What follows belongs to an exercise in optimizing a design on an open flow for small area; a production flow would make more cautious choices.
Where RTL was checked, it was by simulation tests only, not by an equivalence proof against the original.
The series may have gaps, and a smaller design here may also do less where the tests do not look.
Function not checked in run 2: the RTL went through the layout flow alone.

**Run 1: cells coloured by class**

Scale: 3 px per µm. Fill, decap, tap and diode cells in grey.
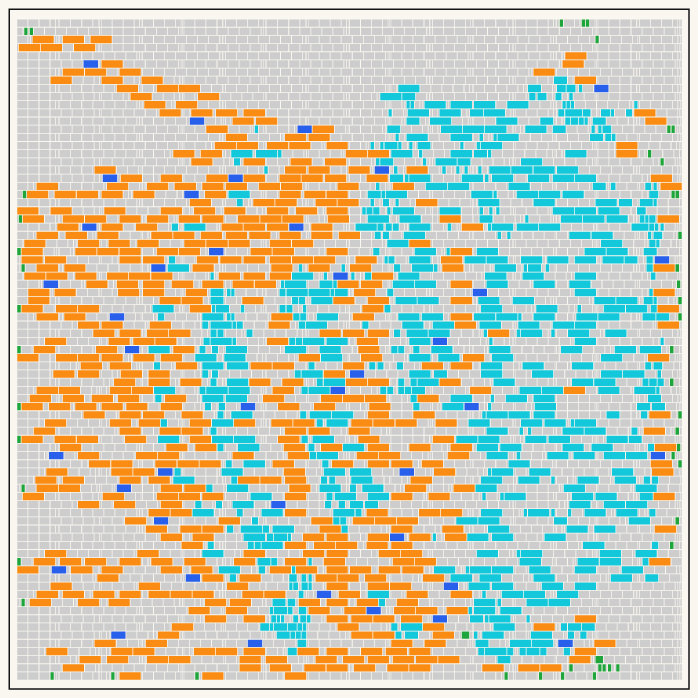
**Run 1: top view of the die**

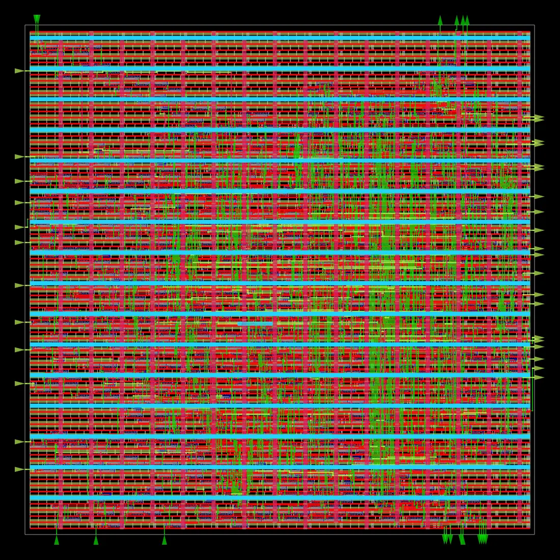
**Run 1: where the registers sit**

Scale: 3 px per µm. Other sequential cells in the stronger grey, the rest of the logic in the fainter grey.
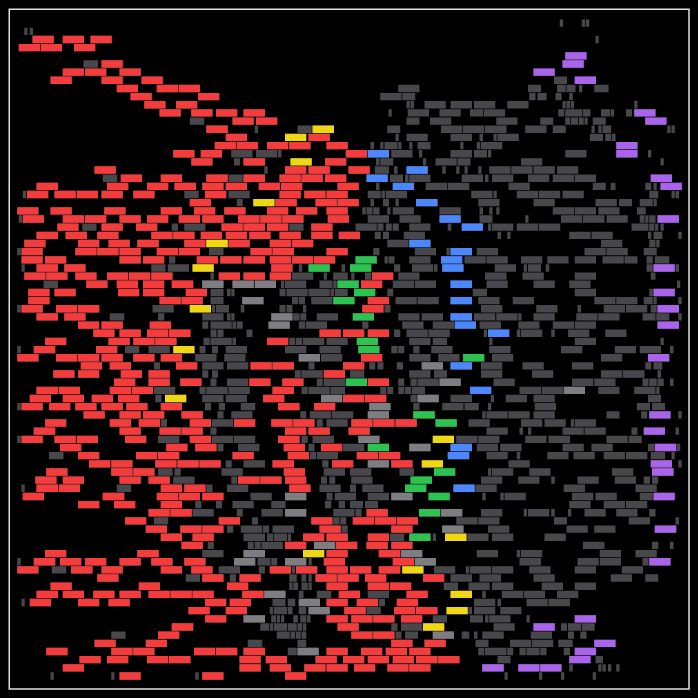
===== design/flow/design.v =====
`timescale 1ns / 1ps
module fir_fa (input a, input b, input c, output s, output co);
  assign s  = a ^ b ^ c;
  assign co = (a & b) | (a & c) | (b & c);
endmodule
module fir_ha (input a, input b, output s, output co);
  assign s  = a ^ b;
  assign co = a & b;
endmodule
`timescale 1ns / 1ps
module fir #(parameter DWIDTH = 16)
(
  input clk,
  input rstn,
  input signed [DWIDTH-1:0] i_data,
  output signed [(2*DWIDTH)-1:0] o_data
);
reg [15:0] d [0:26];
reg [4:0] cnt;       
reg [31:0] acc;
integer m;
always @(posedge clk) begin
  d[0] <= i_data;
  for (m = 1; m < 27; m = m + 1) d[m] <= d[m-1];
end
always @(posedge clk) begin
  if (!rstn)          cnt <= 5'd0;
  else if (cnt != 28) cnt <= cnt + 5'd1;
end
reg v14, v15, v17, v19, v21, v23, v25, v27;
always @(posedge clk) begin
  v14 <= rstn && cnt >= 5'd13;
  v15 <= rstn && cnt >= 5'd14;
  v17 <= rstn && cnt >= 5'd16;
  v19 <= rstn && cnt >= 5'd18;
  v21 <= rstn && cnt >= 5'd20;
  v23 <= rstn && cnt >= 5'd22;
  v25 <= rstn && cnt >= 5'd24;
  v27 <= rstn && cnt >= 5'd26;
end
wire [15:0] u0 = d[12];
wire [15:0] u2 = (d[14] & {16{v15}});
wire [15:0] u4 = (d[16] & {16{v17}});
wire [15:0] u6 = (d[18] & {16{v19}});
wire [15:0] u8 = (d[20] & {16{v21}});
wire [15:0] u10 = (d[22] & {16{v23}});
wire [15:0] u12 = (d[24] & {16{v25}});
wire [15:0] u14 = (d[26] & {16{v27}});
wire a_n1 = ~u0[15];
wire a_n2 = ~u14[15];
wire a_s3, a_c4;
fir_ha u_a_s3 (.a(u0[0]), .b(u14[0]), .s(a_s3), .co(a_c4));
wire a_s5, a_c6;
fir_fa u_a_s5 (.a(u0[1]), .b(u14[1]), .c(a_c4), .s(a_s5), .co(a_c6));
wire a_s7, a_c8;
fir_fa u_a_s7 (.a(u0[2]), .b(u14[2]), .c(a_c6), .s(a_s7), .co(a_c8));
wire a_s9, a_c10;
fir_fa u_a_s9 (.a(u0[3]), .b(u14[3]), .c(a_c8), .s(a_s9), .co(a_c10));
wire a_s11, a_c12;
fir_fa u_a_s11 (.a(u0[4]), .b(u14[4]), .c(a_c10), .s(a_s11), .co(a_c12));
wire a_s13, a_c14;
fir_fa u_a_s13 (.a(u0[5]), .b(u14[5]), .c(a_c12), .s(a_s13), .co(a_c14));
wire a_s15, a_c16;
fir_fa u_a_s15 (.a(u0[6]), .b(u14[6]), .c(a_c14), .s(a_s15), .co(a_c16));
wire a_s17, a_c18;
fir_fa u_a_s17 (.a(u0[7]), .b(u14[7]), .c(a_c16), .s(a_s17), .co(a_c18));
wire a_s19, a_c20;
fir_fa u_a_s19 (.a(u0[8]), .b(u14[8]), .c(a_c18), .s(a_s19), .co(a_c20));
wire a_s21, a_c22;
fir_fa u_a_s21 (.a(u0[9]), .b(u14[9]), .c(a_c20), .s(a_s21), .co(a_c22));
wire a_s23, a_c24;
fir_fa u_a_s23 (.a(u0[10]), .b(u14[10]), .c(a_c22), .s(a_s23), .co(a_c24));
wire a_s25, a_c26;
fir_fa u_a_s25 (.a(u0[11]), .b(u14[11]), .c(a_c24), .s(a_s25), .co(a_c26));
wire a_s27, a_c28;
fir_fa u_a_s27 (.a(u0[12]), .b(u14[12]), .c(a_c26), .s(a_s27), .co(a_c28));
wire a_s29, a_c30;
fir_fa u_a_s29 (.a(u0[13]), .b(u14[13]), .c(a_c28), .s(a_s29), .co(a_c30));
wire a_s31, a_c32;
fir_fa u_a_s31 (.a(u0[14]), .b(u14[14]), .c(a_c30), .s(a_s31), .co(a_c32));
wire a_s33, a_c34;
fir_fa u_a_s33 (.a(a_n1), .b(a_n2), .c(a_c32), .s(a_s33), .co(a_c34));
wire a_n35 = ~a_c34;
wire a_n36 = ~u2[15];
wire a_n37 = ~u12[15];
wire a_s38, a_c39;
fir_ha u_a_s38 (.a(u2[0]), .b(u12[0]), .s(a_s38), .co(a_c39));
wire a_s40, a_c41;
fir_fa u_a_s40 (.a(u2[1]), .b(u12[1]), .c(a_c39), .s(a_s40), .co(a_c41));
wire a_s42, a_c43;
fir_fa u_a_s42 (.a(u2[2]), .b(u12[2]), .c(a_c41), .s(a_s42), .co(a_c43));
wire a_s44, a_c45;
fir_fa u_a_s44 (.a(u2[3]), .b(u12[3]), .c(a_c43), .s(a_s44), .co(a_c45));
wire a_s46, a_c47;
fir_fa u_a_s46 (.a(u2[4]), .b(u12[4]), .c(a_c45), .s(a_s46), .co(a_c47));
wire a_s48, a_c49;
fir_fa u_a_s48 (.a(u2[5]), .b(u12[5]), .c(a_c47), .s(a_s48), .co(a_c49));
wire a_s50, a_c51;
fir_fa u_a_s50 (.a(u2[6]), .b(u12[6]), .c(a_c49), .s(a_s50), .co(a_c51));
wire a_s52, a_c53;
fir_fa u_a_s52 (.a(u2[7]), .b(u12[7]), .c(a_c51), .s(a_s52), .co(a_c53));
wire a_s54, a_c55;
fir_fa u_a_s54 (.a(u2[8]), .b(u12[8]), .c(a_c53), .s(a_s54), .co(a_c55));
wire a_s56, a_c57;
fir_fa u_a_s56 (.a(u2[9]), .b(u12[9]), .c(a_c55), .s(a_s56), .co(a_c57));
wire a_s58, a_c59;
fir_fa u_a_s58 (.a(u2[10]), .b(u12[10]), .c(a_c57), .s(a_s58), .co(a_c59));
wire a_s60, a_c61;
fir_fa u_a_s60 (.a(u2[11]), .b(u12[11]), .c(a_c59), .s(a_s60), .co(a_c61));
wire a_s62, a_c63;
fir_fa u_a_s62 (.a(u2[12]), .b(u12[12]), .c(a_c61), .s(a_s62), .co(a_c63));
wire a_s64, a_c65;
fir_fa u_a_s64 (.a(u2[13]), .b(u12[13]), .c(a_c63), .s(a_s64), .co(a_c65));
wire a_s66, a_c67;
fir_fa u_a_s66 (.a(u2[14]), .b(u12[14]), .c(a_c65), .s(a_s66), .co(a_c67));
wire a_s68, a_c69;
fir_fa u_a_s68 (.a(a_n36), .b(a_n37), .c(a_c67), .s(a_s68), .co(a_c69));
wire a_n70 = ~a_c69;
wire a_s71, a_c72;
fir_ha u_a_s71 (.a(a_s38), .b(a_s42), .s(a_s71), .co(a_c72));
wire a_s73, a_c74;
fir_fa u_a_s73 (.a(a_s40), .b(a_c72), .c(a_s44), .s(a_s73), .co(a_c74));
wire a_s75, a_c76;
fir_fa u_a_s75 (.a(a_s42), .b(a_s46), .c(a_c74), .s(a_s75), .co(a_c76));
wire a_s77, a_c78;
fir_fa u_a_s77 (.a(a_s44), .b(a_s48), .c(a_c76), .s(a_s77), .co(a_c78));
wire a_s79, a_c80;
fir_fa u_a_s79 (.a(a_s46), .b(a_s50), .c(a_c78), .s(a_s79), .co(a_c80));
wire a_s81, a_c82;
fir_fa u_a_s81 (.a(a_s48), .b(a_s52), .c(a_c80), .s(a_s81), .co(a_c82));
wire a_s83, a_c84;
fir_fa u_a_s83 (.a(a_s50), .b(a_s54), .c(a_c82), .s(a_s83), .co(a_c84));
wire a_s85, a_c86;
fir_fa u_a_s85 (.a(a_s52), .b(a_s56), .c(a_c84), .s(a_s85), .co(a_c86));
wire a_s87, a_c88;
fir_fa u_a_s87 (.a(a_s54), .b(a_s58), .c(a_c86), .s(a_s87), .co(a_c88));
wire a_s89, a_c90;
fir_fa u_a_s89 (.a(a_s56), .b(a_s60), .c(a_c88), .s(a_s89), .co(a_c90));
wire a_s91, a_c92;
fir_fa u_a_s91 (.a(a_s58), .b(a_s62), .c(a_c90), .s(a_s91), .co(a_c92));
wire a_s93, a_c94;
fir_fa u_a_s93 (.a(a_s60), .b(a_s64), .c(a_c92), .s(a_s93), .co(a_c94));
wire a_s95, a_c96;
fir_fa u_a_s95 (.a(a_s62), .b(a_s66), .c(a_c94), .s(a_s95), .co(a_c96));
wire a_s97, a_c98;
fir_fa u_a_s97 (.a(a_s64), .b(a_s68), .c(a_c96), .s(a_s97), .co(a_c98));
wire a_s99 = ~(a_s66 ^ a_c69);
wire a_c100 = a_s66 | a_c69;
wire a_s101 = ~(a_s68 ^ a_c100);
wire a_c102 = a_s68 | a_c100;
wire a_s103, a_c104;
fir_ha u_a_s103 (.a(a_c69), .b(a_c102), .s(a_s103), .co(a_c104));
wire a_n105 = ~a_c104;
wire a_n106 = ~u4[15];
wire a_n107 = ~u10[15];
wire a_s108, a_c109;
fir_ha u_a_s108 (.a(u4[0]), .b(u10[0]), .s(a_s108), .co(a_c109));
wire a_s110, a_c111;
fir_fa u_a_s110 (.a(u4[1]), .b(u10[1]), .c(a_c109), .s(a_s110), .co(a_c111));
wire a_s112, a_c113;
fir_fa u_a_s112 (.a(u4[2]), .b(u10[2]), .c(a_c111), .s(a_s112), .co(a_c113));
wire a_s114, a_c115;
fir_fa u_a_s114 (.a(u4[3]), .b(u10[3]), .c(a_c113), .s(a_s114), .co(a_c115));
wire a_s116, a_c117;
fir_fa u_a_s116 (.a(u4[4]), .b(u10[4]), .c(a_c115), .s(a_s116), .co(a_c117));
wire a_s118, a_c119;
fir_fa u_a_s118 (.a(u4[5]), .b(u10[5]), .c(a_c117), .s(a_s118), .co(a_c119));
wire a_s120, a_c121;
fir_fa u_a_s120 (.a(u4[6]), .b(u10[6]), .c(a_c119), .s(a_s120), .co(a_c121));
wire a_s122, a_c123;
fir_fa u_a_s122 (.a(u4[7]), .b(u10[7]), .c(a_c121), .s(a_s122), .co(a_c123));
wire a_s124, a_c125;
fir_fa u_a_s124 (.a(u4[8]), .b(u10[8]), .c(a_c123), .s(a_s124), .co(a_c125));
wire a_s126, a_c127;
fir_fa u_a_s126 (.a(u4[9]), .b(u10[9]), .c(a_c125), .s(a_s126), .co(a_c127));
wire a_s128, a_c129;
fir_fa u_a_s128 (.a(u4[10]), .b(u10[10]), .c(a_c127), .s(a_s128), .co(a_c129));
wire a_s130, a_c131;
fir_fa u_a_s130 (.a(u4[11]), .b(u10[11]), .c(a_c129), .s(a_s130), .co(a_c131));
wire a_s132, a_c133;
fir_fa u_a_s132 (.a(u4[12]), .b(u10[12]), .c(a_c131), .s(a_s132), .co(a_c133));
wire a_s134, a_c135;
fir_fa u_a_s134 (.a(u4[13]), .b(u10[13]), .c(a_c133), .s(a_s134), .co(a_c135));
wire a_s136, a_c137;
fir_fa u_a_s136 (.a(u4[14]), .b(u10[14]), .c(a_c135), .s(a_s136), .co(a_c137));
wire a_s138, a_c139;
fir_fa u_a_s138 (.a(a_n106), .b(a_n107), .c(a_c137), .s(a_s138), .co(a_c139));
wire a_n140 = ~a_c139;
wire a_s141, a_c142;
fir_ha u_a_s141 (.a(a_s108), .b(a_s110), .s(a_s141), .co(a_c142));
wire a_s143, a_c144;
fir_fa u_a_s143 (.a(a_s110), .b(a_c142), .c(a_s112), .s(a_s143), .co(a_c144));
wire a_s145, a_c146;
fir_fa u_a_s145 (.a(a_s112), .b(a_s114), .c(a_c144), .s(a_s145), .co(a_c146));
wire a_s147, a_c148;
fir_fa u_a_s147 (.a(a_s114), .b(a_s116), .c(a_c146), .s(a_s147), .co(a_c148));
wire a_s149, a_c150;
fir_fa u_a_s149 (.a(a_s116), .b(a_s118), .c(a_c148), .s(a_s149), .co(a_c150));
wire a_s151, a_c152;
fir_fa u_a_s151 (.a(a_s118), .b(a_s120), .c(a_c150), .s(a_s151), .co(a_c152));
wire a_s153, a_c154;
fir_fa u_a_s153 (.a(a_s120), .b(a_s122), .c(a_c152), .s(a_s153), .co(a_c154));
wire a_s155, a_c156;
fir_fa u_a_s155 (.a(a_s122), .b(a_s124), .c(a_c154), .s(a_s155), .co(a_c156));
wire a_s157, a_c158;
fir_fa u_a_s157 (.a(a_s124), .b(a_s126), .c(a_c156), .s(a_s157), .co(a_c158));
wire a_s159, a_c160;
fir_fa u_a_s159 (.a(a_s126), .b(a_s128), .c(a_c158), .s(a_s159), .co(a_c160));
wire a_s161, a_c162;
fir_fa u_a_s161 (.a(a_s128), .b(a_s130), .c(a_c160), .s(a_s161), .co(a_c162));
wire a_s163, a_c164;
fir_fa u_a_s163 (.a(a_s130), .b(a_s132), .c(a_c162), .s(a_s163), .co(a_c164));
wire a_s165, a_c166;
fir_fa u_a_s165 (.a(a_s132), .b(a_s134), .c(a_c164), .s(a_s165), .co(a_c166));
wire a_s167, a_c168;
fir_fa u_a_s167 (.a(a_s134), .b(a_s136), .c(a_c166), .s(a_s167), .co(a_c168));
wire a_s169, a_c170;
fir_fa u_a_s169 (.a(a_s136), .b(a_s138), .c(a_c168), .s(a_s169), .co(a_c170));
wire a_s171 = ~(a_c139 ^ a_s138);
wire a_c172 = a_c139 | a_s138;
wire a_s173, a_c174;
fir_ha u_a_s173 (.a(a_c139), .b(a_c172), .s(a_s173), .co(a_c174));
wire a_n175 = ~a_c174;
wire a_n176 = ~u6[15];
wire a_n177 = ~u8[15];
wire a_s178, a_c179;
fir_ha u_a_s178 (.a(u6[0]), .b(u8[0]), .s(a_s178), .co(a_c179));
wire a_s180, a_c181;
fir_fa u_a_s180 (.a(u6[1]), .b(u8[1]), .c(a_c179), .s(a_s180), .co(a_c181));
wire a_s182, a_c183;
fir_fa u_a_s182 (.a(u6[2]), .b(u8[2]), .c(a_c181), .s(a_s182), .co(a_c183));
wire a_s184, a_c185;
fir_fa u_a_s184 (.a(u6[3]), .b(u8[3]), .c(a_c183), .s(a_s184), .co(a_c185));
wire a_s186, a_c187;
fir_fa u_a_s186 (.a(u6[4]), .b(u8[4]), .c(a_c185), .s(a_s186), .co(a_c187));
wire a_s188, a_c189;
fir_fa u_a_s188 (.a(u6[5]), .b(u8[5]), .c(a_c187), .s(a_s188), .co(a_c189));
wire a_s190, a_c191;
fir_fa u_a_s190 (.a(u6[6]), .b(u8[6]), .c(a_c189), .s(a_s190), .co(a_c191));
wire a_s192, a_c193;
fir_fa u_a_s192 (.a(u6[7]), .b(u8[7]), .c(a_c191), .s(a_s192), .co(a_c193));
wire a_s194, a_c195;
fir_fa u_a_s194 (.a(u6[8]), .b(u8[8]), .c(a_c193), .s(a_s194), .co(a_c195));
wire a_s196, a_c197;
fir_fa u_a_s196 (.a(u6[9]), .b(u8[9]), .c(a_c195), .s(a_s196), .co(a_c197));
wire a_s198, a_c199;
fir_fa u_a_s198 (.a(u6[10]), .b(u8[10]), .c(a_c197), .s(a_s198), .co(a_c199));
wire a_s200, a_c201;
fir_fa u_a_s200 (.a(u6[11]), .b(u8[11]), .c(a_c199), .s(a_s200), .co(a_c201));
wire a_s202, a_c203;
fir_fa u_a_s202 (.a(u6[12]), .b(u8[12]), .c(a_c201), .s(a_s202), .co(a_c203));
wire a_s204, a_c205;
fir_fa u_a_s204 (.a(u6[13]), .b(u8[13]), .c(a_c203), .s(a_s204), .co(a_c205));
wire a_s206, a_c207;
fir_fa u_a_s206 (.a(u6[14]), .b(u8[14]), .c(a_c205), .s(a_s206), .co(a_c207));
wire a_s208, a_c209;
fir_fa u_a_s208 (.a(a_n176), .b(a_n177), .c(a_c207), .s(a_s208), .co(a_c209));
wire a_n210 = ~a_c209;
wire a_s211, a_c212;
fir_ha u_a_s211 (.a(a_s178), .b(a_s182), .s(a_s211), .co(a_c212));
wire a_s213, a_c214;
fir_fa u_a_s213 (.a(a_s180), .b(a_c212), .c(a_s184), .s(a_s213), .co(a_c214));
wire a_s215, a_c216;
fir_fa u_a_s215 (.a(a_s182), .b(a_s186), .c(a_c214), .s(a_s215), .co(a_c216));
wire a_s217, a_c218;
fir_fa u_a_s217 (.a(a_s184), .b(a_s188), .c(a_c216), .s(a_s217), .co(a_c218));
wire a_s219, a_c220;
fir_fa u_a_s219 (.a(a_s186), .b(a_s190), .c(a_c218), .s(a_s219), .co(a_c220));
wire a_s221, a_c222;
fir_fa u_a_s221 (.a(a_s188), .b(a_s192), .c(a_c220), .s(a_s221), .co(a_c222));
wire a_s223, a_c224;
fir_fa u_a_s223 (.a(a_s190), .b(a_s194), .c(a_c222), .s(a_s223), .co(a_c224));
wire a_s225, a_c226;
fir_fa u_a_s225 (.a(a_s192), .b(a_s196), .c(a_c224), .s(a_s225), .co(a_c226));
wire a_s227, a_c228;
fir_fa u_a_s227 (.a(a_s194), .b(a_s198), .c(a_c226), .s(a_s227), .co(a_c228));
wire a_s229, a_c230;
fir_fa u_a_s229 (.a(a_s196), .b(a_s200), .c(a_c228), .s(a_s229), .co(a_c230));
wire a_s231, a_c232;
fir_fa u_a_s231 (.a(a_s198), .b(a_s202), .c(a_c230), .s(a_s231), .co(a_c232));
wire a_s233, a_c234;
fir_fa u_a_s233 (.a(a_s200), .b(a_s204), .c(a_c232), .s(a_s233), .co(a_c234));
wire a_s235, a_c236;
fir_fa u_a_s235 (.a(a_s202), .b(a_s206), .c(a_c234), .s(a_s235), .co(a_c236));
wire a_s237, a_c238;
fir_fa u_a_s237 (.a(a_s204), .b(a_s208), .c(a_c236), .s(a_s237), .co(a_c238));
wire a_s239 = ~(a_s206 ^ a_c209);
wire a_c240 = a_s206 | a_c209;
wire a_s241 = ~(a_s208 ^ a_c240);
wire a_c242 = a_s208 | a_c240;
wire a_s243, a_c244;
fir_ha u_a_s243 (.a(a_c209), .b(a_c242), .s(a_s243), .co(a_c244));
wire a_n245 = ~a_c244;
reg [17:0] x0;
reg [20:0] x2;
reg [19:0] x4;
reg [20:0] x6;
always @(posedge clk) begin
  x0 <= {a_n35, a_n35, a_s33, a_s31, a_s29, a_s27, a_s25, a_s23, a_s21, a_s19, a_s17, a_s15, a_s13, a_s11, a_s9, a_s7, a_s5, a_s3};
  x2 <= {a_c98, a_n105, a_s103, a_s101, a_s99, a_s97, a_s95, a_s93, a_s91, a_s89, a_s87, a_s85, a_s83, a_s81, a_s79, a_s77, a_s75, a_s73, a_s71, a_s40, a_s38};
  x4 <= {a_c170, a_n175, a_s173, a_s171, a_s169, a_s167, a_s165, a_s163, a_s161, a_s159, a_s157, a_s155, a_s153, a_s151, a_s149, a_s147, a_s145, a_s143, a_s141, a_s108};
  x6 <= {a_c238, a_n245, a_s243, a_s241, a_s239, a_s237, a_s235, a_s233, a_s231, a_s229, a_s227, a_s225, a_s223, a_s221, a_s219, a_s217, a_s215, a_s213, a_s211, a_s180, a_s178};
end
wire [15:0] t7 = d[20] & {16{v21}};
wire b_n1 = ~x0[17];
wire b_n2 = ~x0[0];
wire b_n3 = ~x0[1];
wire b_n4 = ~x0[2];
wire b_n5 = ~x0[3];
wire b_n6 = ~x0[4];
wire b_n7 = ~x0[5];
wire b_n8 = ~x0[6];
wire b_n9 = ~x0[7];
wire b_n10 = ~x0[8];
wire b_n11 = ~x0[9];
wire b_n12 = ~x0[10];
wire b_n13 = ~x0[11];
wire b_n14 = ~x0[12];
wire b_n15 = ~x0[13];
wire b_n16 = ~x0[14];
wire b_n17 = ~x0[15];
wire b_n18 = ~x0[16];
wire b_n19 = ~x2[19];
wire b_n20 = ~x4[18];
wire b_n21 = ~x4[0];
wire b_n22 = ~x4[1];
wire b_n23 = ~x4[2];
wire b_n24 = ~x4[3];
wire b_n25 = ~x4[4];
wire b_n26 = ~x4[5];
wire b_n27 = ~x4[6];
wire b_n28 = ~x4[7];
wire b_n29 = ~x4[8];
wire b_n30 = ~x4[9];
wire b_n31 = ~x4[10];
wire b_n32 = ~x4[11];
wire b_n33 = ~x4[12];
wire b_n34 = ~x4[13];
wire b_n35 = ~x4[14];
wire b_n36 = ~x4[15];
wire b_n37 = ~x4[16];
wire b_n38 = ~x4[17];
wire b_n39 = ~x4[19];
wire b_n40 = ~x6[19];
wire b_n41 = ~t7[15];
wire b_s42 = ~(x2[2] ^ x4[0]);
wire b_c43 = x2[2] | x4[0];
wire b_s44, b_c45;
fir_fa u_b_s44 (.a(x6[2]), .b(b_n2), .c(b_s42), .s(b_s44), .co(b_c45));
wire b_s46, b_c47;
fir_fa u_b_s46 (.a(x2[3]), .b(x4[1]), .c(x6[0]), .s(b_s46), .co(b_c47));
wire b_s48, b_c49;
fir_fa u_b_s48 (.a(x6[3]), .b(b_n3), .c(b_c43), .s(b_s48), .co(b_c49));
wire b_s50, b_c51;
fir_fa u_b_s50 (.a(b_s46), .b(b_c45), .c(b_s48), .s(b_s50), .co(b_c51));
wire b_s52, b_c53;
fir_fa u_b_s52 (.a(x2[4]), .b(x4[2]), .c(x6[1]), .s(b_s52), .co(b_c53));
wire b_s54, b_c55;
fir_fa u_b_s54 (.a(x6[4]), .b(b_n4), .c(b_c47), .s(b_s54), .co(b_c55));
wire b_s56, b_c57;
fir_fa u_b_s56 (.a(b_s52), .b(b_c49), .c(b_s54), .s(b_s56), .co(b_c57));
wire b_s58, b_c59;
fir_fa u_b_s58 (.a(x0[0]), .b(x2[0]), .c(x2[5]), .s(b_s58), .co(b_c59));
wire b_s60, b_c61;
fir_fa u_b_s60 (.a(x4[3]), .b(x6[2]), .c(x6[5]), .s(b_s60), .co(b_c61));
wire b_s62, b_c63;
fir_fa u_b_s62 (.a(b_n5), .b(b_c53), .c(b_s58), .s(b_s62), .co(b_c63));
wire b_s64, b_c65;
fir_fa u_b_s64 (.a(b_s60), .b(b_c55), .c(b_s62), .s(b_s64), .co(b_c65));
wire b_s66, b_c67;
fir_fa u_b_s66 (.a(x0[1]), .b(x2[1]), .c(x2[6]), .s(b_s66), .co(b_c67));
wire b_s68, b_c69;
fir_fa u_b_s68 (.a(x4[4]), .b(x6[3]), .c(x6[6]), .s(b_s68), .co(b_c69));
wire b_s70, b_c71;
fir_fa u_b_s70 (.a(b_n6), .b(b_c59), .c(b_c61), .s(b_s70), .co(b_c71));
wire b_s72, b_c73;
fir_fa u_b_s72 (.a(b_s66), .b(b_s68), .c(b_c63), .s(b_s72), .co(b_c73));
wire b_s74, b_c75;
fir_fa u_b_s74 (.a(b_s70), .b(b_c65), .c(b_s72), .s(b_s74), .co(b_c75));
wire b_s76, b_c77;
fir_fa u_b_s76 (.a(x0[0]), .b(x0[2]), .c(x2[2]), .s(b_s76), .co(b_c77));
wire b_s78, b_c79;
fir_fa u_b_s78 (.a(x2[7]), .b(x4[5]), .c(x6[4]), .s(b_s78), .co(b_c79));
wire b_s80, b_c81;
fir_fa u_b_s80 (.a(x6[7]), .b(b_n7), .c(b_c67), .s(b_s80), .co(b_c81));
wire b_s82, b_c83;
fir_fa u_b_s82 (.a(b_c69), .b(b_s76), .c(b_s78), .s(b_s82), .co(b_c83));
wire b_s84, b_c85;
fir_fa u_b_s84 (.a(b_c71), .b(b_s80), .c(b_s82), .s(b_s84), .co(b_c85));
wire b_s86, b_c87;
fir_fa u_b_s86 (.a(b_c73), .b(b_s84), .c(b_c75), .s(b_s86), .co(b_c87));
wire b_s88, b_c89;
fir_fa u_b_s88 (.a(x0[1]), .b(x0[3]), .c(x2[0]), .s(b_s88), .co(b_c89));
wire b_s90, b_c91;
fir_fa u_b_s90 (.a(x2[3]), .b(x2[8]), .c(x4[6]), .s(b_s90), .co(b_c91));
wire b_s92, b_c93;
fir_fa u_b_s92 (.a(x6[5]), .b(x6[8]), .c(b_n8), .s(b_s92), .co(b_c93));
wire b_s94, b_c95;
fir_fa u_b_s94 (.a(b_c77), .b(b_c79), .c(b_s88), .s(b_s94), .co(b_c95));
wire b_s96, b_c97;
fir_fa u_b_s96 (.a(b_s90), .b(b_s92), .c(b_c81), .s(b_s96), .co(b_c97));
wire b_s98, b_c99;
fir_fa u_b_s98 (.a(b_c83), .b(b_s94), .c(b_s96), .s(b_s98), .co(b_c99));
wire b_s100, b_c101;
fir_fa u_b_s100 (.a(b_c85), .b(b_s98), .c(b_c87), .s(b_s100), .co(b_c101));
wire b_s102, b_c103;
fir_fa u_b_s102 (.a(x0[2]), .b(x0[4]), .c(x2[1]), .s(b_s102), .co(b_c103));
wire b_s104, b_c105;
fir_fa u_b_s104 (.a(x2[4]), .b(x2[9]), .c(x4[7]), .s(b_s104), .co(b_c105));
wire b_s106, b_c107;
fir_fa u_b_s106 (.a(x6[6]), .b(x6[9]), .c(b_n9), .s(b_s106), .co(b_c107));
wire b_s108, b_c109;
fir_fa u_b_s108 (.a(b_c89), .b(b_c91), .c(b_c93), .s(b_s108), .co(b_c109));
wire b_s110, b_c111;
fir_fa u_b_s110 (.a(b_s102), .b(b_s104), .c(b_s106), .s(b_s110), .co(b_c111));
wire b_s112, b_c113;
fir_fa u_b_s112 (.a(b_c95), .b(b_s108), .c(b_s110), .s(b_s112), .co(b_c113));
wire b_s114, b_c115;
fir_fa u_b_s114 (.a(b_c97), .b(b_s112), .c(b_c99), .s(b_s114), .co(b_c115));
wire b_s116, b_c117;
fir_fa u_b_s116 (.a(x0[3]), .b(x0[5]), .c(x2[2]), .s(b_s116), .co(b_c117));
wire b_s118, b_c119;
fir_fa u_b_s118 (.a(x2[5]), .b(x2[10]), .c(x4[8]), .s(b_s118), .co(b_c119));
wire b_s120, b_c121;
fir_fa u_b_s120 (.a(x6[7]), .b(x6[10]), .c(b_n2), .s(b_s120), .co(b_c121));
wire b_s122, b_c123;
fir_fa u_b_s122 (.a(b_n10), .b(b_n21), .c(b_c103), .s(b_s122), .co(b_c123));
wire b_s124, b_c125;
fir_fa u_b_s124 (.a(b_c105), .b(b_c107), .c(b_s116), .s(b_s124), .co(b_c125));
wire b_s126, b_c127;
fir_fa u_b_s126 (.a(b_s118), .b(b_s120), .c(b_c109), .s(b_s126), .co(b_c127));
wire b_s128, b_c129;
fir_fa u_b_s128 (.a(b_s122), .b(b_c111), .c(b_s124), .s(b_s128), .co(b_c129));
wire b_s130, b_c131;
fir_fa u_b_s130 (.a(b_s126), .b(b_c113), .c(b_s128), .s(b_s130), .co(b_c131));
wire b_s132 = ~(x0[4] ^ x0[6]);
wire b_c133 = x0[4] | x0[6];
wire b_s134, b_c135;
fir_fa u_b_s134 (.a(x2[3]), .b(x2[6]), .c(x2[11]), .s(b_s134), .co(b_c135));
wire b_s136, b_c137;
fir_fa u_b_s136 (.a(x4[9]), .b(x6[0]), .c(x6[8]), .s(b_s136), .co(b_c137));
wire b_s138, b_c139;
fir_fa u_b_s138 (.a(x6[11]), .b(b_n3), .c(b_n11), .s(b_s138), .co(b_c139));
wire b_s140, b_c141;
fir_fa u_b_s140 (.a(b_n22), .b(b_s132), .c(b_c117), .s(b_s140), .co(b_c141));
wire b_s142, b_c143;
fir_fa u_b_s142 (.a(b_c119), .b(b_c121), .c(b_s134), .s(b_s142), .co(b_c143));
wire b_s144, b_c145;
fir_fa u_b_s144 (.a(b_s136), .b(b_s138), .c(b_c123), .s(b_s144), .co(b_c145));
wire b_s146, b_c147;
fir_fa u_b_s146 (.a(b_c125), .b(b_s140), .c(b_s142), .s(b_s146), .co(b_c147));
wire b_s148, b_c149;
fir_fa u_b_s148 (.a(b_c127), .b(b_s144), .c(b_c129), .s(b_s148), .co(b_c149));
wire b_s150, b_c151;
fir_fa u_b_s150 (.a(b_s146), .b(b_c131), .c(b_s148), .s(b_s150), .co(b_c151));
wire b_s152, b_c153;
fir_fa u_b_s152 (.a(x0[5]), .b(x0[7]), .c(x2[4]), .s(b_s152), .co(b_c153));
wire b_s154, b_c155;
fir_fa u_b_s154 (.a(x2[7]), .b(x2[12]), .c(x4[10]), .s(b_s154), .co(b_c155));
wire b_s156, b_c157;
fir_fa u_b_s156 (.a(x6[1]), .b(x6[9]), .c(x6[12]), .s(b_s156), .co(b_c157));
wire b_s158, b_c159;
fir_fa u_b_s158 (.a(b_n4), .b(b_n12), .c(b_n23), .s(b_s158), .co(b_c159));
wire b_s160, b_c161;
fir_fa u_b_s160 (.a(b_c133), .b(b_c135), .c(b_c137), .s(b_s160), .co(b_c161));
wire b_s162, b_c163;
fir_fa u_b_s162 (.a(b_c139), .b(b_s152), .c(b_s154), .s(b_s162), .co(b_c163));
wire b_s164, b_c165;
fir_fa u_b_s164 (.a(b_s156), .b(b_s158), .c(b_c141), .s(b_s164), .co(b_c165));
wire b_s166, b_c167;
fir_fa u_b_s166 (.a(b_c143), .b(b_s160), .c(b_s162), .s(b_s166), .co(b_c167));
wire b_s168, b_c169;
fir_fa u_b_s168 (.a(b_c145), .b(b_s164), .c(b_c147), .s(b_s168), .co(b_c169));
wire b_s170, b_c171;
fir_fa u_b_s170 (.a(b_s166), .b(b_c149), .c(b_s168), .s(b_s170), .co(b_c171));
wire b_s172, b_c173;
fir_fa u_b_s172 (.a(x0[6]), .b(x0[8]), .c(x2[5]), .s(b_s172), .co(b_c173));
wire b_s174, b_c175;
fir_fa u_b_s174 (.a(x2[8]), .b(x2[13]), .c(x4[11]), .s(b_s174), .co(b_c175));
wire b_s176, b_c177;
fir_fa u_b_s176 (.a(x6[2]), .b(x6[10]), .c(x6[13]), .s(b_s176), .co(b_c177));
wire b_s178, b_c179;
fir_fa u_b_s178 (.a(b_n5), .b(b_n13), .c(b_n24), .s(b_s178), .co(b_c179));
wire b_s180, b_c181;
fir_fa u_b_s180 (.a(b_c153), .b(b_c155), .c(b_c157), .s(b_s180), .co(b_c181));
wire b_s182, b_c183;
fir_fa u_b_s182 (.a(b_c159), .b(b_s172), .c(b_s174), .s(b_s182), .co(b_c183));
wire b_s184, b_c185;
fir_fa u_b_s184 (.a(b_s176), .b(b_s178), .c(b_c161), .s(b_s184), .co(b_c185));
wire b_s186, b_c187;
fir_fa u_b_s186 (.a(b_c163), .b(b_s180), .c(b_s182), .s(b_s186), .co(b_c187));
wire b_s188, b_c189;
fir_fa u_b_s188 (.a(b_c165), .b(b_s184), .c(b_c167), .s(b_s188), .co(b_c189));
wire b_s190, b_c191;
fir_fa u_b_s190 (.a(b_s186), .b(b_c169), .c(b_s188), .s(b_s190), .co(b_c191));
wire b_s192, b_c193;
fir_fa u_b_s192 (.a(x0[7]), .b(x0[9]), .c(x2[6]), .s(b_s192), .co(b_c193));
wire b_s194, b_c195;
fir_fa u_b_s194 (.a(x2[9]), .b(x2[14]), .c(x4[12]), .s(b_s194), .co(b_c195));
wire b_s196, b_c197;
fir_fa u_b_s196 (.a(x6[3]), .b(x6[11]), .c(x6[14]), .s(b_s196), .co(b_c197));
wire b_s198, b_c199;
fir_fa u_b_s198 (.a(b_n6), .b(b_n14), .c(b_n25), .s(b_s198), .co(b_c199));
wire b_s200, b_c201;
fir_fa u_b_s200 (.a(t7[0]), .b(b_c173), .c(b_c175), .s(b_s200), .co(b_c201));
wire b_s202, b_c203;
fir_fa u_b_s202 (.a(b_c177), .b(b_c179), .c(b_s192), .s(b_s202), .co(b_c203));
wire b_s204, b_c205;
fir_fa u_b_s204 (.a(b_s194), .b(b_s196), .c(b_s198), .s(b_s204), .co(b_c205));
wire b_s206, b_c207;
fir_fa u_b_s206 (.a(b_c181), .b(b_c183), .c(b_s200), .s(b_s206), .co(b_c207));
wire b_s208, b_c209;
fir_fa u_b_s208 (.a(b_s202), .b(b_s204), .c(b_c185), .s(b_s208), .co(b_c209));
wire b_s210, b_c211;
fir_fa u_b_s210 (.a(b_c187), .b(b_s206), .c(b_s208), .s(b_s210), .co(b_c211));
wire b_s212, b_c213;
fir_fa u_b_s212 (.a(b_c189), .b(b_s210), .c(b_c191), .s(b_s212), .co(b_c213));
wire b_s214, b_c215;
fir_fa u_b_s214 (.a(x0[8]), .b(x0[10]), .c(x2[7]), .s(b_s214), .co(b_c215));
wire b_s216, b_c217;
fir_fa u_b_s216 (.a(x2[10]), .b(x2[15]), .c(x4[13]), .s(b_s216), .co(b_c217));
wire b_s218, b_c219;
fir_fa u_b_s218 (.a(x6[4]), .b(x6[12]), .c(x6[15]), .s(b_s218), .co(b_c219));
wire b_s220, b_c221;
fir_fa u_b_s220 (.a(b_n7), .b(b_n15), .c(b_n26), .s(b_s220), .co(b_c221));
wire b_s222, b_c223;
fir_fa u_b_s222 (.a(t7[1]), .b(b_c193), .c(b_c195), .s(b_s222), .co(b_c223));
wire b_s224, b_c225;
fir_fa u_b_s224 (.a(b_c197), .b(b_c199), .c(b_s214), .s(b_s224), .co(b_c225));
wire b_s226, b_c227;
fir_fa u_b_s226 (.a(b_s216), .b(b_s218), .c(b_s220), .s(b_s226), .co(b_c227));
wire b_s228, b_c229;
fir_fa u_b_s228 (.a(b_c201), .b(b_c203), .c(b_s222), .s(b_s228), .co(b_c229));
wire b_s230, b_c231;
fir_fa u_b_s230 (.a(b_c205), .b(b_s224), .c(b_s226), .s(b_s230), .co(b_c231));
wire b_s232, b_c233;
fir_fa u_b_s232 (.a(b_c207), .b(b_s228), .c(b_s230), .s(b_s232), .co(b_c233));
wire b_s234, b_c235;
fir_fa u_b_s234 (.a(b_c209), .b(b_s232), .c(b_c211), .s(b_s234), .co(b_c235));
wire b_s236, b_c237;
fir_fa u_b_s236 (.a(x0[9]), .b(x0[11]), .c(x2[8]), .s(b_s236), .co(b_c237));
wire b_s238, b_c239;
fir_fa u_b_s238 (.a(x2[11]), .b(x2[16]), .c(x2[20]), .s(b_s238), .co(b_c239));
wire b_s240, b_c241;
fir_fa u_b_s240 (.a(x4[14]), .b(x6[5]), .c(x6[13]), .s(b_s240), .co(b_c241));
wire b_s242, b_c243;
fir_fa u_b_s242 (.a(x6[16]), .b(x6[20]), .c(b_n8), .s(b_s242), .co(b_c243));
wire b_s244, b_c245;
fir_fa u_b_s244 (.a(b_n16), .b(b_n27), .c(t7[2]), .s(b_s244), .co(b_c245));
wire b_s246, b_c247;
fir_fa u_b_s246 (.a(b_c215), .b(b_c217), .c(b_c219), .s(b_s246), .co(b_c247));
wire b_s248, b_c249;
fir_fa u_b_s248 (.a(b_c221), .b(b_s236), .c(b_s238), .s(b_s248), .co(b_c249));
wire b_s250, b_c251;
fir_fa u_b_s250 (.a(b_s240), .b(b_s242), .c(b_s244), .s(b_s250), .co(b_c251));
wire b_s252, b_c253;
fir_fa u_b_s252 (.a(b_c223), .b(b_c225), .c(b_s246), .s(b_s252), .co(b_c253));
wire b_s254, b_c255;
fir_fa u_b_s254 (.a(b_c227), .b(b_s248), .c(b_s250), .s(b_s254), .co(b_c255));
wire b_s256, b_c257;
fir_fa u_b_s256 (.a(b_c229), .b(b_s252), .c(b_c231), .s(b_s256), .co(b_c257));
wire b_s258, b_c259;
fir_fa u_b_s258 (.a(b_s254), .b(b_c233), .c(b_s256), .s(b_s258), .co(b_c259));
wire b_s260, b_c261;
fir_fa u_b_s260 (.a(x0[10]), .b(x0[12]), .c(x2[9]), .s(b_s260), .co(b_c261));
wire b_s262, b_c263;
fir_fa u_b_s262 (.a(x2[12]), .b(x2[17]), .c(x4[15]), .s(b_s262), .co(b_c263));
wire b_s264, b_c265;
fir_fa u_b_s264 (.a(x6[6]), .b(x6[14]), .c(x6[17]), .s(b_s264), .co(b_c265));
wire b_s266, b_c267;
fir_fa u_b_s266 (.a(b_n9), .b(b_n17), .c(b_n28), .s(b_s266), .co(b_c267));
wire b_s268, b_c269;
fir_fa u_b_s268 (.a(t7[3]), .b(b_c237), .c(b_c239), .s(b_s268), .co(b_c269));
wire b_s270, b_c271;
fir_fa u_b_s270 (.a(b_c241), .b(b_c243), .c(b_s260), .s(b_s270), .co(b_c271));
wire b_s272, b_c273;
fir_fa u_b_s272 (.a(b_s262), .b(b_s264), .c(b_s266), .s(b_s272), .co(b_c273));
wire b_s274, b_c275;
fir_fa u_b_s274 (.a(b_c245), .b(b_c247), .c(b_c249), .s(b_s274), .co(b_c275));
wire b_s276, b_c277;
fir_fa u_b_s276 (.a(b_s268), .b(b_s270), .c(b_s272), .s(b_s276), .co(b_c277));
wire b_s278, b_c279;
fir_fa u_b_s278 (.a(b_c251), .b(b_c253), .c(b_s274), .s(b_s278), .co(b_c279));
wire b_s280, b_c281;
fir_fa u_b_s280 (.a(b_s276), .b(b_c255), .c(b_c257), .s(b_s280), .co(b_c281));
wire b_s282, b_c283;
fir_fa u_b_s282 (.a(b_s278), .b(b_c259), .c(b_s280), .s(b_s282), .co(b_c283));
wire b_s284, b_c285;
fir_fa u_b_s284 (.a(x0[11]), .b(x0[13]), .c(x2[10]), .s(b_s284), .co(b_c285));
wire b_s286, b_c287;
fir_fa u_b_s286 (.a(x2[13]), .b(x2[18]), .c(x4[16]), .s(b_s286), .co(b_c287));
wire b_s288, b_c289;
fir_fa u_b_s288 (.a(x4[19]), .b(x6[7]), .c(x6[15]), .s(b_s288), .co(b_c289));
wire b_s290, b_c291;
fir_fa u_b_s290 (.a(x6[18]), .b(b_n10), .c(b_n18), .s(b_s290), .co(b_c291));
wire b_s292, b_c293;
fir_fa u_b_s292 (.a(b_n29), .b(t7[4]), .c(b_c261), .s(b_s292), .co(b_c293));
wire b_s294, b_c295;
fir_fa u_b_s294 (.a(b_c263), .b(b_c265), .c(b_c267), .s(b_s294), .co(b_c295));
wire b_s296, b_c297;
fir_fa u_b_s296 (.a(b_s284), .b(b_s286), .c(b_s288), .s(b_s296), .co(b_c297));
wire b_s298, b_c299;
fir_fa u_b_s298 (.a(b_s290), .b(b_c269), .c(b_c271), .s(b_s298), .co(b_c299));
wire b_s300, b_c301;
fir_fa u_b_s300 (.a(b_s292), .b(b_c273), .c(b_s294), .s(b_s300), .co(b_c301));
wire b_s302, b_c303;
fir_fa u_b_s302 (.a(b_s296), .b(b_c275), .c(b_s298), .s(b_s302), .co(b_c303));
wire b_s304, b_c305;
fir_fa u_b_s304 (.a(b_c277), .b(b_s300), .c(b_c279), .s(b_s304), .co(b_c305));
wire b_s306, b_c307;
fir_fa u_b_s306 (.a(b_s302), .b(b_c281), .c(b_s304), .s(b_s306), .co(b_c307));
wire b_s308 = ~(x0[12] ^ x0[14]);
wire b_c309 = x0[12] | x0[14];
wire b_s310, b_c311;
fir_fa u_b_s310 (.a(x0[17]), .b(x2[11]), .c(x2[14]), .s(b_s310), .co(b_c311));
wire b_s312, b_c313;
fir_fa u_b_s312 (.a(x4[17]), .b(x6[8]), .c(x6[16]), .s(b_s312), .co(b_c313));
wire b_s314, b_c315;
fir_fa u_b_s314 (.a(x6[20]), .b(b_n11), .c(b_n19), .s(b_s314), .co(b_c315));
wire b_s316, b_c317;
fir_fa u_b_s316 (.a(b_n30), .b(b_n40), .c(t7[5]), .s(b_s316), .co(b_c317));
wire b_s318, b_c319;
fir_fa u_b_s318 (.a(b_s308), .b(b_c285), .c(b_c287), .s(b_s318), .co(b_c319));
wire b_s320, b_c321;
fir_fa u_b_s320 (.a(b_c289), .b(b_c291), .c(b_s310), .s(b_s320), .co(b_c321));
wire b_s322, b_c323;
fir_fa u_b_s322 (.a(b_s312), .b(b_s314), .c(b_s316), .s(b_s322), .co(b_c323));
wire b_s324, b_c325;
fir_fa u_b_s324 (.a(b_c293), .b(b_c295), .c(b_c297), .s(b_s324), .co(b_c325));
wire b_s326, b_c327;
fir_fa u_b_s326 (.a(b_s318), .b(b_s320), .c(b_s322), .s(b_s326), .co(b_c327));
wire b_s328, b_c329;
fir_fa u_b_s328 (.a(b_c299), .b(b_c301), .c(b_s324), .s(b_s328), .co(b_c329));
wire b_s330, b_c331;
fir_fa u_b_s330 (.a(b_s326), .b(b_c303), .c(b_s328), .s(b_s330), .co(b_c331));
wire b_s332, b_c333;
fir_fa u_b_s332 (.a(b_c305), .b(b_s330), .c(b_c307), .s(b_s332), .co(b_c333));
wire b_s334 = ~(x0[13] ^ x0[15]);
wire b_c335 = x0[13] | x0[15];
wire b_s336, b_c337;
fir_fa u_b_s336 (.a(x2[12]), .b(x2[15]), .c(x6[9]), .s(b_s336), .co(b_c337));
wire b_s338, b_c339;
fir_fa u_b_s338 (.a(x6[17]), .b(b_n12), .c(b_n31), .s(b_s338), .co(b_c339));
wire b_s340, b_c341;
fir_fa u_b_s340 (.a(b_n20), .b(t7[6]), .c(b_c309), .s(b_s340), .co(b_c341));
wire b_s342, b_c343;
fir_fa u_b_s342 (.a(b_s334), .b(b_c311), .c(b_c313), .s(b_s342), .co(b_c343));
wire b_s344, b_c345;
fir_fa u_b_s344 (.a(b_c315), .b(b_s336), .c(b_s338), .s(b_s344), .co(b_c345));
wire b_s346, b_c347;
fir_fa u_b_s346 (.a(b_c317), .b(b_s340), .c(b_c319), .s(b_s346), .co(b_c347));
wire b_s348, b_c349;
fir_fa u_b_s348 (.a(b_c321), .b(b_s342), .c(b_s344), .s(b_s348), .co(b_c349));
wire b_s350, b_c351;
fir_fa u_b_s350 (.a(b_c323), .b(b_c325), .c(b_s346), .s(b_s350), .co(b_c351));
wire b_s352, b_c353;
fir_fa u_b_s352 (.a(b_s348), .b(b_c327), .c(b_c329), .s(b_s352), .co(b_c353));
wire b_s354, b_c355;
fir_fa u_b_s354 (.a(b_s350), .b(b_c331), .c(b_s352), .s(b_s354), .co(b_c355));
wire b_s356, b_c357;
fir_fa u_b_s356 (.a(x0[14]), .b(x0[16]), .c(x2[13]), .s(b_s356), .co(b_c357));
wire b_s358, b_c359;
fir_fa u_b_s358 (.a(x2[16]), .b(x2[20]), .c(x6[10]), .s(b_s358), .co(b_c359));
wire b_s360, b_c361;
fir_fa u_b_s360 (.a(x6[18]), .b(b_n13), .c(b_n32), .s(b_s360), .co(b_c361));
wire b_s362, b_c363;
fir_fa u_b_s362 (.a(t7[7]), .b(b_c335), .c(b_c337), .s(b_s362), .co(b_c363));
wire b_s364, b_c365;
fir_fa u_b_s364 (.a(b_c339), .b(b_s356), .c(b_s358), .s(b_s364), .co(b_c365));
wire b_s366, b_c367;
fir_fa u_b_s366 (.a(b_s360), .b(b_c341), .c(b_c343), .s(b_s366), .co(b_c367));
wire b_s368, b_c369;
fir_fa u_b_s368 (.a(b_s362), .b(b_c345), .c(b_s364), .s(b_s368), .co(b_c369));
wire b_s370, b_c371;
fir_fa u_b_s370 (.a(b_c347), .b(b_s366), .c(b_c349), .s(b_s370), .co(b_c371));
wire b_s372, b_c373;
fir_fa u_b_s372 (.a(b_s368), .b(b_c351), .c(b_s370), .s(b_s372), .co(b_c373));
wire b_s374, b_c375;
fir_fa u_b_s374 (.a(b_c353), .b(b_s372), .c(b_c355), .s(b_s374), .co(b_c375));
wire b_s376 = ~(x0[15] ^ x2[14]);
wire b_c377 = x0[15] | x2[14];
wire b_s378, b_c379;
fir_fa u_b_s378 (.a(x2[17]), .b(x6[11]), .c(b_n14), .s(b_s378), .co(b_c379));
wire b_s380, b_c381;
fir_fa u_b_s380 (.a(b_n1), .b(b_n33), .c(b_n40), .s(b_s380), .co(b_c381));
wire b_s382, b_c383;
fir_fa u_b_s382 (.a(t7[8]), .b(b_s376), .c(b_c357), .s(b_s382), .co(b_c383));
wire b_s384, b_c385;
fir_fa u_b_s384 (.a(b_c359), .b(b_c361), .c(b_s378), .s(b_s384), .co(b_c385));
wire b_s386, b_c387;
fir_fa u_b_s386 (.a(b_s380), .b(b_c363), .c(b_c365), .s(b_s386), .co(b_c387));
wire b_s388, b_c389;
fir_fa u_b_s388 (.a(b_s382), .b(b_s384), .c(b_c367), .s(b_s388), .co(b_c389));
wire b_s390, b_c391;
fir_fa u_b_s390 (.a(b_c369), .b(b_s386), .c(b_s388), .s(b_s390), .co(b_c391));
wire b_s392, b_c393;
fir_fa u_b_s392 (.a(b_c371), .b(b_s390), .c(b_c373), .s(b_s392), .co(b_c393));
wire b_s394, b_c395;
fir_fa u_b_s394 (.a(x0[16]), .b(x2[15]), .c(x2[18]), .s(b_s394), .co(b_c395));
wire b_s396, b_c397;
fir_fa u_b_s396 (.a(x6[12]), .b(b_n15), .c(b_n34), .s(b_s396), .co(b_c397));
wire b_s398, b_c399;
fir_fa u_b_s398 (.a(t7[9]), .b(b_c377), .c(b_c379), .s(b_s398), .co(b_c399));
wire b_s400, b_c401;
fir_fa u_b_s400 (.a(b_c381), .b(b_s394), .c(b_s396), .s(b_s400), .co(b_c401));
wire b_s402, b_c403;
fir_fa u_b_s402 (.a(b_c383), .b(b_c385), .c(b_s398), .s(b_s402), .co(b_c403));
wire b_s404, b_c405;
fir_fa u_b_s404 (.a(b_s400), .b(b_c387), .c(b_s402), .s(b_s404), .co(b_c405));
wire b_s406, b_c407;
fir_fa u_b_s406 (.a(b_c389), .b(b_s404), .c(b_c391), .s(b_s406), .co(b_c407));
wire b_s408 = ~(x2[16] ^ x2[20]);
wire b_c409 = x2[16] | x2[20];
wire b_s410, b_c411;
fir_fa u_b_s410 (.a(x6[13]), .b(b_n16), .c(b_n1), .s(b_s410), .co(b_c411));
wire b_s412, b_c413;
fir_fa u_b_s412 (.a(b_n19), .b(b_n35), .c(t7[10]), .s(b_s412), .co(b_c413));
wire b_s414, b_c415;
fir_fa u_b_s414 (.a(b_s408), .b(b_c395), .c(b_c397), .s(b_s414), .co(b_c415));
wire b_s416, b_c417;
fir_fa u_b_s416 (.a(b_s410), .b(b_s412), .c(b_c399), .s(b_s416), .co(b_c417));
wire b_s418, b_c419;
fir_fa u_b_s418 (.a(b_c401), .b(b_s414), .c(b_c403), .s(b_s418), .co(b_c419));
wire b_s420, b_c421;
fir_fa u_b_s420 (.a(b_s416), .b(b_s418), .c(b_c405), .s(b_s420), .co(b_c421));
wire b_s422, b_c423;
fir_fa u_b_s422 (.a(x2[17]), .b(x6[14]), .c(b_n17), .s(b_s422), .co(b_c423));
wire b_s424, b_c425;
fir_fa u_b_s424 (.a(b_n36), .b(t7[11]), .c(b_c409), .s(b_s424), .co(b_c425));
wire b_s426, b_c427;
fir_fa u_b_s426 (.a(b_c411), .b(b_s422), .c(b_c413), .s(b_s426), .co(b_c427));
wire b_s428, b_c429;
fir_fa u_b_s428 (.a(b_s424), .b(b_c415), .c(b_s426), .s(b_s428), .co(b_c429));
wire b_s430, b_c431;
fir_fa u_b_s430 (.a(b_c417), .b(b_s428), .c(b_c419), .s(b_s430), .co(b_c431));
wire b_s432, b_c433;
fir_fa u_b_s432 (.a(x2[18]), .b(x6[15]), .c(b_n18), .s(b_s432), .co(b_c433));
wire b_s434, b_c435;
fir_fa u_b_s434 (.a(b_n37), .b(b_n39), .c(t7[12]), .s(b_s434), .co(b_c435));
wire b_s436, b_c437;
fir_fa u_b_s436 (.a(b_c423), .b(b_s432), .c(b_c425), .s(b_s436), .co(b_c437));
wire b_s438, b_c439;
fir_fa u_b_s438 (.a(b_s434), .b(b_c427), .c(b_s436), .s(b_s438), .co(b_c439));
wire b_s440, b_c441;
fir_fa u_b_s440 (.a(b_c429), .b(b_s438), .c(b_c431), .s(b_s440), .co(b_c441));
wire b_s442 = ~(x0[17] ^ x6[16]);
wire b_c443 = x0[17] | x6[16];
wire b_s444, b_c445;
fir_fa u_b_s444 (.a(x6[20]), .b(b_n19), .c(b_n38), .s(b_s444), .co(b_c445));
wire b_s446, b_c447;
fir_fa u_b_s446 (.a(t7[13]), .b(b_s442), .c(b_c433), .s(b_s446), .co(b_c447));
wire b_s448, b_c449;
fir_fa u_b_s448 (.a(b_s444), .b(b_c435), .c(b_s446), .s(b_s448), .co(b_c449));
wire b_s450, b_c451;
fir_fa u_b_s450 (.a(b_c437), .b(b_s448), .c(b_c439), .s(b_s450), .co(b_c451));
wire b_s452 = ~(x4[18] ^ x6[17]);
wire b_c453 = x4[18] | x6[17];
wire b_s454, b_c455;
fir_fa u_b_s454 (.a(t7[14]), .b(b_c443), .c(b_s452), .s(b_s454), .co(b_c455));
wire b_s456, b_c457;
fir_fa u_b_s456 (.a(b_c445), .b(b_s454), .c(b_c447), .s(b_s456), .co(b_c457));
wire b_s458, b_c459;
fir_fa u_b_s458 (.a(b_c449), .b(b_s456), .c(b_c451), .s(b_s458), .co(b_c459));
wire b_s460 = ~(x6[18] ^ b_c453);
wire b_c461 = x6[18] | b_c453;
wire b_s462, b_c463;
fir_fa u_b_s462 (.a(b_n41), .b(b_s460), .c(b_c455), .s(b_s462), .co(b_c463));
wire b_s464, b_c465;
fir_fa u_b_s464 (.a(b_s462), .b(b_c457), .c(b_c459), .s(b_s464), .co(b_c465));
wire b_s466 = ~(b_n40 ^ b_c461);
wire b_c467 = b_n40 | b_c461;
wire b_s468, b_c469;
fir_fa u_b_s468 (.a(b_s466), .b(b_c463), .c(b_c465), .s(b_s468), .co(b_c469));
wire b_s470, b_c471;
fir_ha u_b_s470 (.a(x2[0]), .b(x6[0]), .s(b_s470), .co(b_c471));
wire b_s472, b_c473;
fir_fa u_b_s472 (.a(x2[1]), .b(x6[1]), .c(b_c471), .s(b_s472), .co(b_c473));
wire b_s474, b_c475;
fir_ha u_b_s474 (.a(b_c473), .b(b_s44), .s(b_s474), .co(b_c475));
wire b_s476, b_c477;
fir_ha u_b_s476 (.a(b_c475), .b(b_s50), .s(b_s476), .co(b_c477));
wire b_s478, b_c479;
fir_fa u_b_s478 (.a(b_c51), .b(b_c477), .c(b_s56), .s(b_s478), .co(b_c479));
wire b_s480, b_c481;
fir_fa u_b_s480 (.a(b_c57), .b(b_s64), .c(b_c479), .s(b_s480), .co(b_c481));
wire b_s482, b_c483;
fir_ha u_b_s482 (.a(b_s74), .b(b_c481), .s(b_s482), .co(b_c483));
wire b_s484, b_c485;
fir_ha u_b_s484 (.a(b_s86), .b(b_c483), .s(b_s484), .co(b_c485));
wire b_s486, b_c487;
fir_ha u_b_s486 (.a(b_c485), .b(b_s100), .s(b_s486), .co(b_c487));
wire b_s488, b_c489;
fir_fa u_b_s488 (.a(b_s114), .b(b_c101), .c(b_c487), .s(b_s488), .co(b_c489));
wire b_s490, b_c491;
fir_fa u_b_s490 (.a(b_s130), .b(b_c115), .c(b_c489), .s(b_s490), .co(b_c491));
wire b_s492, b_c493;
fir_ha u_b_s492 (.a(b_s150), .b(b_c491), .s(b_s492), .co(b_c493));
wire b_s494, b_c495;
fir_fa u_b_s494 (.a(b_c151), .b(b_s170), .c(b_c493), .s(b_s494), .co(b_c495));
wire b_s496, b_c497;
fir_fa u_b_s496 (.a(b_c171), .b(b_s190), .c(b_c495), .s(b_s496), .co(b_c497));
wire b_s498, b_c499;
fir_ha u_b_s498 (.a(b_c213), .b(b_s234), .s(b_s498), .co(b_c499));
wire b_s500, b_c501;
fir_ha u_b_s500 (.a(b_c235), .b(b_s258), .s(b_s500), .co(b_c501));
wire b_s502, b_c503;
fir_ha u_b_s502 (.a(b_c283), .b(b_s306), .s(b_s502), .co(b_c503));
wire b_s504, b_c505;
fir_ha u_b_s504 (.a(b_c333), .b(b_s354), .s(b_s504), .co(b_c505));
wire b_s506, b_c507;
fir_ha u_b_s506 (.a(b_c375), .b(b_s392), .s(b_s506), .co(b_c507));
wire b_s508, b_c509;
fir_ha u_b_s508 (.a(b_c393), .b(b_s406), .s(b_s508), .co(b_c509));
wire b_s510, b_c511;
fir_ha u_b_s510 (.a(b_c407), .b(b_s420), .s(b_s510), .co(b_c511));
wire b_s512, b_c513;
fir_ha u_b_s512 (.a(b_c421), .b(b_s430), .s(b_s512), .co(b_c513));
wire b_s514, b_c515;
fir_ha u_b_s514 (.a(b_c441), .b(b_s450), .s(b_s514), .co(b_c515));
wire b_s516, b_c517;
fir_ha u_b_s516 (.a(b_c467), .b(b_c469), .s(b_s516), .co(b_c517));
wire b_g518 = 1'b0 | (b_s212 & b_c497);
wire b_g519 = b_c499 | (b_s498 & b_g518);
wire b_p520 = b_s498 & b_s212;
wire b_g521 = 1'b0 | (b_s282 & b_c501);
wire b_p522 = b_s282 & b_s500;
wire b_g523 = 1'b0 | (b_s332 & b_c503);
wire b_p524 = b_s332 & b_s502;
wire b_g525 = 1'b0 | (b_s374 & b_c505);
wire b_p526 = b_s374 & b_s504;
wire b_g527 = b_c509 | (b_s508 & b_c507);
wire b_p528 = b_s508 & b_s506;
wire b_g529 = b_c513 | (b_s512 & b_c511);
wire b_p530 = b_s512 & b_s510;
wire b_g531 = b_c515 | (b_s514 & 1'b0);
wire b_p532 = b_s514 & b_s440;
wire b_g533 = 1'b0 | (b_s464 & 1'b0);
wire b_p534 = b_s464 & b_s458;
wire b_g535 = b_c517 | (b_s516 & 1'b0);
wire b_p536 = b_s516 & b_s468;
wire b_g537 = b_g521 | (b_p522 & b_g519);
wire b_p538 = b_p522 & b_p520;
wire b_g539 = b_g525 | (b_p526 & b_g523);
wire b_p540 = b_p526 & b_p524;
wire b_g541 = b_g529 | (b_p530 & b_g527);
wire b_p542 = b_p530 & b_p528;
wire b_g543 = b_g533 | (b_p534 & b_g531);
wire b_p544 = b_p534 & b_p532;
wire b_g545 = b_g539 | (b_p540 & b_g537);
wire b_p546 = b_p540 & b_p538;
wire b_g547 = b_g543 | (b_p544 & b_g541);
wire b_p548 = b_p544 & b_p542;
wire b_g549 = b_g547 | (b_p548 & b_g545);
wire b_p550 = b_p548 & b_p546;
wire b_g551 = b_g541 | (b_p542 & b_g545);
wire b_p552 = b_p542 & b_p546;
wire b_g553 = b_g523 | (b_p524 & b_g537);
wire b_p554 = b_p524 & b_p538;
wire b_g555 = b_g527 | (b_p528 & b_g545);
wire b_p556 = b_p528 & b_p546;
wire b_g557 = b_g531 | (b_p532 & b_g551);
wire b_p558 = b_p532 & b_p552;
wire b_g559 = b_g535 | (b_p536 & b_g549);
wire b_p560 = b_p536 & b_p550;
wire b_g561 = b_c501 | (b_s500 & b_g519);
wire b_p562 = b_s500 & b_p520;
wire b_g563 = b_c503 | (b_s502 & b_g537);
wire b_p564 = b_s502 & b_p538;
wire b_g565 = b_c505 | (b_s504 & b_g553);
wire b_p566 = b_s504 & b_p554;
wire b_g567 = b_c507 | (b_s506 & b_g545);
wire b_p568 = b_s506 & b_p546;
wire b_g569 = b_c511 | (b_s510 & b_g555);
wire b_p570 = b_s510 & b_p556;
wire b_g571 = 1'b0 | (b_s440 & b_g551);
wire b_p572 = b_s440 & b_p552;
wire b_g573 = 1'b0 | (b_s458 & b_g557);
wire b_p574 = b_s458 & b_p558;
wire b_g575 = 1'b0 | (b_s468 & b_g549);
wire b_p576 = b_s468 & b_p550;
wire b_z577 = b_s212 ^ b_c497;
wire b_z578 = b_s498 ^ b_g518;
wire b_z579 = b_s500 ^ b_g519;
wire b_z580 = b_s282 ^ b_g561;
wire b_z581 = b_s502 ^ b_g537;
wire b_z582 = b_s332 ^ b_g563;
wire b_z583 = b_s504 ^ b_g553;
wire b_z584 = b_s374 ^ b_g565;
wire b_z585 = b_s506 ^ b_g545;
wire b_z586 = b_s508 ^ b_g567;
wire b_z587 = b_s510 ^ b_g555;
wire b_z588 = b_s512 ^ b_g569;
wire b_z589 = b_s440 ^ b_g551;
wire b_z590 = b_s514 ^ b_g571;
wire b_z591 = b_s458 ^ b_g557;
wire b_z592 = b_s464 ^ b_g573;
wire b_z593 = b_s468 ^ b_g549;
wire b_z594 = b_s516 ^ b_g575;
wire [31:0] sum = {b_z594, b_z593, b_z592, b_z591, b_z590, b_z589, b_z588, b_z587, b_z586, b_z585, b_z584, b_z583, b_z582, b_z581, b_z580, b_z579, b_z578, b_z577, b_s496, b_s494, b_s492, b_s490, b_s488, b_s486, b_s484, b_s482, b_s480, b_s478, b_s476, b_s474, b_s472, b_s470};
always @(posedge clk) acc <= sum & {32{rstn && v14}};
assign o_data = acc;
endmodule

===== design/flow/flow/run.sh =====
#!/bin/bash
set -euo pipefail
cd "$(dirname "$0")/.."
export CTS_ARGS="-sink_clustering_enable -repair_clock_nets -dont_use_dummy_load -sink_clustering_size 18 -sink_clustering_max_diameter 70 -buf_list {sky130_fd_sc_hd__clkbuf_8}"
export BUFFER_PORTS_ARGS="-buffer_cell sky130_fd_sc_hd__buf_1"
bash standard.sh > flow_make.log 2>&1

===== design/flow/standard.sh =====
#!/bin/bash
# synth_recipe.tcl (not shown) runs the flow's synth.tcl, then flattens the netlist and writes it again
# the make line also repeats each setting of config.mk as NAME=value (left out here)
make -C /OpenROAD-flow-scripts/flow DESIGN_CONFIG=/design/flow/config.mk WORK_HOME=/design/flow/orfs CLKGATE_MAP_FILE= SYNTH_SCRIPT=/design/flow/synth_recipe.tcl "${@:-finish}"

===== design/flow/config.mk =====
export PLATFORM = sky130hd
export DESIGN_NAME = fir
export DESIGN_NICKNAME = fir
export VERILOG_FILES = /design/flow/design.v
export SDC_FILE = /design/flow/constraint.sdc
export NUM_CORES = 4
export LEC_CHECK = 0
export CAP_MARGIN = 20
export CORE_MARGIN = 2
export CORE_UTILIZATION = 40
export SLEW_MARGIN = 20
export SYNTH_HIERARCHICAL = 1
export SYNTH_MINIMUM_KEEP_SIZE = 0

===== design/flow/constraint.sdc =====
create_clock -name core_clock -period 8.0 [get_ports {clk}]
set_input_delay 1.6000 -clock core_clock [delete_from_list [all_inputs] [get_ports {clk}]]
set_output_delay 1.6000 -clock core_clock [all_outputs]
set_load 0.01 [all_outputs]

==> flow_metrics.env, run 1 <==
export IMPL_fin_setup_tns_ps=0
export IMPL_worstMarginPinSlew_ps=622
export IMPL_clk_latency_ps=620
export IMPL_netlist_instances=1239
export IMPL_drt_iter0_drc=507
export IMPL_finalSetupViolCount=0
export IMPL_ctsResizeCount=0
export IMPL_core_area_mm2=0.0488
export IMPL_grt_max_degree=29
export IMPL_start_util_pct=40.4
export IMPL_area_growth_pct=7.73
export IMPL_cts_buffers=40
export IMPL_layout_nets=1703
export IMPL_grt_use_total_pct=15.4
export IMPL_cp_end_kind="flop"
export IMPL_die_w_um=226
export IMPL_synth_area_mm2=0.0197
export IMPL_rsz0062_at_grt="no"
export IMPL_via_per_inst=4.30
export IMPL_numClockSinks=556
export IMPL_post_synth_top_count_cell="dfxtp_1"
export IMPL_cts_tree="yes"
export IMPL_syn_nets=1624
export IMPL_crit_arrival_ps=8070
export IMPL_portBuffers=49
export IMPL_grt_pass1_vias=9566
export IMPL_fillers=4376
export IMPL_drive_gt1_share_pct=3.50
export IMPL_synth_async_reset_ratio_pct=0
export IMPL_via_count=8523
export IMPL_timing_rr_end="x6[18]"
export IMPL_die_h_um=226
export IMPL_timing_final_crit_share_pct=94.7
export IMPL_whs_endpoint="d[4][3]"
export IMPL_post_cts_buffers=0
export IMPL_synth_edf_count=0
export IMPL_cts_buffer_depth=3
export IMPL_ys_seq_area_share_pct=56.4
export IMPL_fin_ws_ps=420
export IMPL_hold_viol_final=0
export IMPL_detail_route_wl_per_cell_um=18.4
export IMPL_crit_fanout=16
export IMPL_min_path_type="flop to flop"
export IMPL_drc=0
export IMPL_synth_top_flop_cell="dfxtp_1"
export IMPL_syn_avg_cell_area_um2=15.9
export IMPL_synthTopCellsByCount="556 x dfxtp_1, 311 x fa_1, 105 x and2_1"
export IMPL_min_from="d[3][3]"
export IMPL_synth_area_leader_cell="dfxtp_1"
export IMPL_cts_root_buffer="clkbuf_8"
export IMPL_whs_ps=286
export IMPL_grt_overflow=0
export IMPL_cp_required_ps=8490
export IMPL_ys_top_cells_by_area="dfxtp_1 56%, fa_1 32%, ha_1 3.6%"
export IMPL_holdBufCountCts=0
export IMPL_regToRegSetupSlack_ps=420
export IMPL_status="complete, no violations"
Notes on 'cells coloured by class' above:
[combinational and other logic] cyan | cells: 669 | share of their area: 42%
[clock drivers] blue | cells: 40 | share of their area: 2.7%
[other buffers and delay cells] green | cells: 51 | share of their area: 0.97%
[flops] orange | cells: 556 | share of their area: 55%
Final Core Density: 43.5%
Rows: 81
fin area: 0.0213 mm²

Notes on 'top view of the die' above:
Routed WL: 36500 µm
IO Count: 50
Die Footprint: 0.0511 mm²

Notes on 'where the registers sit' above:
[x0] yellow | sequential cells: 17
[x4] green | sequential cells: 20 | where: centre
[d] red | sequential cells: 432
[x6] blue | sequential cells: 21
[acc] purple | sequential cells: 32 | where: a column on the right
not coloured: 34
register area: 0.0111 mm²

-- run 1: logic make-up after synthesis --
group	Yosys count	share of synthesized area, %
AO/OA/AOI/OAI	24	0.856
XOR/XNOR	11	0.488
adder cells (fa/ha/maj)	367	35.1
buffers and inverters	105	2.01
flip-flops	556	56.4
AND/OR/NAND/NOR	176	5.11
-- run 1: layout make-up --
class                   instances  area [µm²]  share of cell area (%)
clock buffers                  40         551                    2.59
inverters                      91         342                    1.61
multi-input cells             578        8200                    38.6
flip-flops and latches        556       11100                    52.4
well taps                     664         831                    3.91
repair buffers                 51         199                   0.936
-- run 1: registers in the layout, summed over array words and instances (netlist names) --
name  flops
d       432
acc      32
x2       21
x6       21
x4       20
x0       17
cnt       5
v14       1
v15       1
v17       1
v19       1
v21       1
v23       1
v25       1
v27       1
-- run 1: modules after synthesis, one instance, submodules excluded --
| module | cell area (µm²) | copies in the design | flops+latches | cells inside |
|---|---|---|---|---|
| fir_ha | 12.5 | 27 | 0 | 1 |
| fir | 13200 | 1 | 556 | 901 |
| fir_fa | 20.0 | 311 | 0 | 1 |
-- run 1: how the worst max path moves through the flow --
stage | slack (ps) | endpoint | cells past startpoint | start
floorplan | 900 | x6[18] | 21 | v21
global placement | 560 | x2[18] | 21 | v15
detailed placement | 420 | x6[18] | 21 | v21
CTS | 410 | x6[18] | 22 | v21
global route | 120 | x6[18] | 21 | v21
finish | 420 | x6[18] | 22 | v21
-- run 1: routing by layer --
| layer | track usage, % | vias to the layer above | part of all wire, % |
|---|---|---|---|
| met5 | 0 | - | 0.036 |
| li1 | - | 3917 | - |
| met1 | 20.6 | 4365 | 45 |
| met2 | 24.6 | 175 | 46 |
| met3 | 3.21 | 64 | 5.8 |
| met4 | 5.79 | 2 | 3.0 |
-- run 1: placed cells by master, fill, tap and decap left out, types with 2 or more instances in the layout --
cell        n
dfxtp_1   556
fa_1      311
and2_1    105
inv_1      91
ha_1       56
buf_1      49
clkbuf_8   40
and3_1     25
nor2_1     21
nand2_1    15
a21oi_1    10
xnor2_1     6
xor2_1      5
nand3_1     4
o211ai_1    2
a31oi_1     2
buf_4       2
-- run 1: metrics by stage --
| stage | area (µm²) | instances |
|---|---|---|
| final | 21300 | 1980 |
| after global routing | 21300 | 1980 |
| after CTS | 21300 | 1980 |
| after detailed placement | 20700 | 1940 |
| after global placement | 20700 | 1940 |
| after floorplan | 19700 | 1239 |
-- run 1: critical path, stage by stage, from the launching register on --
cell,delay [ps]
dfxtp_1,450
and2_1,240
ha_1,200
fa_1,380
fa_1,400
fa_1,400
fa_1,390
fa_1,390
fa_1,390
fa_1,390
fa_1,390
fa_1,390
fa_1,410
fa_1,390
fa_1,400
fa_1,390
fa_1,390
fa_1,410
inv_1,80
ha_1,140
ha_1,150
inv_1,40
ha_1,260
--- run 2: outline of the changes from run 1 ---
design/flow/design.v: 902 -> 901 lines; modules unchanged: 2
  fir: edited, 892 -> 891 lines
==> flow_metrics.env, run 2 <==
export IMPL_status="complete, no violations"
export IMPL_via_per_inst=4.30
export IMPL_hold_viol_final=0
export IMPL_cts_root_buffer="clkbuf_8"
export IMPL_top_regs="d x432, acc x32"
export IMPL_crit_top_cell="fa_1"
export IMPL_largest_reg_flops=432
export IMPL_die_area_mm2=0.0505
export IMPL_detail_route_wl_per_cell_um=16.8
export IMPL_netlist_instances=1273
export IMPL_worstMarginPinSlew_ps=413
export IMPL_layoutNonFillerInstCount=2031
export IMPL_drive_gt1_share_pct=12.5
export IMPL_rsz0062_at_grt="no"
export IMPL_crit_arrival_ps=8300
export IMPL_synth_top_flop_cell="dfxtp_1"
export IMPL_max_stage_delay_ps=490
export IMPL_layout_nets=1794
export IMPL_synth_area_leader_cell="dfxtp_1"
export IMPL_final_common_cell="dfxtp_1"
export IMPL_grt_overflow=0
export IMPL_cts_buffers=42
export IMPL_drc=0
export IMPL_min_path_type="flop to flop"
export IMPL_place_inst=1988
export IMPL_cts_tree="yes"
export IMPL_cp_startpoint="d[14][0]"
export IMPL_syn_nets=1649
export IMPL_multi_input_area_mm2=0.00796
export IMPL_grt_pass1_vias=9710
export IMPL_via_count=8734
export IMPL_finalSetupViolCount=0
export IMPL_ys_seq_area_share_pct=57.1
export IMPL_path_cells="and2_1 > ha_1 > fa_1 > fa_2 > fa_2 > fa_1 > fa_2 > fa_2 > fa_1 > fa_1 > fa_2 > fa_2 > fa_2 > fa_1 > fa_1 > fa_2 > fa_1 > fa_1 > ha_1 > ha_1 > fa_1"
export IMPL_numClockSinks=556
export IMPL_cp_required_ps=8520
export IMPL_start_util_pct=40.6
export IMPL_cpMaxStageDelayCell="fa_1"
export IMPL_fillers=4271
export IMPL_area_growth_pct=10.9
export IMPL_crit_fanout=2
export IMPL_synth_edf_count=0
export IMPL_grt_max_degree=29
export IMPL_timing_final_crit_share_pct=97.3
export IMPL_ioPinCount=50
[run 2: changes by cell type after synthesis, sizes merged, moves of 3 or more]
cell / before / now
and2: 105 / 63
fa: 311 / 284
ha: 56 / 74
inv: 91 / 131
nand2: 16 / 57
xnor2: 6 / 2
xor2: 5 / 8
[run 2: worst paths after layout]
kind	to	slack, ps	cells after the start
setup / recovery	x2[18]	220	21
hold / removal	d[22][7]	280	0
setup reg to reg	x2[18]	220	21
hold reg to reg	d[22][7]	280	0
[run 2: final cells by class]
type | instances | area share [%]
Sequential cell | 556 | 51.5
Multi-Input combinational cell | 572 | 36.8
Tap cell | 615 | 3.56
Timing Repair Buffer | 115 | 3.14
Clock buffer | 42 | 2.67
Inverter | 131 | 2.28
[run 2: cell families after synthesis]
kind of cell | count (synthesis) | share of synthesized area [%]
buffers and inverters | 145 | 2.81
adder cells (fa/ha/maj) | 358 | 33.9
AND/OR/NAND/NOR | 180 | 4.75
XOR/XNOR | 10 | 0.450
AO/OA/AOI/OAI | 24 | 0.938
flip-flops | 556 | 57.1
[run 2: per-module statistics from Yosys, one instance, submodules excluded]
module	cells inside	flops+latches	copies in the design
fir_ha	1	0	42
fir_fa	1	0	284
fir	947	556	1
[run 2: worst max-delay path: cells and delay by family, from the launching register on]
family | cells | cell delay [ps]
fa+ha+maj | 20 | 7190
flops | 1 | 330
simple gates | 1 | 150
[run 2: what timing repair did]
action	4_1_cts	5_1_grt
setup endpoints to repair	7	7
pin swaps	6	7
setup buffers	0	1
gates resized for setup	27	35
[run 2: routing by layer]
| layer | vias up | track usage, % | routed length, µm |
|---|---|---|---|
| met5 | - | 0 | 0 |
| met3 | 63 | 2.76 | 1280 |
| met2 | 119 | 23.6 | 15900 |
| met1 | 4424 | 19.2 | 15900 |
| li1 | 4128 | - | - |
| met4 | 0 | 5.43 | 1030 |
[run 2: stage by stage]
stage / hold slack, ps / cell area (µm²) / setup WS (ps)
4_1_cts: 265 / 21500 / 3.00
5_1_grt: 263 / 21600 / 14.2
6_report: 285 / 21600 / 217
2_1_floorplan: 310 / 19500 / 23.6
3_5_place_dp: 312 / 20900 / -230
3_3_place_gp: 310 / 20900 / -151
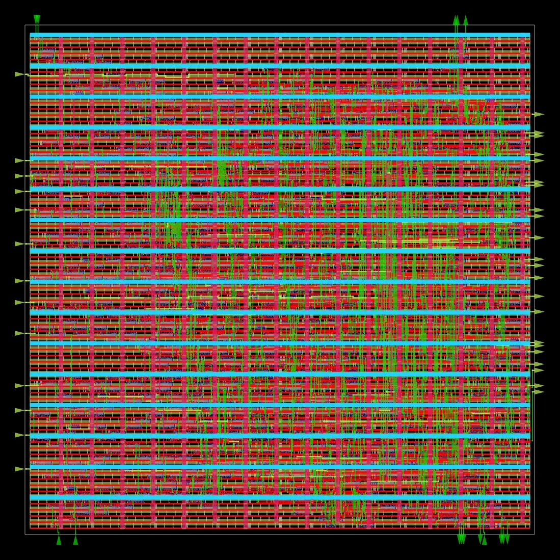
**Above:** run 2 (top view of the die).
Die X: 225 µm
Final Core Density: 45.1%

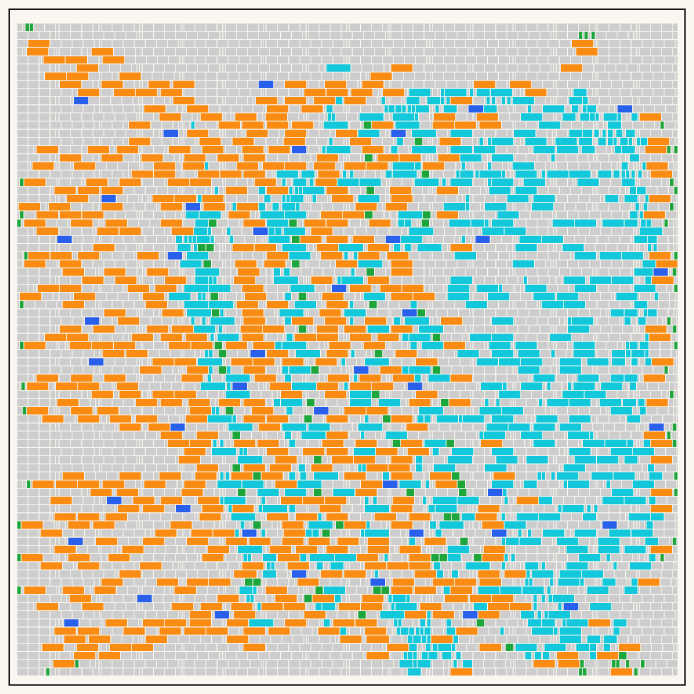
**Above:** run 2 (cells coloured by class).
Scale: 3 px per µm. Fill, decap, tap and diode cells in grey.
core area: 0.0479 mm²
fraction of area in registers: 51.5%
Rows: 80
fin area: 0.0216 mm²

-- separate check: timing with driven ports --
Ports are ideal in the flow. The routed layouts listed here were re-timed in OpenROAD. Step 1 sets driving cells, clkbuf_16 on the clock port and buf_2 on the other inputs (assumed; they add their load-dependent delay and slew). Step 2 moves the port delays by t, midway between the first and last clock arrival at a register: inputs arrive t later, outputs are due t later. That takes back most of the time a late clock gives input paths. Three values: no drivers, after step 1, after step 2; two values: the first two.
run | t, ns | setup WS [ns] | worst hold slack (ns)
run 1 | 0.640 | 0.420 / 0.420 / 0.420 | 0.286 / 0.286 / 0.286
run 2 | 0.635 | 0.217 / 0.217 / 0.217 | 0.285 / 0.285 / 0.285
After both steps every run listed still meets setup and hold.
